This design comes from an exercise in tuning for small area, a short achievable clock period and few clock cycles per item on the open sky130 flow, not from production work. At most, simulation tests tie the RTL to the original design; equivalence was not proved. Not every run is shown, and edits may drop behaviour that the tests do not exercise. The RTL of runs 2 to 8 was laid out without a check of its function. Power is estimated from default activity; no workload was simulated.

## flow/config.mk

```make
export PLATFORM = sky130hd
export DESIGN_NAME = divider
export DESIGN_NICKNAME = divider
export VERILOG_FILES = /design/flow/design.v
export SDC_FILE = /design/flow/constraint.sdc
export NUM_CORES = 4
export LEC_CHECK = 0
export CAP_MARGIN = 20
export CORE_MARGIN = 2
export CORE_UTILIZATION = 40
export PLACE_DENSITY = 0.6
export SLEW_MARGIN = 20
```

## flow/constraint.sdc

```tcl
create_clock -name core_clock -period 5.0 [get_ports {clk}]
set_input_delay 1.0000 -clock core_clock [delete_from_list [all_inputs] [get_ports {clk}]]
set_output_delay 1.0000 -clock core_clock [all_outputs]
set_load 0.01 [all_outputs]
```

## flow/design.v

```verilog
`timescale 1ns / 1ps
module divider(quotient, remainder, done, divisor, dividend, start, clk, rst);
    parameter WORD_SIZE     = 32;
    parameter COUNTER_SIZE  = 6;     
    parameter INIT          = 2'h0;
    parameter SHIFT_LEFT    = 2'h1;
    parameter LOAD          = 2'h2;
    parameter DONE          = 2'h3;
    output reg [WORD_SIZE - 1:0] quotient, remainder;
    input [WORD_SIZE - 1:0] divisor, dividend;
    input start, clk, rst;
    output done;                         
    reg [1:0] state, nextState;          
    reg [WORD_SIZE - 1:0] D;             
    reg [WORD_SIZE - 1:0] count;             
    reg initReg;                        
    wire N_GTE_D;                        
    reg shiftQuotient;                  
    reg enShiftLeft;                    
    reg enLoad;                         
    reg selDifference;                  
    wire cntDone;                        
    wire [WORD_SIZE - 1:0] T;            
    wire [WORD_SIZE - 1:0] difference;   
    always_ff @(posedge clk, negedge rst) begin
        if (~rst)
            state <= DONE;
        else
            state <= nextState;
    end
    always_ff @(posedge clk, negedge rst) begin
        if (~rst)
            D <= 0;
        else if (initReg)
            D <= divisor;
    end
    always_ff @(posedge clk, negedge rst) begin
        if (~rst)
            quotient <= 0;
        else if (initReg)
            quotient <= dividend;
        else if (shiftQuotient)
            quotient <= {quotient[WORD_SIZE - 2:0], N_GTE_D};
        else
            quotient <= quotient;
    end
    always_ff @(posedge clk, negedge rst) begin
        if (~rst)
            remainder <= 0;
        else if (enLoad) begin
            if (selDifference)
                remainder <= difference;
            else  
                remainder <= 0;
        end
        else if (enShiftLeft)
            remainder <= {remainder[WORD_SIZE - 2:0], quotient[WORD_SIZE - 1]};
        else
            remainder <= remainder;
    end
    always_ff @(posedge clk, negedge rst) begin
        if (~rst)
            count <= 0;
        else if (initReg)
            count <= WORD_SIZE;
        else if (count > 0)
            count <= count - 1;
    end
    assign cntDone = (count == 0)?1'b1:1'b0;
    assign done = (state == DONE);
    assign T = ~D + 1;
    assign {N_GTE_D, difference} = {remainder[WORD_SIZE - 2:0], quotient[WORD_SIZE - 1]} + T;
    always @(state, start, N_GTE_D, cntDone) begin
        case (state)
            INIT: begin
                if (!start && !N_GTE_D)     nextState = SHIFT_LEFT;
                else if (!start && N_GTE_D) nextState = LOAD;
                else                        nextState = INIT;
            end
            SHIFT_LEFT: begin
                if (!N_GTE_D && !cntDone)      nextState = SHIFT_LEFT;
                else if (!N_GTE_D && cntDone)  nextState = DONE;
                else if (N_GTE_D && !cntDone)  nextState = LOAD;
                else if (N_GTE_D && cntDone)   nextState = DONE;
                else                        nextState = DONE;
            end
            LOAD: begin
                if (!N_GTE_D && !cntDone)      nextState = SHIFT_LEFT;
                else if (!N_GTE_D && cntDone)  nextState = DONE;
                else if (N_GTE_D && !cntDone)  nextState = LOAD;
                else if (N_GTE_D && cntDone)   nextState = DONE;
                else                        nextState = DONE;
            end
            DONE: begin
                if (start)                  nextState = INIT;
                else             nextState = DONE;
            end
        endcase
    end
    always @ (nextState) begin
        case (nextState)
            INIT:       begin initReg = 1'b1; enShiftLeft = 1'b0;
                        enLoad = 1'b1; selDifference = 1'b0; shiftQuotient = 1'b0; end
            SHIFT_LEFT: begin initReg = 1'b0; enShiftLeft = 1'b1;
                        enLoad = 1'b0; selDifference = 1'b0; shiftQuotient = 1'b1; end
            LOAD:       begin initReg = 1'b0; enShiftLeft = 1'b0;
                        enLoad = 1'b1; selDifference = 1'b1; shiftQuotient = 1'b1; end
            DONE:       begin initReg = 1'b0; enShiftLeft = 1'b0;
                        enLoad = 1'b0; selDifference = 1'b0; shiftQuotient = 1'b0; end
        endcase
    end
endmodule
```

## flow/run.sh

```bash
#!/bin/bash
# synth_recipe.tcl (not shown) runs the flow's synth.tcl, then flattens the netlist and writes it again
# the make line also repeats each setting of config.mk as NAME=value (left out here)
make -C /OpenROAD-flow-scripts/flow DESIGN_CONFIG=/design/flow/config.mk WORK_HOME=/design/flow/orfs CLKGATE_MAP_FILE= SYNTH_SCRIPT=/design/flow/synth_recipe.tcl finish
```

==> flow_summary.html, run 1 <==
<table>
<tr><th>Metric</th><th>Value</th></tr>
<tr><th colspan="2">Timing</th></tr>
<tr><td>Final worst clock skew</td><td>~0.0086 ns</td></tr>
<tr><td>Slew of the pin with the lowest slew margin</td><td>about 1.0 ns</td></tr>
<tr><td>Relative slew slack</td><td>32.5%</td></tr>
<tr><td>Crit path time final</td><td>4.70 ns</td></tr>
<tr><td>Final hold viol count</td><td>0</td></tr>
<tr><td>Final period utilization</td><td>94.0%</td></tr>
<tr><td>RSZ-0062 raised after global routing</td><td>false</td></tr>
<tr><td>Final-layout worst hold slack</td><td>0.523 ns</td></tr>
<tr><th colspan="2">Logic synthesis</th></tr>
<tr><td>Average size of a mapped cell</td><td>8.97 um2</td></tr>
<tr><td>Compound-cell area share of the yosys netlist</td><td>between 10% and 20%</td></tr>
<tr><td>Biggest area consumer among synthesized cells</td><td>sky130_fd_sc_hd__dfrtp_1</td></tr>
<tr><td>Distinct cell type count of the synthesized netlist</td><td>60</td></tr>
<tr><td>Post-synth top flop</td><td>sky130_fd_sc_hd__dfrtp_1</td></tr>
<tr><td>Synthesized net count</td><td>approximately 1000</td></tr>
<tr><td>Post-synth top area share</td><td>40.6%</td></tr>
<tr><td>Number of synthesized register bits</td><td>130</td></tr>
<tr><td>Cell Area, Synth</td><td>just under 8000 um2</td></tr>
<tr><td>Most used standard cell by instance count after synthesis</td><td>sky130_fd_sc_hd__nand2_1</td></tr>
<tr><td>Fraction of the yosys area taken by sequential cells</td><td>roughly two fifths</td></tr>
<tr><th colspan="2">Clocking</th></tr>
<tr><td>Depth of the CTS H-tree</td><td>4</td></tr>
<tr><td>Total number of clock tree sinks</td><td>between 100 and 150</td></tr>
<tr><td>Inserted Clock Buffers</td><td>17</td></tr>
<tr><td>Number of post-CTS setup repair buffers</td><td>0</td></tr>
<tr><th colspan="2">Cells and area</th></tr>
<tr><td>Clock network area share</td><td>roughly 5.7%</td></tr>
<tr><td>Antenna fix cells</td><td>0</td></tr>
<tr><td>Most area-hungry cell class in the final design</td><td>multi-input combinational cells</td></tr>
<tr><td>Proportion of cell area occupied by registers</td><td>about a third</td></tr>
<tr><td>Clock buf count</td><td>19</td></tr>
<tr><td>Most common cell after layout, fill and taps aside</td><td>sky130_fd_sc_hd__clkdlybuf4s50_1</td></tr>
<tr><td>Number of filler cells placed in the layout</td><td>~1.9k</td></tr>
<tr><td>Leading cell types in the layout, fill and taps excluded</td><td>sky130_fd_sc_hd__clkdlybuf4s50_1 (130), sky130_fd_sc_hd__dfrtp_1 (128), sky130_fd_sc_hd__nand2_1 (128), sky130_fd_sc_hd__nor2_1 (107), sky130_fd_sc_hd__xnor2_1 (54)</td></tr>
<tr><th colspan="2">Setup path</th></tr>
<tr><td>Bufs and invs on worst path</td><td>0</td></tr>
<tr><td>Largest incremental delay on the critical path</td><td>0.58 ns</td></tr>
<tr><td>Critical setup path kind</td><td>flip-flop to flip-flop</td></tr>
<tr><td>Required time reported for the critical path endpoint</td><td>5.30 ns</td></tr>
<tr><td>Cells along the critical path</td><td>or4_1 &gt; or4_1 &gt; or3_1 &gt; or2_2 &gt; nor3_1 &gt; xnor2_1 &gt; ha_1 &gt; a21oi_1 &gt; o21bai_1 &gt; a21oi_1 &gt; a2bb2oi_1 &gt; o211a_1 &gt; or2_1 &gt; nor3_1 &gt; a221o_1</td></tr>
<tr><td>Slowest CP cell</td><td>sky130_fd_sc_hd__or4_1</td></tr>
<tr><th colspan="2">Detailed routing</th></tr>
<tr><td>Post-route antenna net violation count</td><td>0</td></tr>
<tr><td>Post-detailed-route via-to-cell ratio</td><td>~5.2</td></tr>
<tr><th colspan="2">Pwr</th></tr>
<tr><td>Total combinational power</td><td>approximately 2.4 mW</td></tr>
<tr><td>Reported net switching power</td><td>2.11 mW</td></tr>
<tr><td>Pint</td><td>3.27 mW</td></tr>
<tr><td>Proportion of power drawn by combinational gates</td><td>around 45%</td></tr>
<tr><td>Largest power group</td><td>combinational logic</td></tr>
<tr><td>Fraction of power consumed by the clock network</td><td>22.6%</td></tr>
<tr><td>Static leakage power</td><td>approximately 4.3 nW</td></tr>
<tr><th colspan="2">Global route</th></tr>
<tr><td>Via count of the first global-routing pass</td><td>6416</td></tr>
<tr><td>Wire length of the first global-routing pass</td><td>roughly 33 mm</td></tr>
<tr><th colspan="2">Place</th></tr>
<tr><td>Port Buf Inserts</td><td>~130</td></tr>
<tr><td>Final weighted congestion in routability-driven placement</td><td>0.898</td></tr>
<tr><td>Placed Instances</td><td>roughly 1.2k</td></tr>
<tr><td>Placed cell areas</td><td>9470 um2</td></tr>
<tr><td>Worst slack at placement</td><td>around 0.12 ns</td></tr>
<tr><th colspan="2">Floorplanning</th></tr>
<tr><td>Starting utilization of the core area</td><td>around 40%</td></tr>
<tr><td>Number of top-level pins</td><td>132</td></tr>
<tr><th colspan="2">Outcome</th></tr>
<tr><td>Status</td><td>no timing/DRC/antenna violations</td></tr>
</table>
Testbench counts for the RTL of run 1, summed over its fixed seeds: cycles 69,632, items 2,048.
run 1: registers in the layout, summed over array words and instances (netlist names):
| register | cells |
|---|---|
| count | 32 |
| state | 2 |
| D | 32 |
| remainder | 32 |
| quotient | 32 |
run 1: metal layers:
metal	global-route usage [%]	wire length [um]	vias to the layer above
met1	28.3	10000	3182
met4	5.06	170	0
met2	31.6	9190	131
li1	-	-	3390
met3	4.17	769	15
met5	0	0	-
run 1: path summary, 6_finish.rpt:
| path | slack, ns | startpoint | to | cells past startpoint |
|---|---|---|---|---|
| setup reg to reg | 0.30 | D[8]$_DFFE_PN0N_ | remainder[24]$_DFFE_PN0P_ | 15 |
| hold reg to reg | 0.52 | count[19]$_DFFE_PN0P_ | count[19]$_DFFE_PN0P_ | 2 |
| hold / removal | 0.52 | count[19]$_DFFE_PN0P_ | count[19]$_DFFE_PN0P_ | 2 |
| setup / recovery | 0.30 | D[8]$_DFFE_PN0N_ | remainder[24]$_DFFE_PN0P_ | 15 |
| min in group asynchronous | 0.67 | rst | count[19]$_DFFE_PN0P_ | 1 |
| max in group asynchronous | 3.34 | rst | remainder[12]$_DFFE_PN0P_ | 2 |
Run 1, full-chip view from the flow's report step:
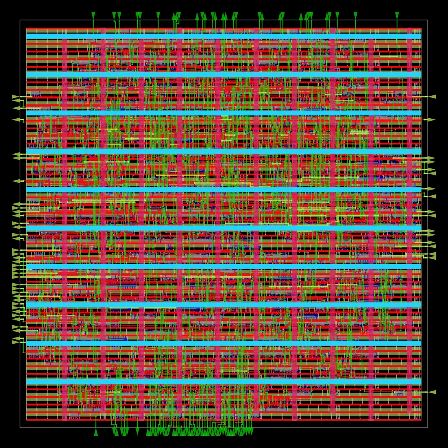
wire length reported by the detailed router: 20.2 mm
count of non-filler cells in the finished layout: 1281
width of the chip: 144 um
row count: 51
total die area: 20900 um2

Run 1, met1 routing:
(2 px per um) Supply wires on this layer in gray.
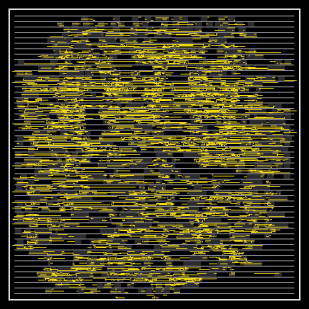
wire length on this layer: 10000 um
main direction: horizontal
nets with wire on the layer: 1010

Run 1, metal 3:
(4 px per um)
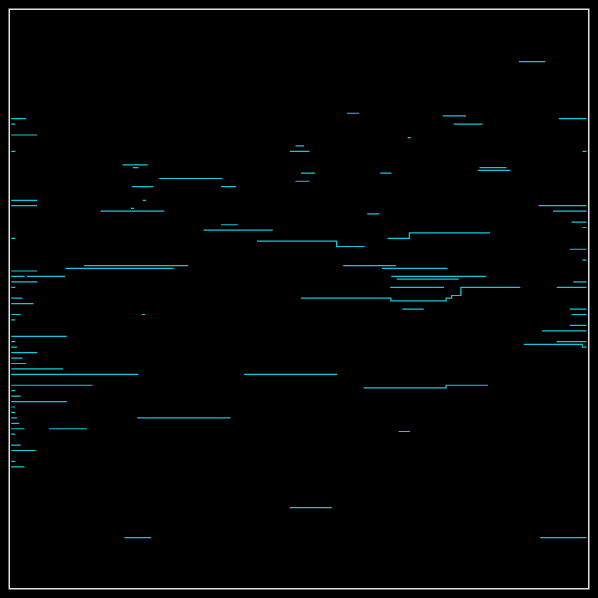
longest straight run: 31.5 um
nets with wire on the layer: 82
grt met3 use: 4.17%
total number of vias: 6718

==> inputs of run 2 (changes only) <==
==> flow/design.v (replaced) <==
module divider(quotient, remainder, done, divisor, dividend, start, clk, rst);
    output reg [31:0] quotient, remainder;
    input [31:0] divisor, dividend;
    input start, clk, rst;
    output done;
    reg        busy;
    reg [31:0] B;        
    reg [4:0]  cnt;      
    function [5:0] clz;
        input [31:0] x;
        integer i;
        begin
            clz = 6'd32;
            for (i = 0; i < 32; i = i + 1)
                if (x[i]) clz = 6'd31 - i;
        end
    endfunction
    wire [5:0] za = clz(dividend);
    wire [5:0] zb = clz(divisor);
    wire [6:0] sd = {1'b0, zb} - {1'b0, za};
    wire       quick = sd[6] | zb[5];          
    wire [4:0] s = sd[4:0];
    wire [32:0] diff = {1'b0, remainder} - {1'b0, B};
    wire        qbit = ~diff[32];
    assign done = ~busy;
    always_ff @(posedge clk, negedge rst) begin
        if (~rst)
            busy <= 1'b0;
        else if (busy)
            busy <= (cnt != 5'd0);
        else
            busy <= start & ~quick;
    end
    always_ff @(posedge clk) begin
        if (busy) begin
            B <= B >> 1;
            cnt <= cnt - 5'd1;
            quotient <= {quotient[30:0], qbit};
            if (qbit) remainder <= diff[31:0];
        end else begin
            B <= divisor << s;
            cnt <= s;
            if (start) begin
                quotient <= 32'd0;
                remainder <= dividend;
            end
        end
    end
endmodule
Run 2, full-chip view from the flow's report step:
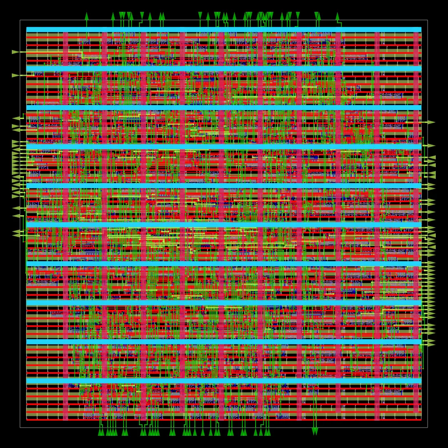
count of non-filler cells in the finished layout: 1312
utilization after layout: 56.2%
width of the chip: 142 um
vertical die dimension: 142 um
wire length reported by the detailed router: 22.5 mm

Run 2, met1 routing:
(3 px per um) Supply wires on this layer in gray.
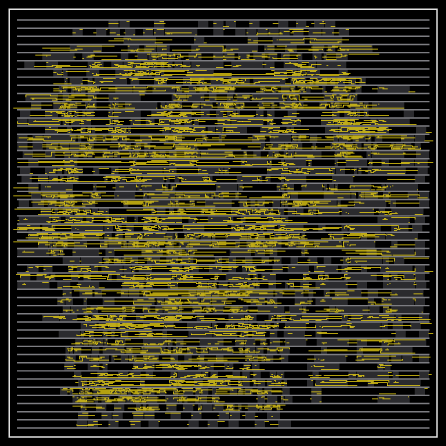
longest straight run: 67.2 um
nets with wire on the layer: 1091
main direction: horizontal
share of all routed wire: 46%
wire length on this layer: 10200 um
Global Route met1 Usage: 29.9%
total number of vias: 7208

Run 2, metal 3:
(4 px per um)
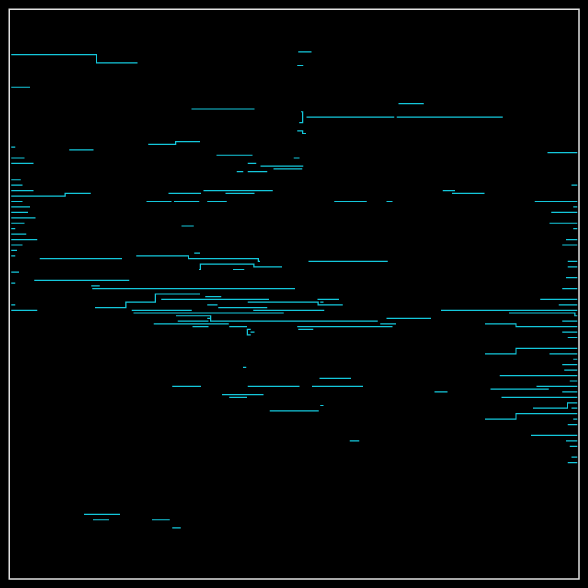
wire length on this layer: 1200 um
main direction: horizontal
grt met3 use: 3.63%

Run 2, cell outlines without signal wires:
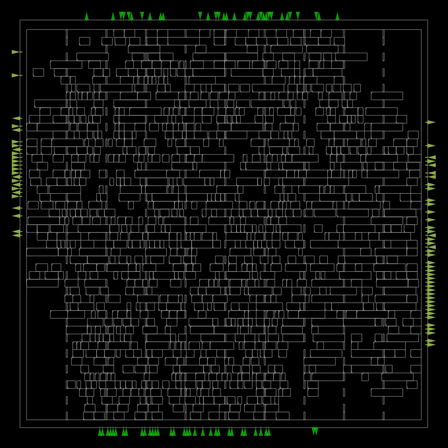
total core area: 18700 um2
Well Taps: 234
row count: 50
number of filler cells placed in the layout: 1713

==> run 2 against run 1 <==
  * Synthesized area decreased by 3.4%
  * Cell count increased by 2.4%
  * Cell area rose by 4.7%
  * Sequential power grew 4%
  * Setup slack worse by 0.057 ns
  * Total power up 34%
  * Non-clock buffer count increased by 96
  * Via count grew 7.3%
  * Critical path type is now primary input to flip-flop
  * Critical endpoint is now B[29]$_DFF_P_
  * Largest power group unchanged
  * Highest routed layer unchanged
==> flow_summary.html, run 2 <==
<table>
<tr><th>Metric</th><th>Value</th></tr>
<tr><th colspan="2">Setup path</th></tr>
<tr><td>Bufs and invs on worst path</td><td>4 (+4)</td></tr>
<tr><td>Cells along the critical path</td><td>clkdlybuf4s50_1 &gt; buf_4 &gt; a21oi_1 &gt; o21ai_0 &gt; a21oi_1 &gt; nor3_1 &gt; o311ai_1 &gt; a21oi_1 &gt; nor3_2 &gt; ha_2 &gt; inv_1 &gt; fa_1 &gt; buf_6 &gt; mux4_2 &gt; mux2i_4 &gt; mux2i_1 &gt; a211oi_1 &gt; a21oi_1</td></tr>
<tr><td>Setup crit end</td><td>B[29]$_DFF_P_</td></tr>
<tr><td>Largest incremental delay on the critical path</td><td>0.60 ns (+0.02 ns)</td></tr>
<tr><td>Endpoint of the most critical register-to-register path</td><td>remainder[16]$_DFFE_PP_</td></tr>
<tr><td>Flop-to-flop setup slack</td><td>1.07 ns (+0.77 ns)</td></tr>
<tr><td>Required time reported for the critical path endpoint</td><td>5.22 ns (-0.08 ns)</td></tr>
<tr><td>Slowest CP cell</td><td>sky130_fd_sc_hd__fa_1</td></tr>
<tr><th colspan="2">Min path</th></tr>
<tr><td>Worst Hold Endpoint</td><td>B[5]$_DFF_P_</td></tr>
<tr><td>Startpoint of the worst hold path</td><td>B[6]$_DFF_P_</td></tr>
<tr><th colspan="2">Logic synthesis</th></tr>
<tr><td>Synthesized net count</td><td>970 (-1.4%)</td></tr>
<tr><td>Distinct cell type count of the synthesized netlist</td><td>67 (+12%)</td></tr>
<tr><td>Post-synth top flop</td><td>sky130_fd_sc_hd__edfxtp_1</td></tr>
<tr><td>Biggest area consumer among synthesized cells</td><td>sky130_fd_sc_hd__edfxtp_1</td></tr>
<tr><td>Cell Area, Synth</td><td>7620 um2 (-3.4%)</td></tr>
<tr><th colspan="2">Floorplanning</th></tr>
<tr><td>Total die area</td><td>20200 um2 (-3.3%)</td></tr>
<tr><th colspan="2">Clocking</th></tr>
<tr><td>Depth of the CTS H-tree</td><td>3 (-1)</td></tr>
<tr><th colspan="2">Cells and area</th></tr>
<tr><td>Most common cell after layout, fill and taps aside</td><td>sky130_fd_sc_hd__clkdlybuf4s50_1</td></tr>
<tr><td>Regs by FF count</td><td>B (32), quotient (32), remainder (32)</td></tr>
<tr><td>Leading cell types in the layout, fill and taps excluded</td><td>sky130_fd_sc_hd__clkdlybuf4s50_1 (124), sky130_fd_sc_hd__buf_4 (98), sky130_fd_sc_hd__nand2_1 (75), sky130_fd_sc_hd__a21oi_1 (69), sky130_fd_sc_hd__edfxtp_1 (64)</td></tr>
<tr><td>Antenna fix cells</td><td>0 (unchanged)</td></tr>
<tr><th colspan="2">Global route</th></tr>
<tr><td>M2 GR Usage</td><td>37.3% (+5.7 points)</td></tr>
<tr><td>Via count of the first global-routing pass</td><td>6854 (+6.8%)</td></tr>
<tr><td>Wire length of the first global-routing pass</td><td>35.4 mm (+7.6%)</td></tr>
<tr><th colspan="2">Pwr</th></tr>
<tr><td>Static leakage power</td><td>4.28 nW (-0.98%)</td></tr>
<tr><td>Proportion of power drawn by combinational gates</td><td>64.5% (+20 points)</td></tr>
<tr><th colspan="2">Timing</th></tr>
<tr><td>Slew of the pin with the lowest slew margin</td><td>0.877 ns (-0.133 ns)</td></tr>
<tr><th colspan="2">Outcome</th></tr>
<tr><td>Status</td><td>no timing/DRC/antenna violations</td></tr>
</table>
## run 2: what timing repair did
action,4_1_cts,5_1_grt
setup endpoints to repair,17,33
pin swaps,0,22
gates resized for setup,4,51
cloned,0,2
setup buffers,0,4
## run 2: metrics by stage
stage / hold WS, ns / setup TNS, ns / instance area [um2]
2_1_floorplan: 0.425 / 0 / 7620
3_3_place_gp: 0.442 / -8.56 / 9940
3_5_place_dp: 0.444 / -12.07 / 9940
4_1_cts: 0.459 / 0 / 10300
5_1_grt: 0.479 / -0.0503 / 10500
6_report: 0.460 / 0 / 10500
## run 2: layout make-up
class	count	area, um2
sequential	102	2690
inverter	61	229
multi-input combinational	661	4770
timing repair buffer	238	2220
tap	234	293
clock inverter	7	86.3
fill	1713	8190
clock buffer	9	225
## run 2: routing by layer
layer	wire length, um	share of wire (%)
met1	10200	46
met2	10700	48
met3	1200	5.3
met4	321	1.4
met5	0	0
## run 2: cell families after synthesis
logic type / Yosys count / synth area share (%)
adders and majority gates: 42 / 7.09
xor gates and xnor gates: 31 / 3.56
and+or+nand+nor: 254 / 16.2
DFF: 102 / 35.3
muxes: 73 / 11.0
buffers and inverters: 98 / 4.91
AOI/OAI and AO/OA: 261 / 22.0
Run 2, I/O nets highlighted:
(3 px per um)
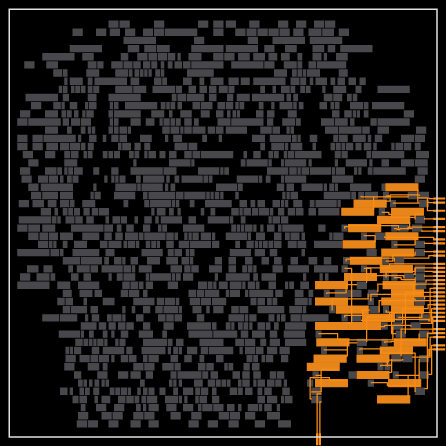

==> inputs of run 3 (changes only) <==
--- a/flow/config.mk
+++ b/flow/config.mk
@@ -10,3 +10,4 @@
 export CORE_UTILIZATION = 40
 export PLACE_DENSITY = 0.6
+export SETUP_SLACK_MARGIN = 1.0
 export SLEW_MARGIN = 20
Run 3, I/O nets highlighted:
(3 px per um)
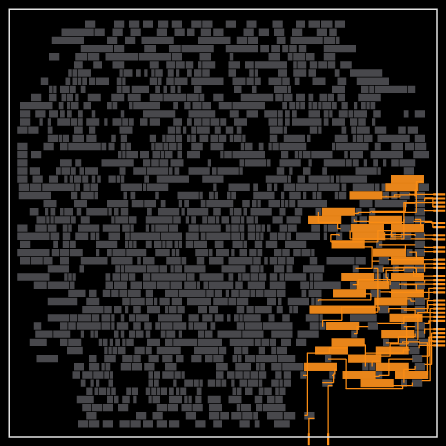
[`quotient`] orange | bits: 32 | direction: output | edge: 30 east, 2 south | end cells: 32 | buffers: 32 | wire: 868 um
Port Buf Inserts: 131
number of top-level pins: 132

Run 3, met1 routing:
(3 px per um) Supply wires on this layer in gray.
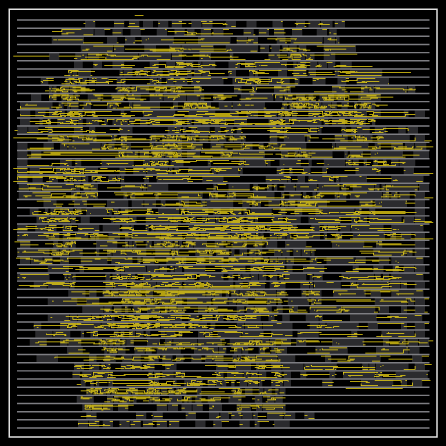
nets with wire on the layer: 1127
wire length on this layer: 10200 um
share of all routed wire: 45%
longest straight run: 60.3 um
main direction: horizontal
total number of vias: 7324
Global Route met1 Usage: 30.0%
wire length reported by the detailed router: 22.9 mm

Run 3, sequential cells colored by netlist name:
(3 px per um) Other sequential cells in the stronger gray, the rest of the logic in the fainter gray.
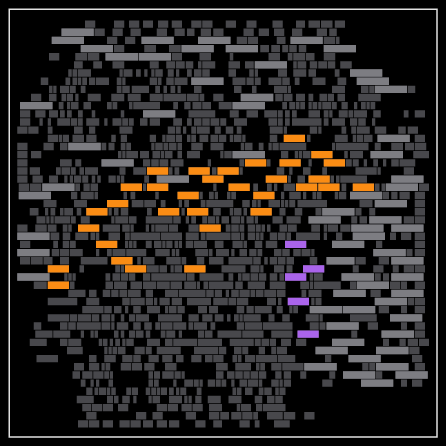
[`cnt`] purple | flops: 5
[`B`] orange | flops: 32

Run 3, metal 3:
(4 px per um)
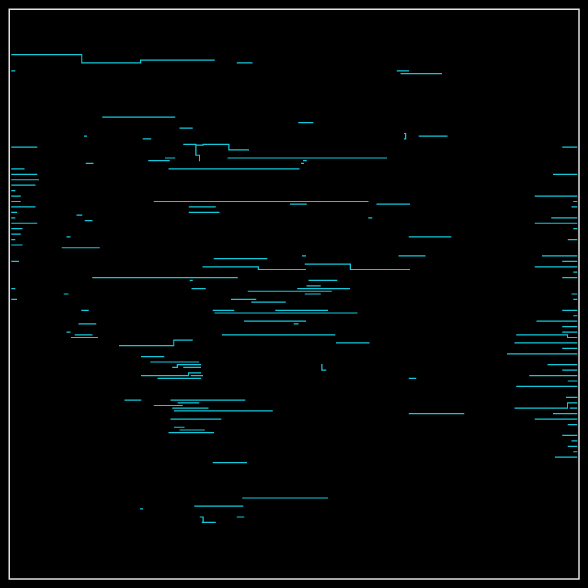
share of all routed wire: 5.0%
nets with wire on the layer: 123
wire length on this layer: 1140 um
main direction: horizontal
longest straight run: 53.4 um

==> run 3 against run 2 <==
  * Critical path depth increased by 5
  * Worst hold slack got worse by 0.0035 ns
  * Clock skew down 0.0048 ns
  * Clock power up 5.0%
  * Synthesized cell count unchanged
  * Maximum frequency is 3.8% higher
  * Sequential cell count is the same
  * Wire length up 1.8%
  * Clock-buffer cell count unchanged
  * Setup slack improved by 0.18 ns
  * Sequential share of layout area shrank 1.4 points
  * Critical endpoint is now B[27]$_DFF_P_
==> flow_summary.html, run 3 <==
<table>
<tr><th>Metric</th><th>Value</th></tr>
<tr><th colspan="2">Timing</th></tr>
<tr><td>Slew of the pin with the lowest slew margin</td><td>1.01 ns (+0.136 ns)</td></tr>
<tr><td>Final-layout worst hold slack</td><td>0.456 ns (-0.00349 ns)</td></tr>
<tr><th colspan="2">Clocking</th></tr>
<tr><td>Depth of the CTS H-tree</td><td>3 (unchanged)</td></tr>
<tr><th colspan="2">Setup path</th></tr>
<tr><td>Slowest CP cell</td><td>sky130_fd_sc_hd__fa_2</td></tr>
<tr><td>Cells along the critical path</td><td>buf_6 &gt; nor2_4 &gt; o31ai_4 &gt; buf_4 &gt; a211oi_2 &gt; o31ai_2 &gt; buf_4 &gt; a211oi_2 &gt; o31ai_2 &gt; a211oi_2 &gt; nor3_2 &gt; o31ai_2 &gt; buf_4 &gt; fa_2 &gt; buf_6 &gt; buf_6 &gt; buf_6 &gt; mux4_2 &gt; buf_6 &gt; mux2i_4 &gt; a211oi_2 &gt; a211oi_2 &gt; a21oi_1</td></tr>
<tr><td>Setup crit end</td><td>B[27]$_DFF_P_</td></tr>
<tr><td>Required time reported for the critical path endpoint</td><td>5.22 ns (about the same)</td></tr>
<tr><td>Largest incremental delay on the critical path</td><td>0.50 ns (-0.10 ns)</td></tr>
<tr><td>Endpoint of the most critical register-to-register path</td><td>remainder[17]$_DFFE_PP_</td></tr>
<tr><td>Kind of end point of the critical path</td><td>flip-flop</td></tr>
<tr><td>Flop-to-flop setup slack</td><td>1.28 ns (+0.21 ns)</td></tr>
<tr><th colspan="2">Pwr</th></tr>
<tr><td>Reported net switching power</td><td>approximately 3.1 mW</td></tr>
<tr><td>Proportion of power drawn by combinational gates</td><td>64.6% (about the same)</td></tr>
<tr><th colspan="2">Min path</th></tr>
<tr><td>Worst Hold Endpoint</td><td>B[7]$_DFF_P_</td></tr>
<tr><td>Startpoint of the worst hold path</td><td>B[8]$_DFF_P_</td></tr>
<tr><th colspan="2">Cells and area</th></tr>
<tr><td>Utilization after layout</td><td>59.4% (+3.1 points)</td></tr>
<tr><td>Antenna fix cells</td><td>0 (unchanged)</td></tr>
<tr><td>Most common cell after layout, fill and taps aside</td><td>sky130_fd_sc_hd__clkdlybuf4s50_1</td></tr>
<tr><td>Leading cell types in the layout, fill and taps excluded</td><td>sky130_fd_sc_hd__clkdlybuf4s50_1 (110), sky130_fd_sc_hd__buf_4 (98), sky130_fd_sc_hd__nand2_1 (73), sky130_fd_sc_hd__edfxtp_1 (64), sky130_fd_sc_hd__a21oi_1 (61)</td></tr>
<tr><td>Final design area excluding fillers</td><td>11100 um2 (+5.6%)</td></tr>
<tr><td>Regs by FF count</td><td>B (32), quotient (32), remainder (32)</td></tr>
<tr><td>Count of non-filler cells in the finished layout</td><td>1325 (+0.99%)</td></tr>
<tr><th colspan="2">Logic synthesis</th></tr>
<tr><td>Xor and xnor area share after synthesis</td><td>3.56% (unchanged)</td></tr>
<tr><td>Cell Area, Synth</td><td>7620 um2 (unchanged)</td></tr>
<tr><td>Distinct cell type count of the synthesized netlist</td><td>67 (unchanged)</td></tr>
<tr><td>Synthesized net count</td><td>970 (unchanged)</td></tr>
<tr><td>Largest family of logic cells by synthesized area</td><td>compound AO/OA/AOI/OAI gates</td></tr>
<tr><td>Share of synthesized cell area in and, or, nand and nor gates</td><td>16.2% (unchanged)</td></tr>
<tr><td>Biggest area consumer among synthesized cells</td><td>sky130_fd_sc_hd__edfxtp_1</td></tr>
<tr><th colspan="2">Detailed routing</th></tr>
<tr><td>Met3 Wirelength</td><td>1.14 mm (-4.7%)</td></tr>
<tr><td>Total routed wire length on the met1 layer</td><td>10.2 mm (about the same)</td></tr>
<tr><td>Met2 wire length</td><td>11.0 mm (+3.2%)</td></tr>
<tr><td>Highest metal used</td><td>met4</td></tr>
<tr><th colspan="2">Global route</th></tr>
<tr><td>Via count of the first global-routing pass</td><td>7089 (+3.4%)</td></tr>
<tr><td>Wire length of the first global-routing pass</td><td>36.2 mm (+2.1%)</td></tr>
<tr><th colspan="2">Place</th></tr>
<tr><td>Placed cell areas</td><td>9950 um2 (+0.13%)</td></tr>
<tr><th colspan="2">Floorplanning</th></tr>
<tr><td>Row count</td><td>50 (unchanged)</td></tr>
<tr><td>Vertical die dimension</td><td>142 um (unchanged)</td></tr>
<tr><td>Total die area</td><td>20200 um2 (unchanged)</td></tr>
<tr><td>Width of the chip</td><td>142 um (unchanged)</td></tr>
<tr><td>Total core area</td><td>18700 um2 (unchanged)</td></tr>
<tr><th colspan="2">Outcome</th></tr>
<tr><td>Status</td><td>no timing/DRC/antenna violations</td></tr>
</table>
-- run 3: final cells by class --
cell class | instances | area (um2)
repair buffers | 250 | 2390
fillers | 1665 | 7600
repair inverters | 1 | 8.76
clock buffers | 9 | 225
multi-input cells | 661 | 5160
clock inverters | 7 | 97.6
well taps | 234 | 293
flip-flops and latches | 102 | 2690
inverters | 61 | 241
-- run 3: power by group through the flow --
stage | Combinational (mW) | Sequential, mW | Clock, mW
final | 4.79 | 1.85 | 0.771
after global routing | 5.26 | 1.90 | 0.818
after CTS | 4.66 | 1.86 | 0.791
after detailed placement | 4.47 | 1.87 | 0
after global placement | 4.43 | 1.87 | 0
after floorplan | 2.98 | 1.90 | 0
-- run 3: critical path: cells and delay by family --
kind,cells,cell delay (ns)
AOI/OAI and AO/OA,10,1.55
muxes,2,0.48
buffers and inverters,8,1.08
and+or+nand+nor,2,0.21
adders and majority gates,1,0.50
-- run 3: layer usage --
metal	vias up	GRT usage, %
met5	-	0
met4	0	6.16
met3	34	3.63
met2	210	38.2
met1	3451	30.0
li1	3629	-
-- run 3: timing repair --
action / CTS / global route
endpoints found under the setup margin: 37 / 69
buffers inserted: 17 / 5
pin swaps: 34 / 23
gates resized for setup: 118 / 78
gates cloned: 3 / 1
Run 3, full-chip view from the flow's report step:
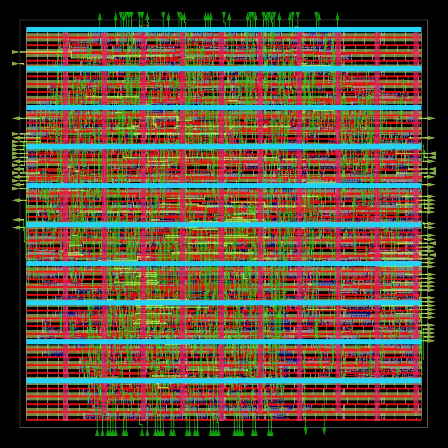

==> inputs of run 4 (changes only) <==
--- a/flow/config.mk
+++ b/flow/config.mk
@@ -10,4 +10,4 @@
 export CORE_UTILIZATION = 40
 export PLACE_DENSITY = 0.6
-export SETUP_SLACK_MARGIN = 1.0
+export SETUP_SLACK_MARGIN = 2.0
 export SLEW_MARGIN = 20
Run 4, full-chip view from the flow's report step:
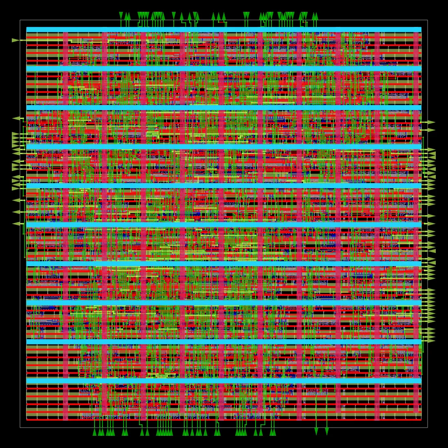
final design area excluding fillers: 12000 um2
total die area: 20200 um2
utilization after layout: 64.2%
count of non-filler cells in the finished layout: 1394

Run 4, met1 routing:
(3 px per um) Supply wires on this layer in gray.
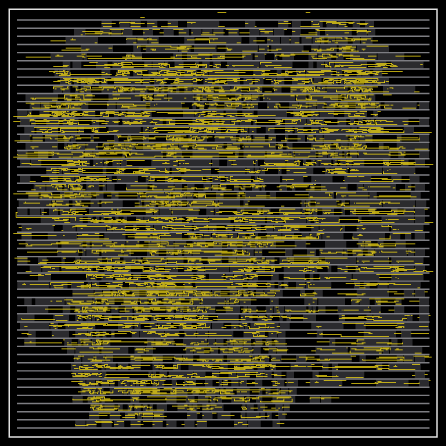
nets with wire on the layer: 1180
wire length on this layer: 11000 um
share of all routed wire: 44%
longest straight run: 57.5 um
main direction: horizontal
wire length reported by the detailed router: 25.0 mm
Global Route met1 Usage: 32.8%
total number of vias: 7658

==> run 4 against run 3 <==
  * Worst hold slack gained 0.015 ns
  * Setup slack gained 0.029 ns
  * Core utilization grew 4.8 points
  * Sequential cell count is the same
  * Via count grew 4.6%
  * Clock-buffer cell count is the same
  * Combinational power grew 23%
  * Sequential share of layout area shrank 1.8 points
  * Wire length grew 9.4%
  * Sequential power is essentially flat
  * Still clean on timing, DRC and antenna
==> flow_summary.html, run 4 <==
<table>
<tr><th>Metric</th><th>Value</th></tr>
<tr><th colspan="2">Cells and area</th></tr>
<tr><td>Most area-hungry cell class in the final design</td><td>multi-input combinational cells</td></tr>
<tr><td>Register area</td><td>2690 um2 (about the same)</td></tr>
<tr><td>Antenna fix cells</td><td>0 (unchanged)</td></tr>
<tr><td>Multi-input combinational cell count</td><td>661 (unchanged)</td></tr>
<tr><td>Clock buf count</td><td>9 (unchanged)</td></tr>
<tr><td>Buffer share of cell area</td><td>25.0% (+3.5 points)</td></tr>
<tr><td>Number of non-clock inverters</td><td>61 (-1.6%)</td></tr>
<tr><td>Leading cell types in the layout, fill and taps excluded</td><td>sky130_fd_sc_hd__buf_4 (159), sky130_fd_sc_hd__clkdlybuf4s50_1 (109), sky130_fd_sc_hd__nand2_1 (70), sky130_fd_sc_hd__edfxtp_1 (64), sky130_fd_sc_hd__inv_1 (57)</td></tr>
<tr><th colspan="2">Detailed routing</th></tr>
<tr><td>Highest metal used</td><td>met4</td></tr>
<tr><th colspan="2">Floorplanning</th></tr>
<tr><td>Well Taps</td><td>234 (unchanged)</td></tr>
<tr><td>Total core area</td><td>18700 um2 (unchanged)</td></tr>
<tr><td>Row count</td><td>50 (unchanged)</td></tr>
<tr><th colspan="2">Min path</th></tr>
<tr><td>Startpoint of the worst hold path</td><td>B[6]$_DFF_P_</td></tr>
<tr><th colspan="2">Logic synthesis</th></tr>
<tr><td>Distinct cell type count of the synthesized netlist</td><td>67 (unchanged)</td></tr>
<tr><td>Cell Area, Synth</td><td>7620 um2 (unchanged)</td></tr>
<tr><td>Synthesized net count</td><td>970 (unchanged)</td></tr>
<tr><td>Biggest area consumer among synthesized cells</td><td>sky130_fd_sc_hd__edfxtp_1</td></tr>
<tr><th colspan="2">Setup path</th></tr>
<tr><td>Endpoint of the most critical register-to-register path</td><td>remainder[29]$_DFFE_PP_</td></tr>
<tr><td>Kind of end point of the critical path</td><td>flip-flop</td></tr>
<tr><td>Required time reported for the critical path endpoint</td><td>5.27 ns (+0.05 ns)</td></tr>
<tr><td>Largest incremental delay on the critical path</td><td>0.48 ns (-0.02 ns)</td></tr>
<tr><td>CP Depth</td><td>24 (+4.3%)</td></tr>
<tr><th colspan="2">Outcome</th></tr>
<tr><td>Status</td><td>no timing/DRC/antenna violations</td></tr>
<tr><th colspan="2">Place</th></tr>
<tr><td>Placed cell areas</td><td>10300 um2 (+3.5%)</td></tr>
<tr><th colspan="2">Timing</th></tr>
<tr><td>Slew of the pin with the lowest slew margin</td><td>0.692 ns (-0.322 ns)</td></tr>
<tr><th colspan="2">Global route</th></tr>
<tr><td>Via count of the first global-routing pass</td><td>7312 (+3.1%)</td></tr>
<tr><td>M2 GR Usage</td><td>40.6% (+2.4 points)</td></tr>
<tr><th colspan="2">Clocking</th></tr>
<tr><td>Number of post-CTS setup repair buffers</td><td>41 (+24)</td></tr>
</table>
Run 4, sequential cells colored by netlist name:
(3 px per um) Other sequential cells in the stronger gray, the rest of the logic in the fainter gray.
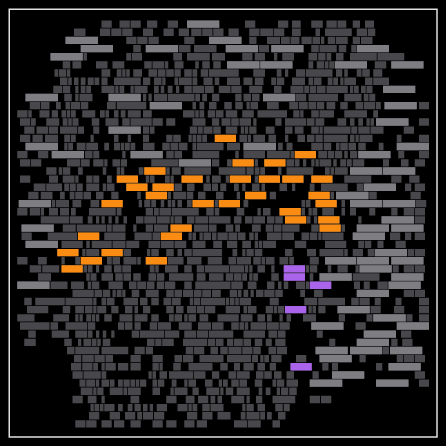
[`cnt`] purple | flops: 5
[`B`] orange | flops: 32
not colored: 65

Run 4, I/O nets highlighted:
(3 px per um)
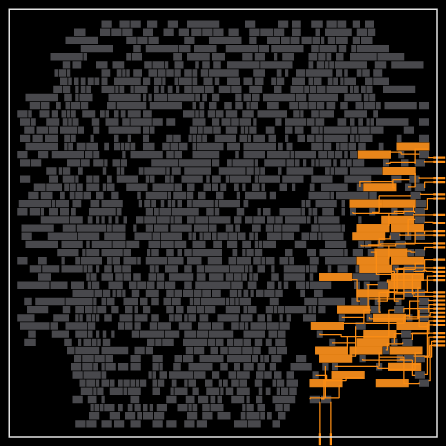
[`quotient`] orange | bits: 32 | direction: output | edge: 30 east, 2 south | end cells: 32 | buffers: 32 | wire: 869 um

==> run 4: changes by cell type in the layout (fill, tap and decap cells not counted), sizes merged <==
cell           change
buf               +67
bufinv             -1
clkbuf             +3
clkdlybuf4s15      -4
clkdlybuf4s50      -1
clkinv             -3
clkinvlp           +3
dlygate4sd2        -2
dlymetal6s2s       +7
==> run 4: through the flow <==
| step | hold WS (ns) | util (%) | instances | power (mW) | setup WS (ns) |
|---|---|---|---|---|---|
| final | 0.471 | 64.2 | 1394 | 8.44 | 0.449 |
| after global routing | 0.497 | 64.2 | 1394 | 9.04 | 0.232 |
| after CTS | 0.473 | 60.8 | 1371 | 7.95 | 0.276 |
| after detailed placement | 0.459 | 55.1 | 1309 | 6.53 | -0.492 |
| after global placement | 0.448 | 55.1 | 1309 | 6.49 | -0.412 |
| after floorplan | 0.425 | - | 861 | 5.01 | 0.896 |
==> run 4: power breakdown <==
group / internal [mW] / switching, mW / leakage (nW) / total [mW]
sequential: 1.60 / 0.263 / 1.00 / 1.86
clock: 0.349 / 0.343 / 0.133 / 0.692
combinational: 3.02 / 2.87 / 3.74 / 5.89
==> inputs of run 5 (changes only) <==
==> flow/design.v (replaced) <==
module divider(quotient, remainder, done, divisor, dividend, start, clk, rst);
    output reg [31:0] quotient, remainder;
    input [31:0] divisor, dividend;
    input start, clk, rst;
    output done;
    reg        busy, align;
    reg [4:0]  sh;       
    reg [31:0] B;        
    function [5:0] clz;
        input [31:0] x;
        integer i;
        begin
            clz = 6'd32;
            for (i = 0; i < 32; i = i + 1)
                if (x[i]) clz = 6'd31 - i;
        end
    endfunction
    wire [5:0] za = clz(dividend);
    wire [5:0] zb = clz(divisor);
    wire [6:0] sd = {1'b0, zb} - {1'b0, za};
    wire       quick = sd[6] | zb[5];          
    wire [32:0] diff = {1'b0, remainder} - {1'b0, B};
    wire        qbit = ~diff[32];
    assign done = ~busy;
    always_ff @(posedge clk, negedge rst) begin
        if (~rst) begin
            busy <= 1'b0;
            align <= 1'b0;
        end else if (busy) begin
            align <= 1'b0;
            busy <= align | (sh != 5'd0);
        end else begin
            busy <= start & ~quick;
            align <= start & ~quick;
        end
    end
    always_ff @(posedge clk) begin
        if (busy) begin
            if (align) begin
                B <= B << sh;
            end else begin
                B <= B >> 1;
                sh <= sh - 5'd1;
                quotient <= {quotient[30:0], qbit};
                if (qbit) remainder <= diff[31:0];
            end
        end else begin
            B <= divisor;
            sh <= sd[4:0];
            if (start) begin
                quotient <= 32'd0;
                remainder <= dividend;
            end
        end
    end
endmodule
--- a/flow/config.mk
+++ b/flow/config.mk
@@ -10,4 +10,3 @@
 export CORE_UTILIZATION = 40
 export PLACE_DENSITY = 0.6
-export SETUP_SLACK_MARGIN = 2.0
 export SLEW_MARGIN = 20
Run 5, full-chip view from the flow's report step:
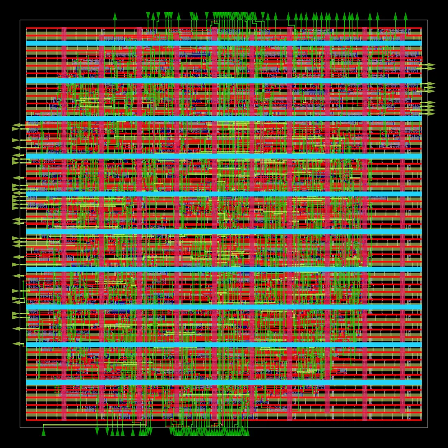
vertical die dimension: 147 um
final design area excluding fillers: 10100 um2
width of the chip: 147 um
wire length reported by the detailed router: 25.6 mm

Run 5, met1 routing:
(2 px per um) Supply wires on this layer in gray.
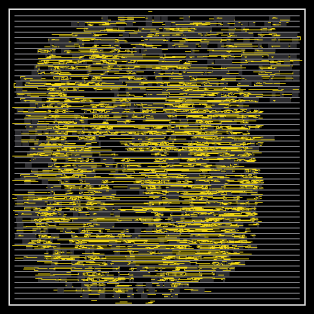
share of all routed wire: 45%
wire length on this layer: 11400 um
Global Route met1 Usage: 32.7%
total number of vias: 7507

==> run 5 against run 4 <==
  * Critical endpoint is now busy$_DFF_PN0_
  * Die area rose by 7.2%
  * Critical path depth shrank 6
  * Combinational power fell by 3%
==> flow_summary.html, run 5 <==
<table>
<tr><th>Metric</th><th>Value</th></tr>
<tr><th colspan="2">Pwr</th></tr>
<tr><td>Power in the clock group</td><td>0.744 mW (+7.5%)</td></tr>
<tr><td>Sequential cell fraction of total power</td><td>24.8% (+2.7 points)</td></tr>
<tr><td>Pint</td><td>4.65 mW (-6.6%)</td></tr>
<tr><td>Reported net switching power</td><td>3.97 mW (+14%)</td></tr>
<tr><td>Flop+latch power</td><td>2.14 mW (+15%)</td></tr>
<tr><td>Proportion of power drawn by combinational gates</td><td>66.5% (-3.3 points)</td></tr>
<tr><td>Fraction of power consumed by the clock network</td><td>8.6% (+0.4 points)</td></tr>
<tr><td>Largest power group</td><td>combinational logic</td></tr>
<tr><td>Switching fraction of total power</td><td>46.1% (+5.0 points)</td></tr>
<tr><td>PnR Total Power</td><td>8.62 mW (+2.0%)</td></tr>
<tr><td>Total combinational power</td><td>5.73 mW (-3%)</td></tr>
<tr><th colspan="2">Timing</th></tr>
<tr><td>Final worst setup slack</td><td>1.01 ns (+0.565 ns)</td></tr>
<tr><td>Relative slew slack</td><td>between 30% and 40%</td></tr>
<tr><td>Final-layout worst hold slack</td><td>0.556 ns (+0.0846 ns)</td></tr>
<tr><th colspan="2">Cells and area</th></tr>
<tr><td>Number of filler cells placed in the layout</td><td>approximately 2.0k</td></tr>
<tr><td>Leading cell types in the layout, fill and taps excluded</td><td>sky130_fd_sc_hd__clkdlybuf4s50_1 (131), sky130_fd_sc_hd__nand2_1 (92), sky130_fd_sc_hd__nor2_1 (75), sky130_fd_sc_hd__edfxtp_1 (71), sky130_fd_sc_hd__a21oi_1 (68)</td></tr>
<tr><th colspan="2">Logic synthesis</th></tr>
<tr><td>Cell Area, Synth</td><td>8190 um2 (+7.4%)</td></tr>
<tr><td>Synthesized net count</td><td>1020 (+5.2%)</td></tr>
<tr><td>Biggest area consumer among synthesized cells</td><td>sky130_fd_sc_hd__edfxtp_1</td></tr>
<tr><td>Fraction of synthesized area in multiplexers</td><td>about an eighth</td></tr>
<tr><th colspan="2">Clocking</th></tr>
<tr><td>Cell at the root of the clock tree</td><td>sky130_fd_sc_hd__clkbuf_16</td></tr>
<tr><td>Number of post-CTS setup repair buffers</td><td>0 (-100%)</td></tr>
<tr><th colspan="2">Setup path</th></tr>
<tr><td>Critical setup path kind</td><td>primary input to flip-flop</td></tr>
<tr><td>Kind of end point of the critical path</td><td>flip-flop</td></tr>
<tr><td>Required time reported for the critical path endpoint</td><td>5.26 ns (about the same)</td></tr>
<tr><th colspan="2">Outcome</th></tr>
<tr><td>Status</td><td>no timing/DRC/antenna violations</td></tr>
<tr><th colspan="2">Global route</th></tr>
<tr><td>Via count of the first global-routing pass</td><td>7314 (+0.027%)</td></tr>
<tr><td>Pin count of the biggest net entering global routing</td><td>68</td></tr>
<tr><th colspan="2">Detailed routing</th></tr>
<tr><td>Highest metal used</td><td>met4</td></tr>
<tr><th colspan="2">Floorplanning</th></tr>
<tr><td>Total die area</td><td>21600 um2 (+7.2%)</td></tr>
<tr><th colspan="2">Place</th></tr>
<tr><td>Placed Instances</td><td>1282 (-2.1%)</td></tr>
<tr><td>Worst slack at placement</td><td>0.663 ns (+1.15 ns)</td></tr>
</table>
Run 5, cell outlines without signal wires:
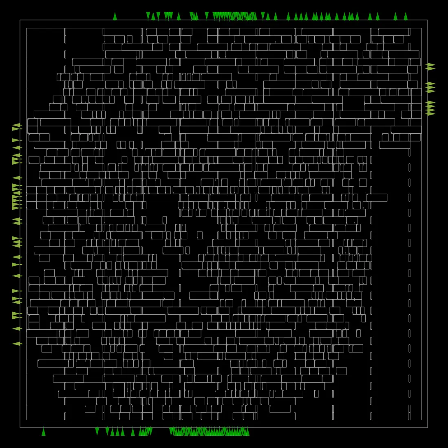
total core area: 20200 um2
count of non-filler cells in the finished layout: 1300
sequential cells: 103
row count: 52
utilization after layout: 50.0%

Run 5, sequential cells colored by netlist name:
(3 px per um) Other sequential cells in the stronger gray, the rest of the logic in the fainter gray.
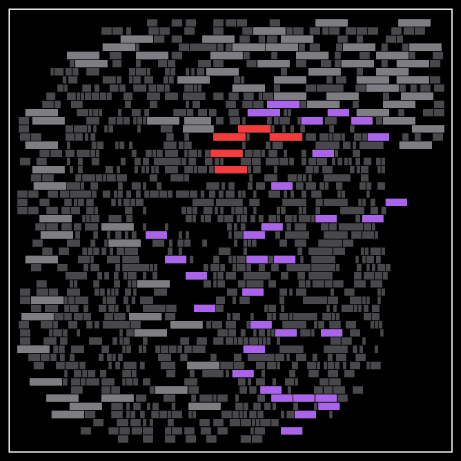
[`B`] purple | flops: 32
[`sh`] red | flops: 5

run 5: cell count changes after synthesis, sizes merged, moves of 9 or more:
cell,delta
nand2,+16
o221ai,+9
o21ai,-9
a21oi,-9
a211oi,-25
mux4,+13
o211ai,+22
mux2i,-11
nor2,+12
run 5: worst paths after layout:
kind	start	to	slack, ns	cells after the start
min in group asynchronous	rst	align$_DFF_PN0_	0.79	1
worst max register to register	busy$_DFF_PN0_	remainder[14]$_DFFE_PP_	1.57	7
max in group asynchronous	rst	busy$_DFF_PN0_	4.07	1
worst min-delay path	quotient[10]$_SDFFCE_PN0P_	quotient[11]$_SDFFCE_PN0P_	0.56	1
worst min register to register	quotient[10]$_SDFFCE_PN0P_	quotient[11]$_SDFFCE_PN0P_	0.56	1
worst max-delay path	dividend[0]	busy$_DFF_PN0_	1.01	18
run 5: final cells by class:
class	count	area (um2)	share of cell area [%]
well taps	270	338	3.35
repair buffers	144	1410	14.0
multi-input cells	695	4980	49.4
inverters	70	263	2.60
diodes	2	5.00	0.0496
flip-flops and latches	103	2790	27.6
clock buffers	9	225	2.23
clock inverters	7	81.3	0.806
==> inputs of run 6 (changes only) <==
--- a/flow/config.mk
+++ b/flow/config.mk
@@ -6,4 +6,5 @@
 export NUM_CORES = 4
 export LEC_CHECK = 0
+export ABC_CLOCK_PERIOD_IN_PS = 2500
 export CAP_MARGIN = 20
 export CORE_MARGIN = 2
Run 6, metal 3:
(4 px per um)
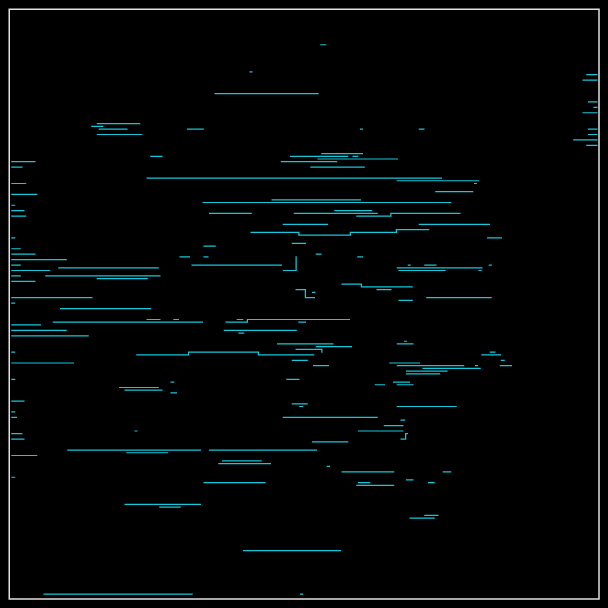
main direction: horizontal
wire length on this layer: 1450 um
grt met3 use: 3.42%

==> run 6 against run 5 <==
  * Global-route usage stayed put
  * Cell count unchanged
  * Cell area stayed put
  * Sequential share of layout area did not move
  * Register-to-register slack barely moved
  * Synthesized area unchanged
  * Via count unchanged
  * Wire length unchanged
  * Worst hold slack stayed put
  * Sequential power hardly changed
  * Non-clock buffer count stayed put
  * Critical endpoint unchanged
  * Largest cell class unchanged
  * Largest power group unchanged
==> flow_summary.html, run 6 <==
<table>
<tr><th>Metric</th><th>Value</th></tr>
<tr><th colspan="2">Cells and area</th></tr>
<tr><td>Leading cell types in the layout, fill and taps excluded</td><td>sky130_fd_sc_hd__clkdlybuf4s50_1 (131), sky130_fd_sc_hd__nand2_1 (92), sky130_fd_sc_hd__nor2_1 (75), sky130_fd_sc_hd__edfxtp_1 (71), sky130_fd_sc_hd__a21oi_1 (68)</td></tr>
<tr><td>Count of non-filler cells in the finished layout</td><td>1300 (unchanged)</td></tr>
<tr><td>Utilization after layout</td><td>50.0% (unchanged)</td></tr>
<tr><td>Final design area excluding fillers</td><td>10100 um2 (unchanged)</td></tr>
<tr><th colspan="2">Min path</th></tr>
<tr><td>Worst Hold Endpoint</td><td>quotient[11]$_SDFFCE_PN0P_</td></tr>
<tr><td>Startpoint of the worst hold path</td><td>quotient[10]$_SDFFCE_PN0P_</td></tr>
<tr><td>Hold path cells</td><td>1 (unchanged)</td></tr>
<tr><th colspan="2">Setup path</th></tr>
<tr><td>Critical setup path kind</td><td>primary input to flip-flop</td></tr>
<tr><td>Endpoint of the most critical register-to-register path</td><td>remainder[14]$_DFFE_PP_</td></tr>
<tr><td>Worst setup path startpoint</td><td>dividend[0]</td></tr>
<tr><td>CP Depth</td><td>18 (unchanged)</td></tr>
<tr><td>Setup crit end</td><td>busy$_DFF_PN0_</td></tr>
<tr><td>Kind of end point of the critical path</td><td>flip-flop</td></tr>
<tr><td>Worst r2r path cells</td><td>7 (unchanged)</td></tr>
<tr><td>Flop-to-flop setup slack</td><td>1.57 ns (about the same)</td></tr>
<tr><th colspan="2">Logic synthesis</th></tr>
<tr><td>Most used standard cell by instance count after synthesis</td><td>sky130_fd_sc_hd__nand2_1</td></tr>
<tr><td>Cell Area, Synth</td><td>8190 um2 (unchanged)</td></tr>
<tr><td>Biggest area consumer among synthesized cells</td><td>sky130_fd_sc_hd__edfxtp_1</td></tr>
<tr><td>Synthesized net count</td><td>1020 (unchanged)</td></tr>
<tr><th colspan="2">Floorplanning</th></tr>
<tr><td>Vertical die dimension</td><td>147 um (unchanged)</td></tr>
<tr><td>Total die area</td><td>21600 um2 (unchanged)</td></tr>
<tr><td>Width of the chip</td><td>147 um (unchanged)</td></tr>
<tr><td>Row count</td><td>52 (unchanged)</td></tr>
<tr><th colspan="2">Pwr</th></tr>
<tr><td>PnR Total Power</td><td>8.62 mW (unchanged)</td></tr>
<tr><th colspan="2">Timing</th></tr>
<tr><td>Relative slew slack</td><td>34.9% (unchanged)</td></tr>
<tr><td>Final-layout worst hold slack</td><td>0.556 ns (unchanged)</td></tr>
<tr><th colspan="2">Detailed routing</th></tr>
<tr><td>Wire length reported by the detailed router</td><td>25.6 mm (unchanged)</td></tr>
<tr><td>Total number of vias</td><td>7507 (unchanged)</td></tr>
<tr><td>Post-route antenna net violation count</td><td>0</td></tr>
<tr><th colspan="2">Outcome</th></tr>
<tr><td>Status</td><td>no timing/DRC/antenna violations</td></tr>
<tr><th colspan="2">Place</th></tr>
<tr><td>Worst slack at placement</td><td>0.663 ns (unchanged)</td></tr>
<tr><th colspan="2">Clocking</th></tr>
<tr><td>Cell at the root of the clock tree</td><td>sky130_fd_sc_hd__clkbuf_16</td></tr>
<tr><td>Number of post-CTS setup repair buffers</td><td>0 (unchanged)</td></tr>
<tr><th colspan="2">Global route</th></tr>
<tr><td>Pin count of the biggest net entering global routing</td><td>68 (unchanged)</td></tr>
</table>
Run 6, I/O nets highlighted:
(3 px per um)
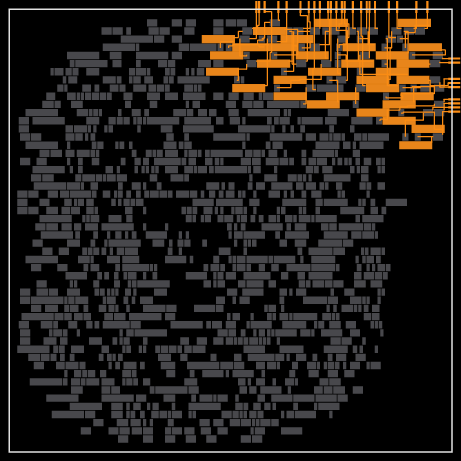
[`quotient`] orange | bits: 32 | direction: output | edge: 23 north, 9 east | end cells: 32 | buffers: 32 | wire: 805 um

-- run 6: cell counts after synthesis --
Identical to the previous run, type by type.
-- run 6: cell families after synthesis --
| logic type | share of synthesized area [%] |
|---|---|
| AOI/OAI and AO/OA | 21.4 |
| muxes | 13.3 |
| adders and majority gates | 6.60 |
| buffers and inverters | 5.41 |
| DFF | 34.0 |
| and+or+nand+nor | 16.7 |
| xor gates and xnor gates | 2.67 |
-- run 6: where the power goes --
group | switching, mW | internal, mW | leakage, nW
clock | 0.385 | 0.359 | 0.150
combinational | 3.10 | 2.64 | 2.81
sequential | 0.489 | 1.65 | 1.00
total | 3.97 | 4.65 | 3.97
-- run 6: cell type report --
class	count	area, um2
Antenna cell	2	5.00
Tap cell	270	338
Sequential cell	103	2790
Inverter	70	263
Fill cell	1964	10100
Multi-Input combinational cell	695	4980
Clock inverter	7	81.3
Clock buffer	9	225
Timing Repair Buffer	144	1410
-- run 6: metal layers --
layer  global-route usage, %  share of wire, %  vias up
li1                        -                 -     3616
met1                    32.7                45     3593
met2                    38.1                47      251
met3                    3.42               5.7       47
met4                    9.04               2.9        0
met5                       0                 0        -
==> inputs of run 7 (changes only) <==
--- a/flow/config.mk
+++ b/flow/config.mk
@@ -11,3 +11,4 @@
 export CORE_UTILIZATION = 40
 export PLACE_DENSITY = 0.6
+export SETUP_SLACK_MARGIN = 1.5
 export SLEW_MARGIN = 20
Run 7, I/O nets highlighted:
(3 px per um)
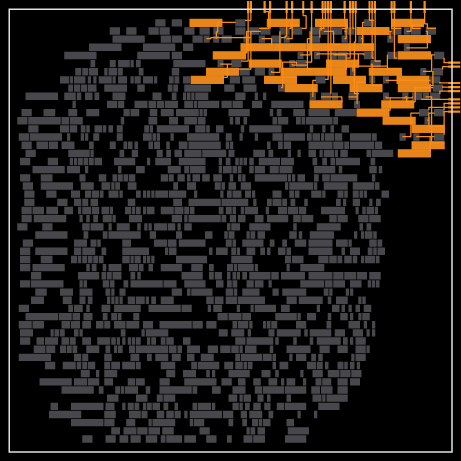
[`quotient`] orange | bits: 32 | direction: output | edge: 23 north, 9 east | end cells: 32 | buffers: 32 | wire: 755 um

Run 7, metal 3:
(4 px per um)
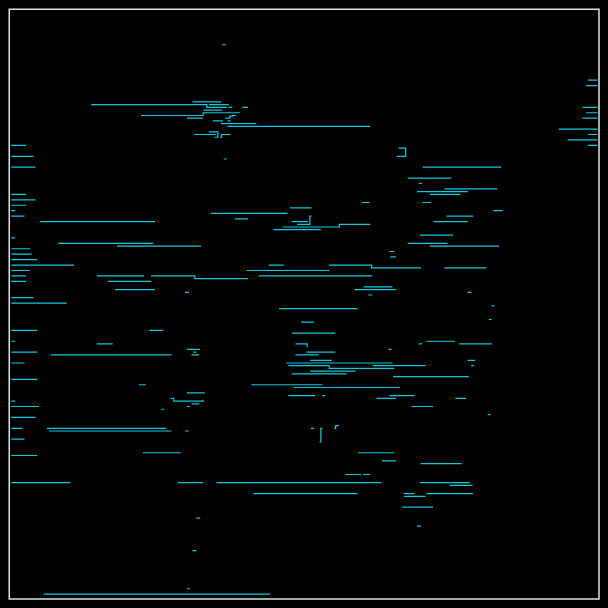
main direction: horizontal
longest straight run: 56.4 um
share of all routed wire: 5.2%

Run 7, cell outlines without signal wires:
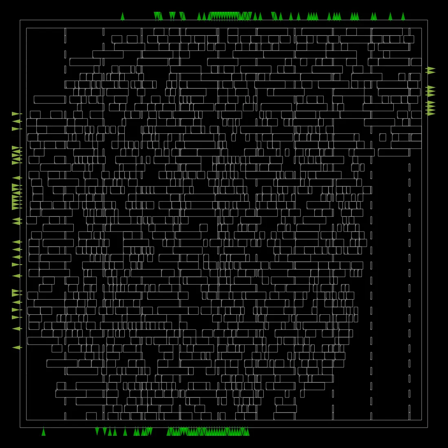
count of non-filler cells in the finished layout: 1307
utilization after layout: 51.1%
Well Taps: 270

Run 7, sequential cells colored by netlist name:
(3 px per um) Other sequential cells in the stronger gray, the rest of the logic in the fainter gray.
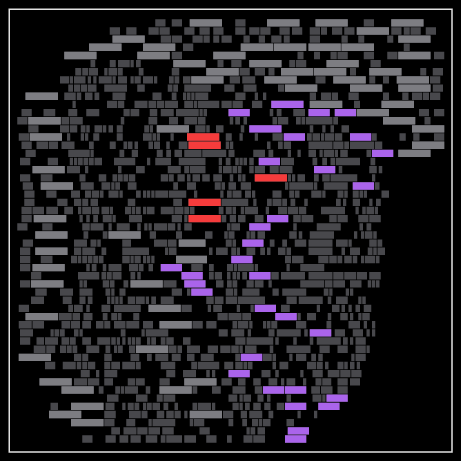
[`sh`] red | flops: 5
[`B`] purple | flops: 32
not colored: 66
proportion of cell area occupied by registers: 27.0%
Flop+latch power: 2.13 mW
register area: 2790 um2

==> run 7 against run 6 <==
  * Combinational power increased by 3%
  * Via count increased by 0.37%
  * Synthesized cell count unchanged
  * Sequential cell count unchanged
  * Worst hold slack improved by 0.0033 ns
  * Wire length increased by 0.41%
  * Total power increased by 1.7%
  * Non-clock buffer count increased by 8
  * Largest power group unchanged
==> flow_summary.html, run 7 <==
<table>
<tr><th>Metric</th><th>Value</th></tr>
<tr><th colspan="2">Outcome</th></tr>
<tr><td>Status</td><td>no timing/DRC/antenna violations</td></tr>
<tr><th colspan="2">Detailed routing</th></tr>
<tr><td>Post-route antenna net violation count</td><td>0 (unchanged)</td></tr>
<tr><td>Total number of vias</td><td>7535 (+0.37%)</td></tr>
<tr><td>Met3 Wirelength</td><td>1.34 mm (-7.6%)</td></tr>
<tr><td>Highest metal used</td><td>met4</td></tr>
<tr><td>Wire length reported by the detailed router</td><td>25.7 mm (+0.41%)</td></tr>
<tr><td>Drt drc</td><td>0</td></tr>
<tr><td>1st-iter DRT viols</td><td>between 600 and 700</td></tr>
<tr><td>Met2 wire length</td><td>12.3 mm (+2.5%)</td></tr>
<tr><td>Total routed wire length on the met1 layer</td><td>11.4 mm (unchanged)</td></tr>
<tr><th colspan="2">Timing</th></tr>
<tr><td>Final setup violation count</td><td>0</td></tr>
<tr><td>Relative slew slack</td><td>28.5% (-6.4 points)</td></tr>
<tr><td>Final hold viol count</td><td>0</td></tr>
<tr><th colspan="2">Clocking</th></tr>
<tr><td>Cell at the root of the clock tree</td><td>sky130_fd_sc_hd__clkbuf_16</td></tr>
<tr><td>Depth of the CTS H-tree</td><td>3</td></tr>
<tr><td>Max Root-Sink Buffers</td><td>2</td></tr>
<tr><td>Total number of clock tree sinks</td><td>just over 100</td></tr>
<tr><th colspan="2">Logic synthesis</th></tr>
<tr><td>Synthesized net count</td><td>1020 (unchanged)</td></tr>
<tr><td>Share of synthesized cell area in and, or, nand and nor gates</td><td>16.7% (unchanged)</td></tr>
<tr><td>Largest family of logic cells by synthesized area</td><td>compound AO/OA/AOI/OAI gates</td></tr>
<tr><td>Most used standard cell by instance count after synthesis</td><td>sky130_fd_sc_hd__nand2_1</td></tr>
<tr><td>Cell Area, Synth</td><td>8190 um2 (unchanged)</td></tr>
<tr><td>Fraction of synthesized area in multiplexers</td><td>13.3% (unchanged)</td></tr>
<tr><td>Biggest area consumer among synthesized cells</td><td>sky130_fd_sc_hd__edfxtp_1</td></tr>
<tr><td>Adder-cell area share of the yosys netlist</td><td>6.60% (unchanged)</td></tr>
<tr><td>Xor and xnor area share after synthesis</td><td>2.67% (unchanged)</td></tr>
<tr><td>Compound-cell area share of the yosys netlist</td><td>21.4% (unchanged)</td></tr>
<tr><th colspan="2">Setup path</th></tr>
<tr><td>Endpoint of the most critical register-to-register path</td><td>remainder[17]$_DFFE_PP_</td></tr>
<tr><td>Critical setup path kind</td><td>primary input to flip-flop</td></tr>
<tr><td>Worst setup path startpoint</td><td>divisor[26]</td></tr>
<tr><td>Largest incremental delay on the critical path</td><td>0.53 ns</td></tr>
<tr><td>Required time reported for the critical path endpoint</td><td>around 5.1 ns</td></tr>
<tr><td>Flop-to-flop setup slack</td><td>1.75 ns (+0.18 ns)</td></tr>
<tr><td>Setup crit end</td><td>sh[4]$_DFFE_PP_</td></tr>
<tr><td>Worst r2r path cells</td><td>12 (+5)</td></tr>
<tr><td>CP Depth</td><td>15 (-3)</td></tr>
<tr><td>Kind of end point of the critical path</td><td>flip-flop</td></tr>
<tr><td>Slowest CP cell</td><td>sky130_fd_sc_hd__clkdlybuf4s50_1</td></tr>
<tr><th colspan="2">Cells and area</th></tr>
<tr><td>Ratio of cells with drive above 1 in the final layout</td><td>between 10% and 20%</td></tr>
<tr><td>Leading cell types in the layout, fill and taps excluded</td><td>sky130_fd_sc_hd__clkdlybuf4s50_1 (102), sky130_fd_sc_hd__nand2_1 (92), sky130_fd_sc_hd__edfxtp_1 (71), sky130_fd_sc_hd__nor2_1 (69), sky130_fd_sc_hd__inv_1 (66)</td></tr>
<tr><td>Number of filler cells placed in the layout</td><td>1940 (-1.2%)</td></tr>
<tr><td>Total number of nets in the final design</td><td>roughly 1.1k</td></tr>
<tr><td>Antenna fix cells</td><td>0 (-2)</td></tr>
<tr><th colspan="2">Min path</th></tr>
<tr><td>Worst Hold Endpoint</td><td>quotient[5]$_SDFFCE_PN0P_</td></tr>
<tr><td>Hold path cells</td><td>1 (unchanged)</td></tr>
<tr><td>Startpoint of the worst hold path</td><td>quotient[4]$_SDFFCE_PN0P_</td></tr>
<tr><th colspan="2">Global route</th></tr>
<tr><td>Pin count of the biggest net entering global routing</td><td>107 (+57%)</td></tr>
<tr><td>Wire length of the first global-routing pass</td><td>~39 mm</td></tr>
<tr><td>Congestion Overflow GR</td><td>0</td></tr>
<tr><th colspan="2">Pwr</th></tr>
<tr><td>PnR Total Power</td><td>8.76 mW (+1.7%)</td></tr>
<tr><th colspan="2">Floorplanning</th></tr>
<tr><td>Total die area</td><td>21600 um2 (unchanged)</td></tr>
<tr><td>Vertical die dimension</td><td>147 um (unchanged)</td></tr>
<tr><td>Width of the chip</td><td>147 um (unchanged)</td></tr>
<tr><td>Row count</td><td>52 (unchanged)</td></tr>
<tr><th colspan="2">Place</th></tr>
<tr><td>Worst slack at placement</td><td>0.651 ns (-0.0120 ns)</td></tr>
</table>
-- run 7: cell counts after synthesis --
Identical to the previous run, type by type.
-- run 7: layout make-up --
| class | instances | area [um2] | share of cell area [%] |
|---|---|---|---|
| inverters | 70 | 263 | 2.55 |
| clock buffers | 9 | 225 | 2.18 |
| multi-input cells | 696 | 5150 | 50.0 |
| well taps | 270 | 338 | 3.28 |
| flip-flops and latches | 103 | 2790 | 27.0 |
| clock inverters | 7 | 81.3 | 0.789 |
| repair buffers | 152 | 1470 | 14.2 |
-- run 7: power breakdown --
group	internal (mW)	switching, mW
Sequential	1.65	0.475
Combinational	2.73	3.16
Clock	0.358	0.388
Total	4.73	4.03
-- run 7: routing by layer --
layer,vias up,track usage (%)
met1,3590,32.1
met3,51,2.20
met4,0,8.27
li1,3637,-
met2,257,38.0
met5,-,0
-- run 7: stage by stage --
step	cell area, um2	instances	hold slack [ns]
floorplan	8200	911	0.497
global placement	9760	1280	0.535
detailed placement	9760	1280	0.543
CTS	10200	1305	0.564
global route	10300	1307	0.581
finish	10300	1307	0.559
-- run 7: repair_timing --
action	in CTS	in global routing
buffers inserted	8	2
endpoints found under the setup margin	18	22
gates cloned	1	0
gates resized for setup	65	46
pin swaps	32	21
Run 7, met1 routing:
(2 px per um) Supply wires on this layer in gray.
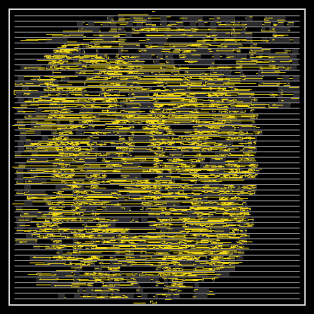

==> inputs of run 8 (changes only) <==
--- a/flow/config.mk
+++ b/flow/config.mk
@@ -6,9 +6,8 @@
 export NUM_CORES = 4
 export LEC_CHECK = 0
-export ABC_CLOCK_PERIOD_IN_PS = 2500
 export CAP_MARGIN = 20
 export CORE_MARGIN = 2
 export CORE_UTILIZATION = 40
+export GPL_TIMING_DRIVEN = 0
 export PLACE_DENSITY = 0.6
-export SETUP_SLACK_MARGIN = 1.5
 export SLEW_MARGIN = 20
Run 8, met1 routing:
(2 px per um) Supply wires on this layer in gray.
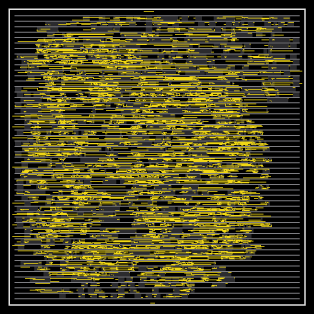
longest straight run: 70.8 um
share of all routed wire: 44%
nets with wire on the layer: 1091
wire length on this layer: 12400 um
main direction: horizontal
Global Route met1 Usage: 36.5%
wire length reported by the detailed router: 28.4 mm
total number of vias: 7807

Run 8, I/O nets highlighted:
(3 px per um)
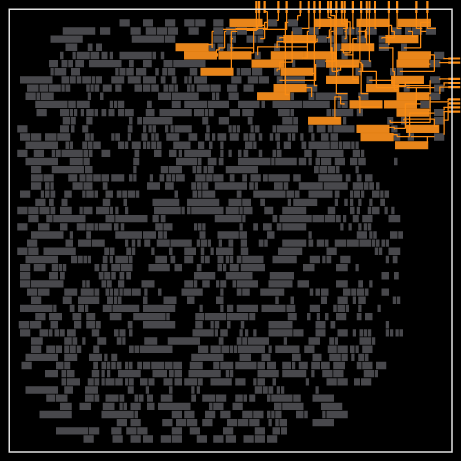
[`quotient`] orange | bits: 32 | direction: output | edge: 23 north, 9 east | end cells: 32 | buffers: 32 | wire: 855 um

==> run 8 against run 7 <==
  * Still clean on timing, DRC and antenna
  * Via count rose by 3.6%
  * Cell area fell by 0.84%
  * Clock skew barely moved
  * Synthesized area did not move
==> flow_summary.html, run 8 <==
<table>
<tr><th>Metric</th><th>Value</th></tr>
<tr><th colspan="2">Setup path</th></tr>
<tr><td>Kind of end point of the critical path</td><td>flip-flop</td></tr>
<tr><td>Worst setup path startpoint</td><td>divisor[1]</td></tr>
<tr><td>CP Depth</td><td>16 (+1)</td></tr>
<tr><td>Largest incremental delay on the critical path</td><td>0.53 ns (about the same)</td></tr>
<tr><td>Required time reported for the critical path endpoint</td><td>5.09 ns (+0.02 ns)</td></tr>
<tr><td>Critical setup path kind</td><td>primary input to flip-flop</td></tr>
<tr><td>Slowest CP cell</td><td>sky130_fd_sc_hd__clkdlybuf4s50_1</td></tr>
<tr><th colspan="2">Floorplanning</th></tr>
<tr><td>Well Taps</td><td>270 (unchanged)</td></tr>
<tr><td>Vertical die dimension</td><td>147 um (unchanged)</td></tr>
<tr><td>Row count</td><td>52 (unchanged)</td></tr>
<tr><th colspan="2">Timing</th></tr>
<tr><td>Relative slew slack</td><td>45.3% (+17 points)</td></tr>
<tr><td>Final hold viol count</td><td>0 (unchanged)</td></tr>
<tr><td>Final setup violation count</td><td>0 (unchanged)</td></tr>
<tr><td>Final-layout worst hold slack</td><td>0.559 ns (+0.000564 ns)</td></tr>
<tr><th colspan="2">Logic synthesis</th></tr>
<tr><td>Largest family of logic cells by synthesized area</td><td>compound AO/OA/AOI/OAI gates</td></tr>
<tr><td>Cell Area, Synth</td><td>8190 um2 (unchanged)</td></tr>
<tr><td>Share of synthesized cell area in and, or, nand and nor gates</td><td>16.7% (unchanged)</td></tr>
<tr><td>Xor and xnor area share after synthesis</td><td>2.67% (unchanged)</td></tr>
<tr><td>Fraction of synthesized area in multiplexers</td><td>13.3% (unchanged)</td></tr>
<tr><td>Compound-cell area share of the yosys netlist</td><td>21.4% (unchanged)</td></tr>
<tr><td>Most used standard cell by instance count after synthesis</td><td>sky130_fd_sc_hd__nand2_1</td></tr>
<tr><td>Synthesized net count</td><td>1020 (unchanged)</td></tr>
<tr><th colspan="2">Pwr</th></tr>
<tr><td>Sequential cell fraction of total power</td><td>22.8% (-1.5 points)</td></tr>
<tr><td>Proportion of power drawn by combinational gates</td><td>68.7% (+1.5 points)</td></tr>
<tr><td>Switching fraction of total power</td><td>47.0% (+1.0 points)</td></tr>
<tr><td>Largest power group</td><td>combinational logic</td></tr>
<tr><td>Total combinational power</td><td>6.14 mW (+4.2%)</td></tr>
<tr><td>Power in the clock group</td><td>0.755 mW (+1%)</td></tr>
<tr><th colspan="2">Cells and area</th></tr>
<tr><td>Antenna fix cells</td><td>0 (unchanged)</td></tr>
<tr><td>Ratio of cells with drive above 1 in the final layout</td><td>8.49% (-5.8 points)</td></tr>
<tr><td>Clock buf count</td><td>9 (unchanged)</td></tr>
<tr><td>Number of filler cells placed in the layout</td><td>1943 (+0.15%)</td></tr>
<tr><td>Total number of nets in the final design</td><td>1164 (+2.0%)</td></tr>
<tr><td>Clock network area share</td><td>3.02% (+0.050 points)</td></tr>
<tr><td>Multi-input gate area</td><td>4990 um2 (-3.2%)</td></tr>
<tr><td>Non-clock buffer count</td><td>176 (+16%)</td></tr>
<tr><td>Proportion of cell area occupied by registers</td><td>27.2% (+0.19 points)</td></tr>
<tr><td>Buffer share of cell area</td><td>15.1% (+0.89 points)</td></tr>
<tr><td>Leading cell types in the layout, fill and taps excluded</td><td>sky130_fd_sc_hd__clkdlybuf4s50_1 (131), sky130_fd_sc_hd__nand2_1 (92), sky130_fd_sc_hd__nor2_1 (75), sky130_fd_sc_hd__edfxtp_1 (71), sky130_fd_sc_hd__a21oi_1 (68)</td></tr>
<tr><th colspan="2">Clocking</th></tr>
<tr><td>Total number of clock tree sinks</td><td>103 (unchanged)</td></tr>
<tr><td>Number of gates resized after CTS</td><td>0 (-100%)</td></tr>
<tr><td>Cell at the root of the clock tree</td><td>sky130_fd_sc_hd__clkbuf_16</td></tr>
<tr><td>Depth of the CTS H-tree</td><td>3 (unchanged)</td></tr>
<tr><th colspan="2">Global route</th></tr>
<tr><td>Wire length of the first global-routing pass</td><td>43.6 mm (+12%)</td></tr>
<tr><td>Congestion Overflow GR</td><td>0 (unchanged)</td></tr>
<tr><th colspan="2">Detailed routing</th></tr>
<tr><td>Post-route antenna net violation count</td><td>0 (unchanged)</td></tr>
<tr><td>Drt drc</td><td>0 (unchanged)</td></tr>
<tr><td>1st-iter DRT viols</td><td>607 (-12%)</td></tr>
<tr><th colspan="2">Min path</th></tr>
<tr><td>Hold path cells</td><td>1 (unchanged)</td></tr>
<tr><th colspan="2">Place</th></tr>
<tr><td>Placed Instances</td><td>1314 (+2.7%)</td></tr>
<tr><td>Placed cell areas</td><td>9920 um2 (+1.6%)</td></tr>
<tr><th colspan="2">Outcome</th></tr>
<tr><td>Status</td><td>no timing/DRC/antenna violations</td></tr>
</table>
Run 8, sequential cells colored by netlist name:
(3 px per um) Other sequential cells in the stronger gray, the rest of the logic in the fainter gray.
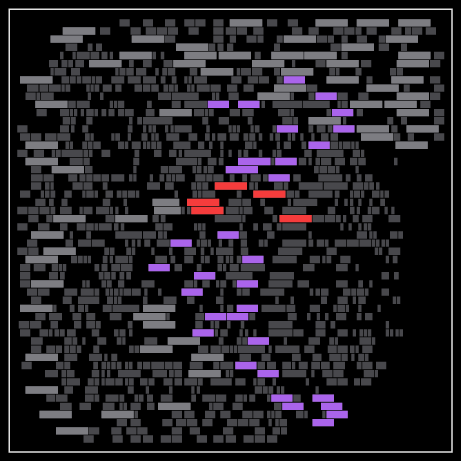
[`sh`] red | flops: 5 | where: center
[`B`] purple | flops: 32
Flop+latch power: 2.04 mW
utilization after layout: 50.7%

Run 8, full-chip view from the flow's report step:
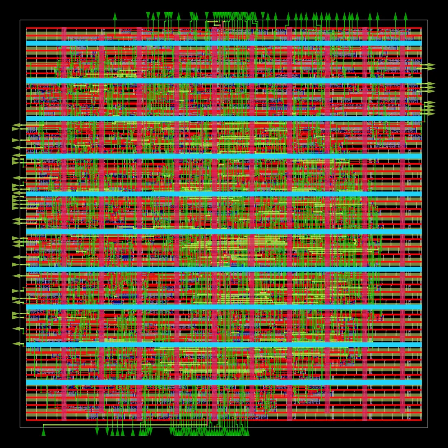
total die area: 21600 um2
final design area excluding fillers: 10200 um2
count of non-filler cells in the finished layout: 1330

[run 8: cell count changes in the layout (fill, tap and decap cells not counted), moves of 4 or more]
cell                              before  now
sky130_fd_sc_hd__buf_1                 0    6
sky130_fd_sc_hd__buf_4                19    2
sky130_fd_sc_hd__clkbuf_1              0   31
sky130_fd_sc_hd__clkdlybuf4s50_1     102  131
sky130_fd_sc_hd__dlygate4sd2_1        11    0
sky130_fd_sc_hd__dlymetal6s2s_1        5    0
sky130_fd_sc_hd__nor2_1               69   75
sky130_fd_sc_hd__nor2_2                4    0
sky130_fd_sc_hd__o31ai_1               4    9
sky130_fd_sc_hd__o31ai_2               4    0
[run 8: worst paths after layout]
| check | to |
|---|---|
| setup / recovery | sh[4]$_DFFE_PP_ |
| hold / removal | quotient[29]$_SDFFCE_PN0P_ |
| setup reg to reg | remainder[13]$_DFFE_PP_ |
| hold reg to reg | quotient[29]$_SDFFCE_PN0P_ |
| max in group asynchronous | align$_DFF_PN0_ |
| min in group asynchronous | busy$_DFF_PN0_ |
[run 8: per-layer routing]
layer | track usage, % | wire, um
met5 | 0 | 0
met4 | 8.37 | 701
met3 | 2.76 | 1840
met2 | 43.3 | 13400
met1 | 36.5 | 12400
==> inputs of run 9 (changes only) <==
--- a/flow/design.v
+++ b/flow/design.v
@@ -7,17 +7,43 @@
     reg [4:0]  sh;       
     reg [31:0] B;        
-    function [5:0] clz;
+    function [4:0] lzc;
+        input [31:0] x;
+        reg [15:0] v0; reg [15:0] z0;
+        reg [7:0]  v1; reg [15:0] z1;
+        reg [3:0]  v2; reg [11:0] z2;
+        reg [1:0]  v3; reg [7:0]  z3;
+        integer i;
+        begin
+            for (i = 0; i < 16; i = i + 1) begin
+                v0[i] = x[2*i+1] | x[2*i];
+                z0[i] = ~x[2*i+1];
+            end
+            for (i = 0; i < 8; i = i + 1) begin
+                v1[i] = v0[2*i+1] | v0[2*i];
+                z1[2*i +: 2] = v0[2*i+1] ? {1'b0, z0[2*i+1]} : {1'b1, z0[2*i]};
+            end
+            for (i = 0; i < 4; i = i + 1) begin
+                v2[i] = v1[2*i+1] | v1[2*i];
+                z2[3*i +: 3] = v1[2*i+1] ? {1'b0, z1[4*i+2 +: 2]} : {1'b1, z1[4*i +: 2]};
+            end
+            for (i = 0; i < 2; i = i + 1) begin
+                v3[i] = v2[2*i+1] | v2[2*i];
+                z3[4*i +: 4] = v2[2*i+1] ? {1'b0, z2[6*i+3 +: 3]} : {1'b1, z2[6*i +: 3]};
+            end
+            lzc = v3[1] ? {1'b0, z3[7:4]} : {1'b1, z3[3:0]};
+        end
+    endfunction
+    function [31:0] smear;
         input [31:0] x;
         integer i;
         begin
-            clz = 6'd32;
-            for (i = 0; i < 32; i = i + 1)
-                if (x[i]) clz = 6'd31 - i;
+            smear = x;
+            for (i = 1; i < 32; i = i * 2)
+                smear = smear | (smear >> i);
         end
     endfunction
-    wire [5:0] za = clz(dividend);
-    wire [5:0] zb = clz(divisor);
-    wire [6:0] sd = {1'b0, zb} - {1'b0, za};
-    wire       quick = sd[6] | zb[5];          
+    wire [4:0] za = lzc(dividend);
+    wire [4:0] zb = lzc(divisor);
+    wire       quick = (|(divisor & ~smear(dividend))) | ~(|divisor);
     wire [32:0] diff = {1'b0, remainder} - {1'b0, B};
     wire        qbit = ~diff[32];
@@ -47,5 +73,5 @@
         end else begin
             B <= divisor;
-            sh <= sd[4:0];
+            sh <= zb - za;
             if (start) begin
                 quotient <= 32'd0;
--- a/flow/config.mk
+++ b/flow/config.mk
@@ -9,5 +9,4 @@
 export CORE_MARGIN = 2
 export CORE_UTILIZATION = 40
-export GPL_TIMING_DRIVEN = 0
 export PLACE_DENSITY = 0.6
 export SLEW_MARGIN = 20
Run 9, sequential cells colored by netlist name:
(3 px per um) Other sequential cells in the stronger gray, the rest of the logic in the fainter gray.
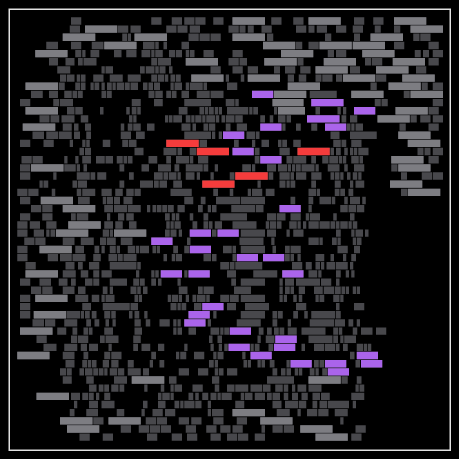
[`B`] purple | flops: 32
[`sh`] red | flops: 5
not colored: 66
utilization after layout: 49.8%
proportion of cell area occupied by registers: 27.8%

Run 9, metal 3:
(4 px per um)
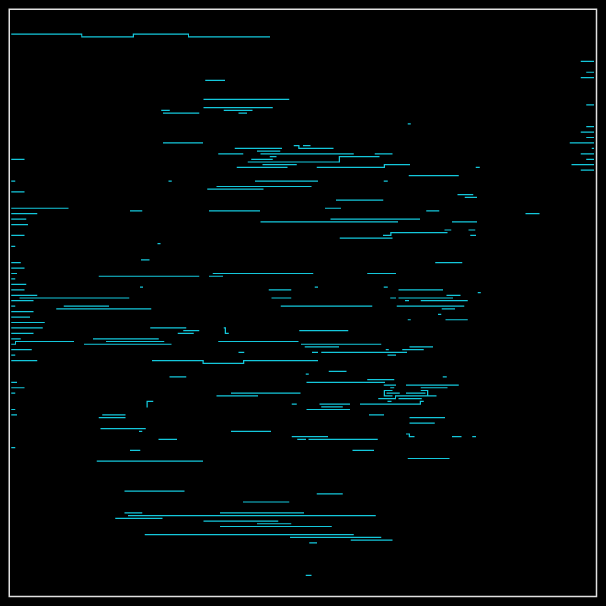
main direction: horizontal
wire length on this layer: 1660 um

Run 9, cell outlines without signal wires:
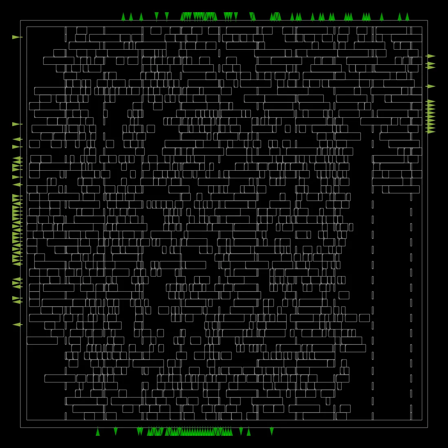
count of non-filler cells in the finished layout: 1313
number of filler cells placed in the layout: 1916
total core area: 20100 um2

Run 9, full-chip view from the flow's report step:
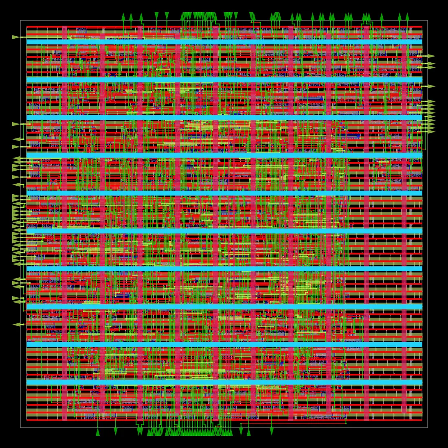
wire length reported by the detailed router: 27.1 mm
vertical die dimension: 146 um
final design area excluding fillers: 10000 um2
width of the chip: 146 um

==> run 9 against run 8 <==
  * Wire length decreased by 4.5%
  * Core utilization decreased by 0.88 points
  * Still clean on timing, DRC and antenna
  * Synthesized cell count up 1.8%
  * Cell area decreased by 2.1%
  * Worst hold slack lost 0.011 ns
  * Largest power group unchanged
  * Clock power is 1% lower
  * Critical endpoint unchanged
  * Critical path type unchanged
  * Via count barely moved
  * Setup slack better by 0.099 ns
  * Sequential cell count unchanged
==> flow_summary.html, run 9 <==
<table>
<tr><th>Metric</th><th>Value</th></tr>
<tr><th colspan="2">Detailed routing</th></tr>
<tr><td>1st-iter DRT viols</td><td>839 (+38%)</td></tr>
<tr><td>Highest metal used</td><td>met4</td></tr>
<tr><td>Drt drc</td><td>0 (unchanged)</td></tr>
<tr><td>Total routed wire length on the met1 layer</td><td>12.9 mm (+3.6%)</td></tr>
<tr><td>Post-route antenna net violation count</td><td>0 (unchanged)</td></tr>
<tr><th colspan="2">Setup path</th></tr>
<tr><td>Largest incremental delay on the critical path</td><td>0.48 ns (-0.05 ns)</td></tr>
<tr><td>CP Depth</td><td>13 (-3)</td></tr>
<tr><td>Setup crit end</td><td>sh[4]$_DFFE_PP_</td></tr>
<tr><td>Critical setup path kind</td><td>primary input to flip-flop</td></tr>
<tr><td>Reg2reg start</td><td>remainder[0]$_DFFE_PP_</td></tr>
<tr><td>Endpoint of the most critical register-to-register path</td><td>remainder[5]$_DFFE_PP_</td></tr>
<tr><td>Kind of end point of the critical path</td><td>flip-flop</td></tr>
<tr><td>Required time reported for the critical path endpoint</td><td>5.11 ns (+0.02 ns)</td></tr>
<tr><th colspan="2">Cells and area</th></tr>
<tr><td>Leading cell types in the layout, fill and taps excluded</td><td>sky130_fd_sc_hd__clkdlybuf4s50_1 (131), sky130_fd_sc_hd__nand2_1 (89), sky130_fd_sc_hd__nor2_1 (82), sky130_fd_sc_hd__a21oi_1 (78), sky130_fd_sc_hd__edfxtp_1 (71)</td></tr>
<tr><td>Total number of nets in the final design</td><td>1145 (-1.6%)</td></tr>
<tr><td>Antenna fix cells</td><td>0 (unchanged)</td></tr>
<tr><td>Ratio of cells with drive above 1 in the final layout</td><td>8.34% (-0.15 points)</td></tr>
<tr><th colspan="2">Clocking</th></tr>
<tr><td>Depth of the CTS H-tree</td><td>3 (unchanged)</td></tr>
<tr><td>Skew-Pair Late Insertion Delay</td><td>between 0.3 and 0.4 ns</td></tr>
<tr><td>Number of gates resized after CTS</td><td>0 (unchanged)</td></tr>
<tr><td>Cell at the root of the clock tree</td><td>sky130_fd_sc_hd__clkbuf_16</td></tr>
<tr><td>Total number of clock tree sinks</td><td>103 (unchanged)</td></tr>
<tr><th colspan="2">Pwr</th></tr>
<tr><td>Switching fraction of total power</td><td>46.4% (-0.57 points)</td></tr>
<tr><td>Total combinational power</td><td>5.67 mW (-7.7%)</td></tr>
<tr><td>Proportion of power drawn by combinational gates</td><td>66.4% (-2.3 points)</td></tr>
<tr><td>Sequential cell fraction of total power</td><td>24.9% (+2.1 points)</td></tr>
<tr><td>Power in the clock group</td><td>0.746 mW (-1%)</td></tr>
<tr><th colspan="2">Global route</th></tr>
<tr><td>Congestion Overflow GR</td><td>0 (unchanged)</td></tr>
<tr><td>Grt met3 use</td><td>3.81% (+1.0 points)</td></tr>
<tr><td>M2 GR Usage</td><td>37.0% (-6.3 points)</td></tr>
<tr><td>Wire length of the first global-routing pass</td><td>41.6 mm (-4.6%)</td></tr>
<tr><td>Global Route met1 Usage</td><td>36.7% (+0.20 points)</td></tr>
<tr><td>Most heavily used metal layer in global routing</td><td>met2</td></tr>
<tr><th colspan="2">Logic synthesis</th></tr>
<tr><td>Xor and xnor area share after synthesis</td><td>3.24% (+0.56 points)</td></tr>
<tr><td>Synthesized net count</td><td>1034 (+1.4%)</td></tr>
<tr><td>Cell Area, Synth</td><td>8120 um2 (-0.86%)</td></tr>
<tr><td>Largest family of logic cells by synthesized area</td><td>compound AO/OA/AOI/OAI gates</td></tr>
<tr><td>Most used standard cell by instance count after synthesis</td><td>sky130_fd_sc_hd__nand2_1</td></tr>
<tr><td>Share of synthesized cell area in and, or, nand and nor gates</td><td>16.8% (+0.16 points)</td></tr>
<tr><th colspan="2">Min path</th></tr>
<tr><td>Hold path cells</td><td>2 (+1)</td></tr>
<tr><td>Worst Hold Endpoint</td><td>B[29]$_DFF_P_</td></tr>
<tr><th colspan="2">Floorplanning</th></tr>
<tr><td>Total die area</td><td>21500 um2 (-0.83%)</td></tr>
<tr><td>Row count</td><td>52 (unchanged)</td></tr>
<tr><th colspan="2">Place</th></tr>
<tr><td>Placed cell areas</td><td>9700 um2 (-2.2%)</td></tr>
<tr><th colspan="2">Timing</th></tr>
<tr><td>Final hold viol count</td><td>0 (unchanged)</td></tr>
<tr><td>Final setup violation count</td><td>0 (unchanged)</td></tr>
<tr><th colspan="2">Outcome</th></tr>
<tr><td>Status</td><td>no timing/DRC/antenna violations</td></tr>
</table>
Testbench counts for the RTL of run 9, summed over its fixed seeds: cycles 15,180, items 2,048.
[run 9: cell count changes after synthesis, sizes merged, moves of 5 or more]
cell    change
a21oi      +11
o211ai     -14
mux2        -8
nor2        +7
a21o        +9
o21ai      +20
o21bai      -5
o21a        -5
mux2i       -9
nor3        +7
[run 9: final cells by class]
type,instances,area [um2],area share (%)
repair buffers,142,1410,14.0
well taps,270,338,3.37
flip-flops and latches,103,2790,27.8
inverters,67,251,2.51
clock inverters,7,86.3,0.862
multi-input cells,715,4920,49.2
clock buffers,9,225,2.25
[run 9: through the flow]
step | std cells | worst slack, ns | hold WS (ns) | power [mW]
after floorplan | 927 | 1.25 | 0.499 | 5.91
final | 1313 | 0.892 | 0.549 | 8.54
after global routing | 1313 | 0.561 | 0.576 | 9.16
after CTS | 1313 | 0.930 | 0.552 | 8.50
after detailed placement | 1297 | 0.537 | 0.539 | 7.71
after global placement | 1297 | 0.587 | 0.511 | 7.73
[run 9: tightest hold or removal path, stage by stage (launching register included)]
cell                       delay (ns)
sky130_fd_sc_hd__edfxtp_1        0.35
sky130_fd_sc_hd__o211ai_1        0.09
sky130_fd_sc_hd__o21ai_0         0.07
Run 9, met1 routing:
(2 px per um) Supply wires on this layer in gray.
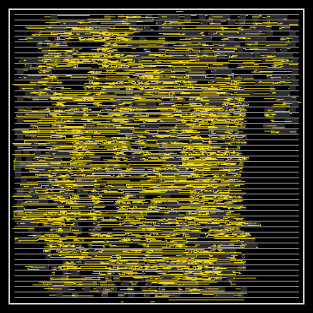

==> inputs of run 10 (changes only) <==
--- a/flow/config.mk
+++ b/flow/config.mk
@@ -10,3 +10,4 @@
 export CORE_UTILIZATION = 40
 export PLACE_DENSITY = 0.6
+export SETUP_SLACK_MARGIN = 1.5
 export SLEW_MARGIN = 20
Run 10, met1 routing:
(2 px per um) Supply wires on this layer in gray.
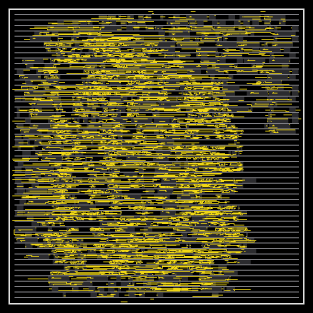
nets with wire on the layer: 1085
longest straight run: 54.3 um

Run 10, cell outlines without signal wires:
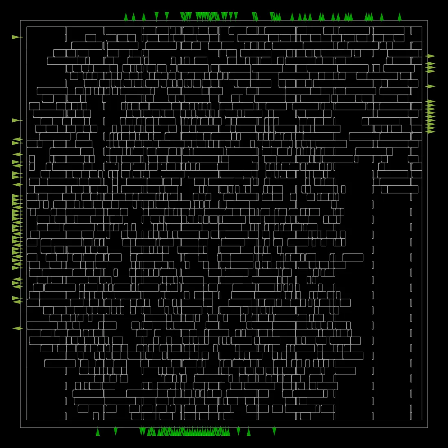
count of non-filler cells in the finished layout: 1343
proportion of cell area occupied by registers: 26.5%
utilization after layout: 52.2%

==> run 10 against run 9 <==
  * Via count increased by 2.6%
  * Worst hold slack better by 0.0094 ns
  * Clock power is 1% higher
  * Still clean on timing, DRC and antenna
  * Critical path type unchanged
  * Largest cell class unchanged
==> flow_summary.html, run 10 <==
<table>
<tr><th>Metric</th><th>Value</th></tr>
<tr><th colspan="2">Outcome</th></tr>
<tr><td>Status</td><td>no timing/DRC/antenna violations</td></tr>
<tr><th colspan="2">Cells and area</th></tr>
<tr><td>Ratio of cells with drive above 1 in the final layout</td><td>16.6% (+8.2 points)</td></tr>
<tr><td>Multi-input gate area</td><td>5200 um2 (+5.7%)</td></tr>
<tr><td>Total number of nets in the final design</td><td>1175 (+2.6%)</td></tr>
<tr><td>Antenna fix cells</td><td>0 (unchanged)</td></tr>
<tr><td>Register area</td><td>2790 um2 (unchanged)</td></tr>
<tr><th colspan="2">Global route</th></tr>
<tr><td>Global Route met1 Usage</td><td>36.8% (+0.14 points)</td></tr>
<tr><td>Congestion Overflow GR</td><td>0 (unchanged)</td></tr>
<tr><td>Most heavily used metal layer in global routing</td><td>met2</td></tr>
<tr><td>Grt met3 use</td><td>3.00% (-0.81 points)</td></tr>
<tr><td>M2 GR Usage</td><td>39.6% (+2.6 points)</td></tr>
<tr><th colspan="2">Setup path</th></tr>
<tr><td>Kind of end point of the critical path</td><td>flip-flop</td></tr>
<tr><td>Largest incremental delay on the critical path</td><td>0.39 ns (-0.09 ns)</td></tr>
<tr><td>CP Depth</td><td>14 (+1)</td></tr>
<tr><td>Worst r2r path cells</td><td>14</td></tr>
<tr><td>Setup crit end</td><td>sh[4]$_DFFE_PP_</td></tr>
<tr><td>Cells along the critical path</td><td>dlygate4sd2_1 &gt; nor4_4 &gt; nand2b_4 &gt; a21oi_4 &gt; a2111oi_2 &gt; a21oi_1 &gt; ha_2 &gt; inv_2 &gt; fa_2 &gt; a21o_1 &gt; a21oi_2 &gt; xor2_1 &gt; xnor2_1 &gt; o21ai_1</td></tr>
<tr><td>Reg2reg start</td><td>remainder[0]$_DFFE_PP_</td></tr>
<tr><td>Required time reported for the critical path endpoint</td><td>5.10 ns (about the same)</td></tr>
<tr><td>Endpoint of the most critical register-to-register path</td><td>remainder[22]$_DFFE_PP_</td></tr>
<tr><td>Critical setup path kind</td><td>primary input to flip-flop</td></tr>
<tr><th colspan="2">Pwr</th></tr>
<tr><td>Switching fraction of total power</td><td>46.2% (-0.22 points)</td></tr>
<tr><td>Proportion of power drawn by combinational gates</td><td>67.1% (+0.7 points)</td></tr>
<tr><td>Fraction of power consumed by the clock network</td><td>about 8.6%</td></tr>
<tr><th colspan="2">Logic synthesis</th></tr>
<tr><td>Share of flip-flops with an asynchronous set or reset after synthesis</td><td>1.94%</td></tr>
<tr><td>Number of synthesized register bits</td><td>~100</td></tr>
<tr><td>Cell Area, Synth</td><td>8120 um2 (unchanged)</td></tr>
<tr><td>Count of flip-flops with a built-in enable after synthesis</td><td>71</td></tr>
<tr><td>Yosys warning total</td><td>1</td></tr>
<tr><td>Most used standard cell by instance count after synthesis</td><td>sky130_fd_sc_hd__nand2_1</td></tr>
<tr><td>Synth top area cells</td><td>sky130_fd_sc_hd__edfxtp_1 (26%), sky130_fd_sc_hd__dfxtp_1 (7.4%), sky130_fd_sc_hd__ha_1 (5.9%)</td></tr>
<tr><td>Commonest cells in the synthesized netlist</td><td>sky130_fd_sc_hd__nand2_1 (89), sky130_fd_sc_hd__nor2_1 (82), sky130_fd_sc_hd__a21oi_1 (78)</td></tr>
<tr><td>Synthesized net count</td><td>1034 (unchanged)</td></tr>
<tr><th colspan="2">Floorplanning</th></tr>
<tr><td>Vertical die dimension</td><td>146 um (unchanged)</td></tr>
<tr><td>Row count</td><td>52 (unchanged)</td></tr>
<tr><td>Total core area</td><td>20100 um2 (unchanged)</td></tr>
<tr><td>Width of the chip</td><td>146 um (unchanged)</td></tr>
<tr><th colspan="2">Min path</th></tr>
<tr><td>Hold path cells</td><td>1 (-1)</td></tr>
<tr><td>Hold WC Path Type</td><td>flip-flop to flip-flop</td></tr>
<tr><td>Worst Hold Endpoint</td><td>quotient[15]$_SDFFCE_PN0P_</td></tr>
<tr><th colspan="2">Clocking</th></tr>
<tr><td>Max Root-Sink Buffers</td><td>2</td></tr>
<tr><td>Number of gates resized after CTS</td><td>72 (+72)</td></tr>
<tr><td>Skew-Pair Late Insertion Delay</td><td>0.37 ns (about the same)</td></tr>
<tr><td>Cell at the root of the clock tree</td><td>sky130_fd_sc_hd__clkbuf_16</td></tr>
<tr><td>Total number of clock tree sinks</td><td>103 (unchanged)</td></tr>
<tr><td>Depth of the CTS H-tree</td><td>3 (unchanged)</td></tr>
<tr><th colspan="2">Detailed routing</th></tr>
<tr><td>1st-iter DRT viols</td><td>839 (unchanged)</td></tr>
<tr><td>Highest metal used</td><td>met4</td></tr>
<tr><td>Total routed wire length on the met1 layer</td><td>12.2 mm (-5.2%)</td></tr>
<tr><td>First-pass DRT Iterations</td><td>5</td></tr>
<tr><th colspan="2">Timing</th></tr>
<tr><td>Final setup violation count</td><td>0 (unchanged)</td></tr>
<tr><td>RSZ-0062 raised after global routing</td><td>true</td></tr>
<tr><td>Final hold viol count</td><td>0 (unchanged)</td></tr>
<tr><td>Final worst setup slack</td><td>1.57 ns (+0.679 ns)</td></tr>
<tr><th colspan="2">Place</th></tr>
<tr><td>Worst slack at placement</td><td>0.558 ns (+0.0208 ns)</td></tr>
<tr><td>Placed Instances</td><td>1295 (-0.15%)</td></tr>
<tr><td>Placed cell areas</td><td>9690 um2 (-0.10%)</td></tr>
</table>
Run 10, I/O nets highlighted:
(3 px per um)
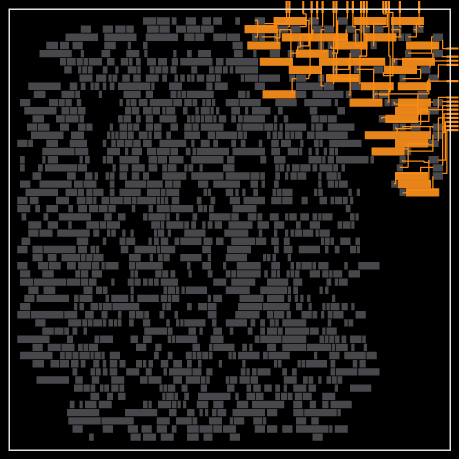
[`quotient`] orange | bits: 32 | direction: output | edge: 18 north, 14 east | end cells: 32 | buffers: 32 | wire: 797 um

Run 10, full-chip view from the flow's report step:
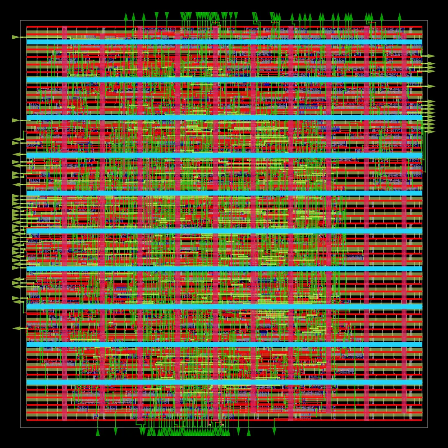
final design area excluding fillers: 10500 um2
total die area: 21500 um2
wire length reported by the detailed router: 27.7 mm

-- run 10: cell counts after synthesis --
No cell type changed its count.
-- run 10: cells by family after synthesis --
logic type / after synthesis / share of synthesized area, %
xor gates and xnor gates: 30 / 3.24
adders and majority gates: 40 / 6.35
AOI/OAI and AO/OA: 291 / 23.3
muxes: 63 / 10.9
buffers and inverters: 109 / 5.13
DFF: 103 / 34.3
and+or+nand+nor: 291 / 16.8
-- run 10: layout make-up --
class / count / share of cell area [%]
inverters: 67 / 2.43
repair buffers: 170 / 15.3
clock buffers: 9 / 2.14
well taps: 270 / 3.22
clock inverters: 7 / 0.822
multi-input cells: 717 / 49.5
flip-flops and latches: 103 / 26.5
-- run 10: stage by stage --
step,hold slack (ns),power [mW]
final,0.558,8.79
after global routing,0.581,9.41
after CTS,0.565,8.57
after detailed placement,0.544,7.64
after global placement,0.533,7.64
after floorplan,0.499,5.91
-- run 10: power groups by stage --
stage / Combinational [mW] / Sequential [mW] / Clock, mW
after CTS: 5.67 / 2.14 / 0.763
final: 5.90 / 2.13 / 0.757
after global placement: 5.47 / 2.16 / 0
after floorplan: 3.87 / 2.04 / 0
after detailed placement: 5.48 / 2.16 / 0
after global routing: 6.41 / 2.21 / 0.795
==> inputs of run 11 (changes only) <==
--- a/flow/config.mk
+++ b/flow/config.mk
@@ -10,4 +10,4 @@
 export CORE_UTILIZATION = 40
 export PLACE_DENSITY = 0.6
-export SETUP_SLACK_MARGIN = 1.5
+export SETUP_SLACK_MARGIN = 2.5
 export SLEW_MARGIN = 20
Run 11, metal 3:
(4 px per um)
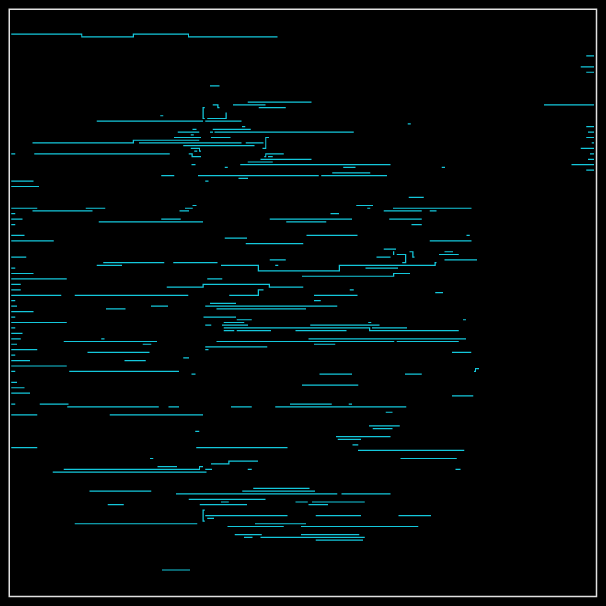
longest straight run: 44.2 um
wire length on this layer: 2150 um
share of all routed wire: 7.1%
main direction: horizontal
nets with wire on the layer: 181

Run 11, full-chip view from the flow's report step:
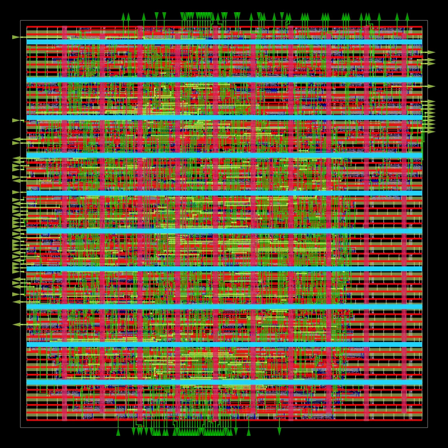
utilization after layout: 59.1%
final design area excluding fillers: 11900 um2

Run 11, I/O nets highlighted:
(3 px per um)
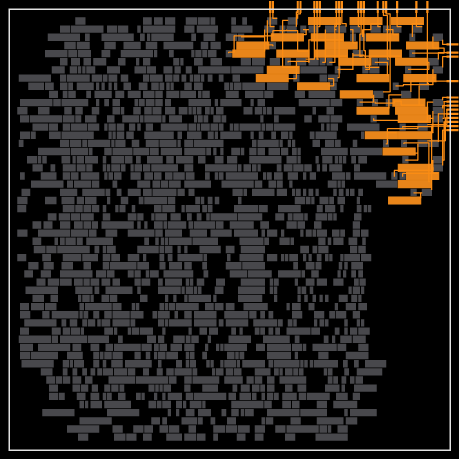
[`quotient`] orange | bits: 32 | direction: output | edge: 19 north, 13 east | end cells: 32 | buffers: 32 | wire: 836 um

Run 11, sequential cells colored by netlist name:
(3 px per um) Other sequential cells in the stronger gray, the rest of the logic in the fainter gray.
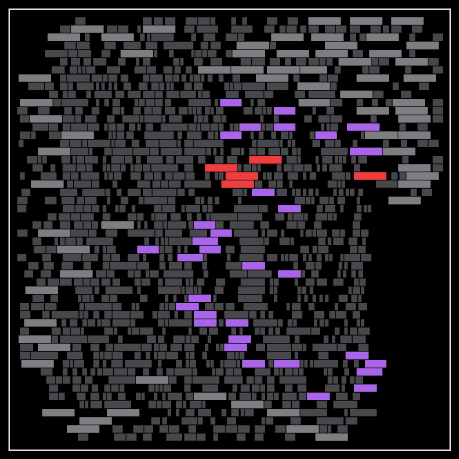
[`B`] purple | flops: 32
[`sh`] red | flops: 5
not colored: 66
register area: 2820 um2
proportion of cell area occupied by registers: 23.7%
Flop+latch power: 2.10 mW

==> run 11 against run 10 <==
  * Critical path depth grew 4
  * Synthesized cell count unchanged
  * Still clean
  * Critical endpoint unchanged
  * Combinational power up 28%
==> flow_summary.html, run 11 <==
<table>
<tr><th>Metric</th><th>Value</th></tr>
<tr><th colspan="2">Outcome</th></tr>
<tr><td>Status</td><td>no timing/DRC/antenna violations</td></tr>
<tr><th colspan="2">Cells and area</th></tr>
<tr><td>Most area-hungry cell class in the final design</td><td>multi-input combinational cells</td></tr>
<tr><td>Count of non-filler cells in the finished layout</td><td>1416 (+5.4%)</td></tr>
<tr><td>Clock network area share</td><td>2.62% (-0.35 points)</td></tr>
<tr><td>Ratio of cells with drive above 1 in the final layout</td><td>33.4% (+17 points)</td></tr>
<tr><td>Multi-input gate area</td><td>5930 um2 (+14%)</td></tr>
<tr><td>Clock buf count</td><td>9 (unchanged)</td></tr>
<tr><td>Multi-input logic portion of the cell area</td><td>49.9% (+0.34 points)</td></tr>
<tr><th colspan="2">Setup path</th></tr>
<tr><td>Worst r2r path cells</td><td>14 (unchanged)</td></tr>
<tr><td>Reg2reg start</td><td>remainder[0]$_DFFE_PP_</td></tr>
<tr><td>Critical setup path kind</td><td>primary input to flip-flop</td></tr>
<tr><td>Required time reported for the critical path endpoint</td><td>5.11 ns (about the same)</td></tr>
<tr><td>Cells along the critical path</td><td>dlygate4sd2_1 &gt; inv_1 &gt; a21oi_1 &gt; nor2_1 &gt; nor2_1 &gt; nor2_1 &gt; nor2_1 &gt; o21ai_2 &gt; o211ai_1 &gt; o31ai_2 &gt; ha_2 &gt; inv_2 &gt; fa_2 &gt; a21o_1 &gt; a21oi_2 &gt; xor2_1 &gt; xnor2_1 &gt; o21ai_1</td></tr>
<tr><th colspan="2">Timing</th></tr>
<tr><td>Final hold viol count</td><td>0 (unchanged)</td></tr>
<tr><td>Final-layout worst hold slack</td><td>0.559 ns (+0.00105 ns)</td></tr>
<tr><td>RSZ-0062 raised after global routing</td><td>true</td></tr>
<tr><th colspan="2">Global route</th></tr>
<tr><td>Global Route met1 Usage</td><td>38.4% (+1.5 points)</td></tr>
<tr><td>Congestion Overflow GR</td><td>0 (unchanged)</td></tr>
<tr><th colspan="2">Pwr</th></tr>
<tr><td>PnR Total Power</td><td>10.4 mW (+18%)</td></tr>
<tr><td>Largest power group</td><td>combinational logic</td></tr>
<tr><td>Fraction of power consumed by the clock network</td><td>7.3% (-1.3 points)</td></tr>
<tr><th colspan="2">Floorplanning</th></tr>
<tr><td>Row count</td><td>52 (unchanged)</td></tr>
<tr><td>Well Taps</td><td>270 (unchanged)</td></tr>
<tr><td>Width of the chip</td><td>146 um (unchanged)</td></tr>
<tr><td>Total die area</td><td>21500 um2 (unchanged)</td></tr>
<tr><th colspan="2">Clocking</th></tr>
<tr><td>Depth of the CTS H-tree</td><td>3 (unchanged)</td></tr>
<tr><td>Total number of clock tree sinks</td><td>103 (unchanged)</td></tr>
<tr><td>Number of gates resized after CTS</td><td>316 (+340%)</td></tr>
<tr><th colspan="2">Place</th></tr>
<tr><td>Placed Instances</td><td>1294 (-0.077%)</td></tr>
<tr><td>Worst slack at placement</td><td>0.542 ns (-0.0155 ns)</td></tr>
<tr><td>Placed cell areas</td><td>9910 um2 (+2.2%)</td></tr>
<tr><th colspan="2">Logic synthesis</th></tr>
<tr><td>Cell Area, Synth</td><td>8120 um2 (unchanged)</td></tr>
<tr><td>Commonest cells in the synthesized netlist</td><td>sky130_fd_sc_hd__nand2_1 (89), sky130_fd_sc_hd__nor2_1 (82), sky130_fd_sc_hd__a21oi_1 (78)</td></tr>
<tr><td>Count of flip-flops with a built-in enable after synthesis</td><td>71 (unchanged)</td></tr>
<tr><td>Yosys warning total</td><td>1 (unchanged)</td></tr>
<tr><td>Synthesized net count</td><td>1034 (unchanged)</td></tr>
<tr><th colspan="2">Detailed routing</th></tr>
<tr><td>1st-iter DRT viols</td><td>828 (-1.3%)</td></tr>
<tr><td>Wire length reported by the detailed router</td><td>30.1 mm (+8.8%)</td></tr>
<tr><td>First-pass DRT Iterations</td><td>5 (unchanged)</td></tr>
<tr><th colspan="2">Min path</th></tr>
<tr><td>Hold WC Path Type</td><td>flip-flop to flip-flop</td></tr>
</table>
[run 11: kinds of logic (layout without fill, tap and decap cells)]
group / count (synthesis) / after routing / share of synthesized area [%]
multiplexers: 63 / 63 / 10.9
AO/OA/AOI/OAI: 291 / 293 / 23.3
XOR/XNOR: 30 / 30 / 3.24
AND/OR/NAND/NOR: 291 / 291 / 16.8
buffers and inverters: 109 / 326 / 5.13
adder cells (fa/ha/maj): 40 / 40 / 6.35
flip-flops: 103 / 103 / 34.3
[run 11: worst min-delay path by stage]
| stage | start | endpoint | cells past startpoint |
|---|---|---|---|
| 5_1_grt | quotient[16]$_SDFFCE_PN0P_ | quotient[17]$_SDFFCE_PN0P_ | 1 |
| 6_report | quotient[11]$_SDFFCE_PN0P_ | quotient[12]$_SDFFCE_PN0P_ | 1 |
| 3_5_place_dp | quotient[11]$_SDFFCE_PN0P_ | quotient[12]$_SDFFCE_PN0P_ | 1 |
| 3_3_place_gp | quotient[1]$_SDFFCE_PN0P_ | quotient[2]$_SDFFCE_PN0P_ | 1 |
| 2_1_floorplan | B[30]$_DFFE_PP_ | B[29]$_DFF_P_ | 2 |
| 4_1_cts | quotient[2]$_SDFFCE_PN0P_ | quotient[3]$_SDFFCE_PN0P_ | 1 |
==> inputs of run 12 (changes only) <==
==> flow/flow/run.sh (new file) <==
#!/bin/bash
# Own layout flow: the standard synthesis unchanged, then the standard ORFS
# steps with a few extra ORFS settings (flow/extra.mk) appended to config.mk
# after synthesis, so that synthesis is exactly the standard flow's.
set -euo pipefail
here="$(pwd)"
bash standard.sh synth > "$here/log_synth.txt" 2>&1
cat flow/extra.mk >> config.mk
bash standard.sh > "$here/log_layout.txt" 2>&1
==> flow/flow/extra.mk (new file) <==
export BUFFER_PORTS_ARGS = -buffer_cell sky130_fd_sc_hd__buf_2
==> flow/standard.sh (new file) <==
#!/bin/bash
# synth_recipe.tcl (not shown) runs the flow's synth.tcl, then flattens the netlist and writes it again
# the make line also repeats each setting of config.mk as NAME=value (left out here)
make -C /OpenROAD-flow-scripts/flow DESIGN_CONFIG=/design/flow/config.mk WORK_HOME=/design/flow/orfs CLKGATE_MAP_FILE= SYNTH_SCRIPT=/design/flow/synth_recipe.tcl "${@:-finish}"
--- a/flow/config.mk
+++ b/flow/config.mk
@@ -10,4 +10,5 @@
 export CORE_UTILIZATION = 40
 export PLACE_DENSITY = 0.6
-export SETUP_SLACK_MARGIN = 2.5
+export SETUP_SLACK_MARGIN = 1.5
 export SLEW_MARGIN = 20
+export BUFFER_PORTS_ARGS = -buffer_cell sky130_fd_sc_hd__buf_2
removed: flow/run.sh
==> run 12 against run 11 <==
  * Clock power is essentially flat
  * Sequential share of layout area up 4.9 points
  * Largest power group unchanged
  * Non-clock buffer count is 87 lower
  * Register-to-register slack lost 0.29 ns
  * First-iteration DRC count is 11% lower
  * Still clean on timing, DRC and antenna
  * Via count decreased by 6.4%
  * Sequential cell count did not move
  * Sequential power is 2% lower
  * Global-route usage is 2.7 points lower
  * Core utilization fell by 11 points
  * Critical path depth did not move
==> flow_summary.html, run 12 <==
<table>
<tr><th>Metric</th><th>Value</th></tr>
<tr><th colspan="2">Cells and area</th></tr>
<tr><td>Multi-input gate area</td><td>5160 um2 (-13%)</td></tr>
<tr><td>Antenna fix cells</td><td>0</td></tr>
<tr><td>Ratio of cells with drive above 1 in the final layout</td><td>24.4% (-9.0 points)</td></tr>
<tr><td>Register area</td><td>2790 um2 (-1.2%)</td></tr>
<tr><td>Regs by FF count</td><td>B (32), quotient (32), remainder (32)</td></tr>
<tr><td>Number of filler cells placed in the layout</td><td>1956</td></tr>
<tr><th colspan="2">Logic synthesis</th></tr>
<tr><td>Fraction of synthesized area in multiplexers</td><td>10.9% (unchanged)</td></tr>
<tr><td>Cell Area, Synth</td><td>8120 um2 (unchanged)</td></tr>
<tr><td>Most used standard cell by instance count after synthesis</td><td>sky130_fd_sc_hd__nand2_1</td></tr>
<tr><td>Xor and xnor area share after synthesis</td><td>3.24% (unchanged)</td></tr>
<tr><td>Adder-cell area share of the yosys netlist</td><td>6.35% (unchanged)</td></tr>
<tr><td>Synthesized net count</td><td>1034 (unchanged)</td></tr>
<tr><td>Share of synthesized cell area in and, or, nand and nor gates</td><td>16.8% (unchanged)</td></tr>
<tr><td>Yosys warning total</td><td>1 (unchanged)</td></tr>
<tr><td>Count of flip-flops with a built-in enable after synthesis</td><td>71 (unchanged)</td></tr>
<tr><td>Compound-cell area share of the yosys netlist</td><td>23.3% (unchanged)</td></tr>
<tr><td>Synthesized instance count</td><td>around 900</td></tr>
<tr><td>Share of flip-flops with an asynchronous set or reset after synthesis</td><td>approximately 1.9%</td></tr>
<tr><td>Largest family of logic cells by synthesized area</td><td>compound AO/OA/AOI/OAI gates</td></tr>
<tr><td>Biggest area consumer among synthesized cells</td><td>sky130_fd_sc_hd__edfxtp_1</td></tr>
<tr><td>Commonest cells in the synthesized netlist</td><td>sky130_fd_sc_hd__nand2_1 (89), sky130_fd_sc_hd__nor2_1 (82), sky130_fd_sc_hd__a21oi_1 (78)</td></tr>
<tr><td>Post-synth top flop</td><td>sky130_fd_sc_hd__edfxtp_1</td></tr>
<tr><th colspan="2">Outcome</th></tr>
<tr><td>Status</td><td>no timing/DRC/antenna violations</td></tr>
<tr><th colspan="2">Timing</th></tr>
<tr><td>RSZ-0062 raised after global routing</td><td>true</td></tr>
<tr><td>Final-layout worst hold slack</td><td>0.399 ns (-0.160 ns)</td></tr>
<tr><td>Slew of the pin with the lowest slew margin</td><td>1.03 ns</td></tr>
<tr><td>Final hold viol count</td><td>0 (unchanged)</td></tr>
<tr><td>Final setup violation count</td><td>0</td></tr>
<tr><th colspan="2">Setup path</th></tr>
<tr><td>Endpoint of the most critical register-to-register path</td><td>remainder[12]$_DFFE_PP_</td></tr>
<tr><td>Critical setup path kind</td><td>primary input to flip-flop</td></tr>
<tr><td>Kind of end point of the critical path</td><td>flip-flop</td></tr>
<tr><td>Cells along the critical path</td><td>buf_8 &gt; nand2b_4 &gt; a21oi_2 &gt; o21bai_1 &gt; a21oi_2 &gt; o21bai_1 &gt; a21oi_1 &gt; nor2_1 &gt; nor2_2 &gt; o31ai_2 &gt; ha_2 &gt; inv_2 &gt; fa_2 &gt; a21o_1 &gt; a21oi_2 &gt; xor2_1 &gt; xnor2_1 &gt; o21ai_1</td></tr>
<tr><td>Worst r2r path cells</td><td>14 (unchanged)</td></tr>
<tr><td>Flop-to-flop setup slack</td><td>roughly 1.6 ns</td></tr>
<tr><td>Required time reported for the critical path endpoint</td><td>5.10 ns (about the same)</td></tr>
<tr><td>Reg2reg start</td><td>remainder[0]$_DFFE_PP_</td></tr>
<tr><td>Kind of cell with the highest combined delay on the critical path</td><td>compound AO/OA/AOI/OAI gates</td></tr>
<tr><th colspan="2">Detailed routing</th></tr>
<tr><td>First-pass DRT Iterations</td><td>5 (unchanged)</td></tr>
<tr><td>Wire length reported by the detailed router</td><td>26.8 mm (-11%)</td></tr>
<tr><td>1st-iter DRT viols</td><td>735 (-11%)</td></tr>
<tr><td>Post-route antenna net violation count</td><td>0</td></tr>
<tr><th colspan="2">Clocking</th></tr>
<tr><td>Inserted Clock Buffers</td><td>9</td></tr>
<tr><td>Number of gates resized after CTS</td><td>11 (-97%)</td></tr>
<tr><td>Depth of the CTS H-tree</td><td>3 (unchanged)</td></tr>
<tr><td>Clock tree from TritonCTS</td><td>built</td></tr>
<tr><td>Total number of clock tree sinks</td><td>103 (unchanged)</td></tr>
<tr><th colspan="2">Floorplanning</th></tr>
<tr><td>Width of the chip</td><td>146 um (unchanged)</td></tr>
<tr><td>Number of top-level pins</td><td>132</td></tr>
<tr><td>Vertical die dimension</td><td>around 150 um</td></tr>
<tr><td>Row count</td><td>52 (unchanged)</td></tr>
<tr><td>Total die area</td><td>21500 um2 (unchanged)</td></tr>
<tr><th colspan="2">Place</th></tr>
<tr><td>Final weighted congestion in routability-driven placement</td><td>about 0.96</td></tr>
<tr><td>Port Buf Inserts</td><td>131</td></tr>
<tr><th colspan="2">Global route</th></tr>
<tr><td>Congestion Overflow GR</td><td>0 (unchanged)</td></tr>
<tr><th colspan="2">Min path</th></tr>
<tr><td>Hold WC Path Type</td><td>primary input to asynchronous set/reset pin</td></tr>
</table>
run 12: stage by stage:
step / power [mW] / instances / instance area, um2 / setup WS [ns]
final: 8.49 / 1327 / 9740 / 1.60
after global routing: 9.11 / 1327 / 9740 / 1.42
after CTS: 8.34 / 1321 / 9540 / 1.52
after detailed placement: 7.31 / 1294 / 9030 / 0.882
after global placement: 7.30 / 1294 / 9030 / 0.940
after floorplan: 5.91 / 927 / 8140 / 1.43
run 12: layer usage:
layer,global-route usage [%],vias up,wire length [um]
li1,-,3697,-
met1,34.9,3720,11800
met2,37.5,358,12100
met3,3.88,64,1960
met4,9.03,0,869
met5,0,-,0
run 12: where the power goes:
part / switching (mW) / internal [mW] / leakage (nW)
Combinational: 3.20 / 2.48 / 2.99
Clock: 0.397 / 0.359 / 0.150
Sequential: 0.425 / 1.64 / 1.00
run 12: layout make-up:
cell class | count | area share, %
Sequential cell | 103 | 28.6
Clock inverter | 7 | 0.887
Tap cell | 270 | 3.47
Clock buffer | 9 | 2.31
Timing Repair Buffer | 154 | 9.10
Inverter | 67 | 2.58
Multi-Input combinational cell | 717 | 53.0
Run 12, met1 routing:
(2 px per um) Supply wires on this layer in gray.
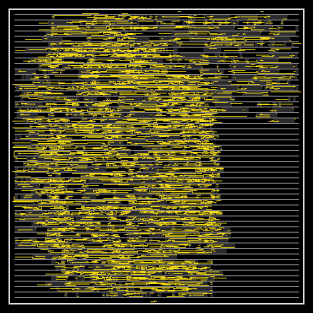
main direction: horizontal
nets with wire on the layer: 1076
longest straight run: 52.4 um
share of all routed wire: 44%
wire length on this layer: 11800 um

Run 12, metal 3:
(4 px per um)
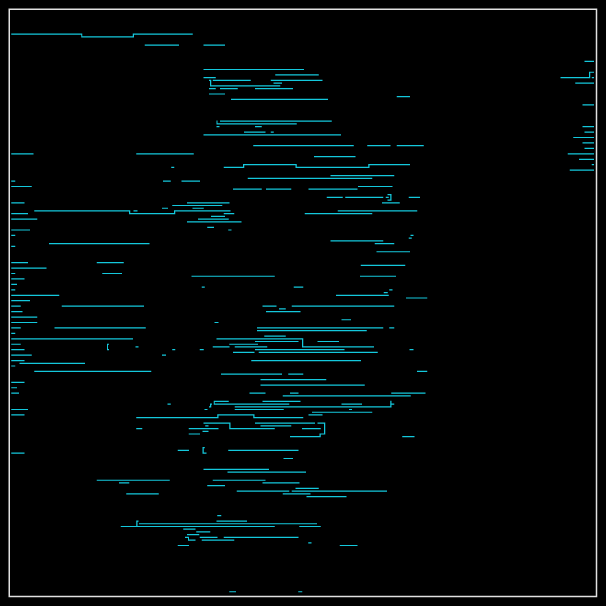
nets with wire on the layer: 160
share of all routed wire: 7.3%
main direction: horizontal
longest straight run: 44.2 um
wire length on this layer: 1960 um

Run 12, I/O nets highlighted:
(3 px per um)
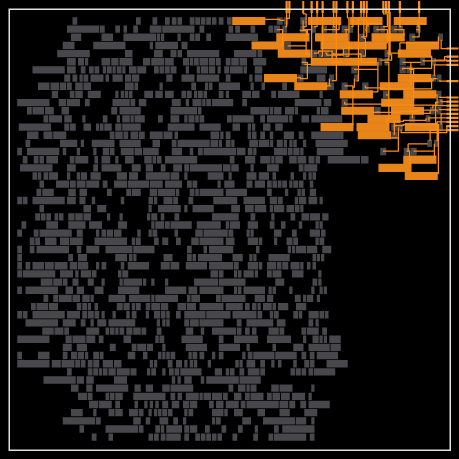
[`quotient`] orange | bits: 32 | direction: output | edge: 18 north, 14 east | end cells: 32 | buffers: 32 | wire: 781 um

Run 12, sequential cells colored by netlist name:
(3 px per um) Other sequential cells in the stronger gray, the rest of the logic in the fainter gray.
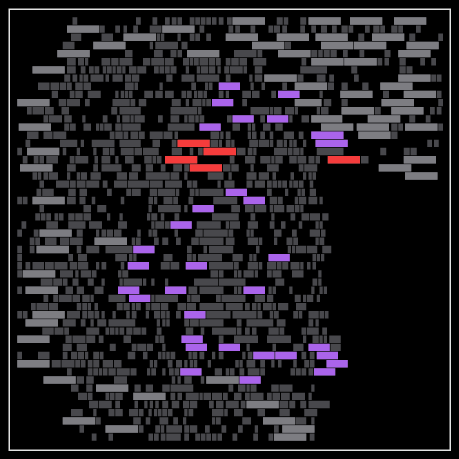
[`sh`] red | flops: 5
[`B`] purple | flops: 32
not colored: 66
Flop+latch power: 2.06 mW
utilization after layout: 48.4%

==> inputs of run 13 (changes only) <==
==> flow/flow/extra.mk (replaced) <==
export BUFFER_PORTS_ARGS = -buffer_cell sky130_fd_sc_hd__buf_1
--- a/flow/config.mk
+++ b/flow/config.mk
@@ -10,5 +10,5 @@
 export CORE_UTILIZATION = 40
 export PLACE_DENSITY = 0.6
-export SETUP_SLACK_MARGIN = 1.5
+export SETUP_SLACK_MARGIN = 2.0
 export SLEW_MARGIN = 20
-export BUFFER_PORTS_ARGS = -buffer_cell sky130_fd_sc_hd__buf_2
+export BUFFER_PORTS_ARGS = -buffer_cell sky130_fd_sc_hd__buf_1
Run 13, metal 3:
(4 px per um)
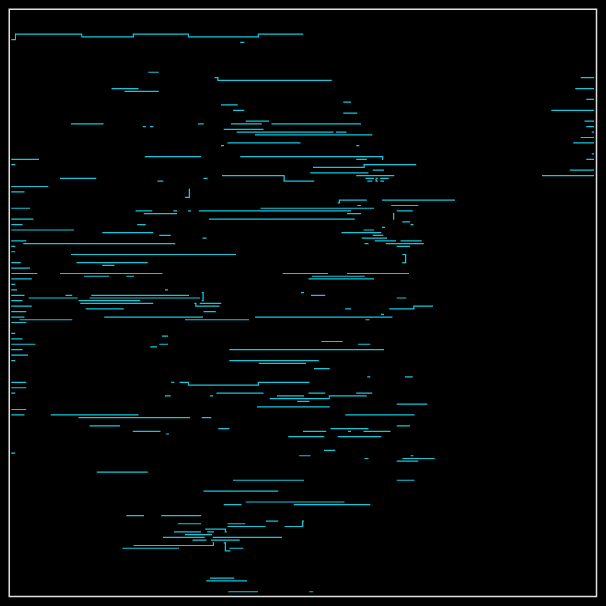
share of all routed wire: 6.7%
main direction: horizontal
wire length on this layer: 1840 um
nets with wire on the layer: 157

Run 13, I/O nets highlighted:
(3 px per um)
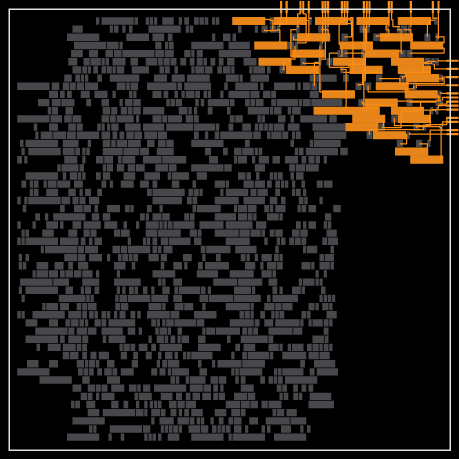
[`quotient`] orange | bits: 32 | direction: output | edge: 19 north, 13 east | end cells: 32 | buffers: 32 | wire: 740 um

Run 13, cell outlines without signal wires:
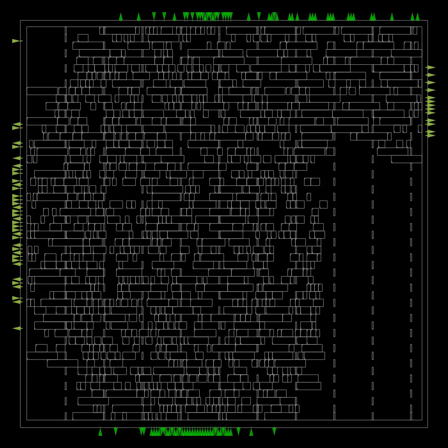
proportion of cell area occupied by registers: 28.0%
count of non-filler cells in the finished layout: 1342
utilization after layout: 49.8%

Run 13, sequential cells colored by netlist name:
(3 px per um) Other sequential cells in the stronger gray, the rest of the logic in the fainter gray.
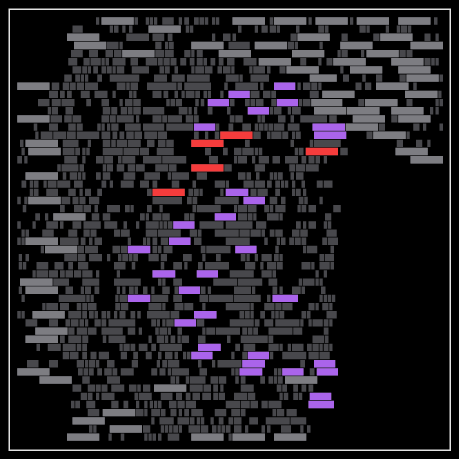
[`B`] purple | flops: 32
[`sh`] red | flops: 5

==> run 13 against run 12 <==
  * Still clean
  * Core utilization grew 1.3 points
  * Non-clock buffer count rose by 14
  * Wire length grew 2.1%
  * Synthesized cell count unchanged
  * Sequential power barely moved
  * Combinational power rose by 0.9%
  * Clock power increased by 0.5%
  * Setup slack better by 0.076 ns
  * Sequential share of layout area is 0.60 points lower
  * Synthesized area unchanged
  * Clock-buffer cell count unchanged
  * Critical path depth down 4
  * Critical endpoint unchanged
  * Largest power group unchanged
  * Highest routed layer unchanged
==> flow_summary.html, run 13 <==
<table>
<tr><th>Metric</th><th>Value</th></tr>
<tr><th colspan="2">Pwr</th></tr>
<tr><td>Flop+latch power</td><td>2.08 mW (about the same)</td></tr>
<tr><td>Largest power group</td><td>combinational logic</td></tr>
<tr><td>Proportion of power drawn by combinational gates</td><td>66.8% (about the same)</td></tr>
<tr><td>Total combinational power</td><td>5.72 mW (+0.9%)</td></tr>
<tr><td>PnR Total Power</td><td>8.56 mW (+0.79%)</td></tr>
<tr><td>Reported net switching power</td><td>4.11 mW (+2.2%)</td></tr>
<tr><td>Pint</td><td>4.45 mW (-0.51%)</td></tr>
<tr><th colspan="2">Place</th></tr>
<tr><td>Final weighted congestion in routability-driven placement</td><td>0.929 (-2.8%)</td></tr>
<tr><td>Port Buf Inserts</td><td>131 (unchanged)</td></tr>
<tr><td>Worst slack at placement</td><td>0.917 ns (+0.0351 ns)</td></tr>
<tr><td>Placed Instances</td><td>1293 (-0.077%)</td></tr>
<tr><th colspan="2">Detailed routing</th></tr>
<tr><td>1st-iter DRT viols</td><td>800 (+8.8%)</td></tr>
<tr><td>First-pass DRT Iterations</td><td>7 (+2)</td></tr>
<tr><th colspan="2">Timing</th></tr>
<tr><td>Final worst setup slack</td><td>1.68 ns (+0.0756 ns)</td></tr>
<tr><td>Slew of the pin with the lowest slew margin</td><td>0.817 ns (-0.211 ns)</td></tr>
<tr><td>RSZ-0062 raised after global routing</td><td>true</td></tr>
<tr><th colspan="2">Logic synthesis</th></tr>
<tr><td>Xor and xnor area share after synthesis</td><td>3.24% (unchanged)</td></tr>
<tr><td>Most used standard cell by instance count after synthesis</td><td>sky130_fd_sc_hd__nand2_1</td></tr>
<tr><td>Synthesized net count</td><td>1034 (unchanged)</td></tr>
<tr><td>Yosys warning total</td><td>1 (unchanged)</td></tr>
<tr><td>Cell Area, Synth</td><td>8120 um2 (unchanged)</td></tr>
<tr><td>Compound-cell area share of the yosys netlist</td><td>23.3% (unchanged)</td></tr>
<tr><td>Biggest area consumer among synthesized cells</td><td>sky130_fd_sc_hd__edfxtp_1</td></tr>
<tr><td>Largest family of logic cells by synthesized area</td><td>compound AO/OA/AOI/OAI gates</td></tr>
<tr><td>Commonest cells in the synthesized netlist</td><td>sky130_fd_sc_hd__nand2_1 (89), sky130_fd_sc_hd__nor2_1 (82), sky130_fd_sc_hd__a21oi_1 (78)</td></tr>
<tr><th colspan="2">Setup path</th></tr>
<tr><td>Kind of cell with the highest combined delay on the critical path</td><td>compound AO/OA/AOI/OAI gates</td></tr>
<tr><td>Required time reported for the critical path endpoint</td><td>5.11 ns (about the same)</td></tr>
<tr><td>Reg2reg start</td><td>B[7]$_DFF_P_</td></tr>
<tr><td>Critical setup path kind</td><td>primary input to flip-flop</td></tr>
<tr><td>Endpoint of the most critical register-to-register path</td><td>remainder[20]$_DFFE_PP_</td></tr>
<tr><th colspan="2">Clocking</th></tr>
<tr><td>Total number of clock tree sinks</td><td>103 (unchanged)</td></tr>
<tr><td>Inserted Clock Buffers</td><td>9 (unchanged)</td></tr>
<tr><td>Clock tree from TritonCTS</td><td>built</td></tr>
<tr><th colspan="2">Cells and area</th></tr>
<tr><td>Ratio of cells with drive above 1 in the final layout</td><td>19.8% (-4.6 points)</td></tr>
<tr><td>Most area-hungry cell class in the final design</td><td>multi-input combinational cells</td></tr>
<tr><td>Clock network area share</td><td>3.14% (-0.061 points)</td></tr>
<tr><td>Number of filler cells placed in the layout</td><td>1886 (-3.6%)</td></tr>
<tr><td>Clock buf count</td><td>9 (unchanged)</td></tr>
<tr><th colspan="2">Outcome</th></tr>
<tr><td>Status</td><td>no timing/DRC/antenna violations</td></tr>
<tr><th colspan="2">Floorplanning</th></tr>
<tr><td>Row count</td><td>52 (unchanged)</td></tr>
<tr><td>Width of the chip</td><td>146 um (unchanged)</td></tr>
<tr><td>Total die area</td><td>21500 um2 (unchanged)</td></tr>
<tr><th colspan="2">Min path</th></tr>
<tr><td>Hold WC Path Type</td><td>primary input to asynchronous set/reset pin</td></tr>
</table>
run 13: cell counts after synthesis:
No cell type changed its count.
run 13: worst reg2reg max path: stages, from the launching register on:
cell	delay [ns]
sky130_fd_sc_hd__dfxtp_2	0.40
sky130_fd_sc_hd__inv_1	0.08
sky130_fd_sc_hd__ha_1	0.40
sky130_fd_sc_hd__o21ai_1	0.14
sky130_fd_sc_hd__nor4_1	0.24
sky130_fd_sc_hd__a21bo_2	0.29
sky130_fd_sc_hd__a21oi_4	0.17
sky130_fd_sc_hd__o21ai_4	0.09
sky130_fd_sc_hd__o21ai_4	0.20
sky130_fd_sc_hd__a21oi_4	0.10
sky130_fd_sc_hd__o31ai_4	0.28
sky130_fd_sc_hd__buf_6	0.18
sky130_fd_sc_hd__a22o_4	0.16
sky130_fd_sc_hd__buf_12	0.15
run 13: timing repair:
action,in CTS,in global routing
gates cloned,2,1
resized for setup,90,60
pin swaps,32,32
setup endpoints to repair,41,59
buffers inserted,26,4
hold endpoints to repair,0,0
run 13: per-layer routing:
metal	vias up	global-route usage (%)
met5	-	0
met4	0	10.1
met3	65	3.41
met2	363	39.1
met1	3782	34.8
li1	3735	-

## what the ideal ports hide
In the flow no input, the clock included, has a driving cell. The finished layouts below were timed again as built, in two steps.
Step 1: set_driving_cell puts a clkbuf_16 on clk and a buf_2 on each other input, an assumption about the parent block.
Step 2, shift: input delay + t, output delay - t, t = (earliest + latest rising clock arrival at the registers) / 2. This alone moves slack from input paths to output paths.
Slacks: no drivers / after step 1 / after step 2; pairs: no drivers / after step 1.
run	shift t [ns]	slack for setup (ns)
run 1	0.459	0.301 / 0.301 / 0.301
run 2	0.407	0.244 / 0.266 / -0.141
run 3	0.401	0.420 / 0.422 / 0.021
run 4	0.391	0.449 / 0.449 / 0.059
run 5	0.411	1.013 / 1.036 / 0.624
run 6	0.411	1.013 / 1.036 / 0.624
run 7	0.409	1.429 / 1.432 / 1.023
run 8	0.406	0.794 / 0.812 / 0.405
run 9	0.408	0.892 / 0.918 / 0.510
run 10	0.407	1.571 / 1.592 / 1.184
run 11	0.415	1.617 / 1.619 / 1.203
run 12	0.412	1.603 / 1.593 / 1.181
run 13	0.410	1.678 / 1.658 / 1.248
Met with ideal ports but missed after step 2: setup timing in run 2.
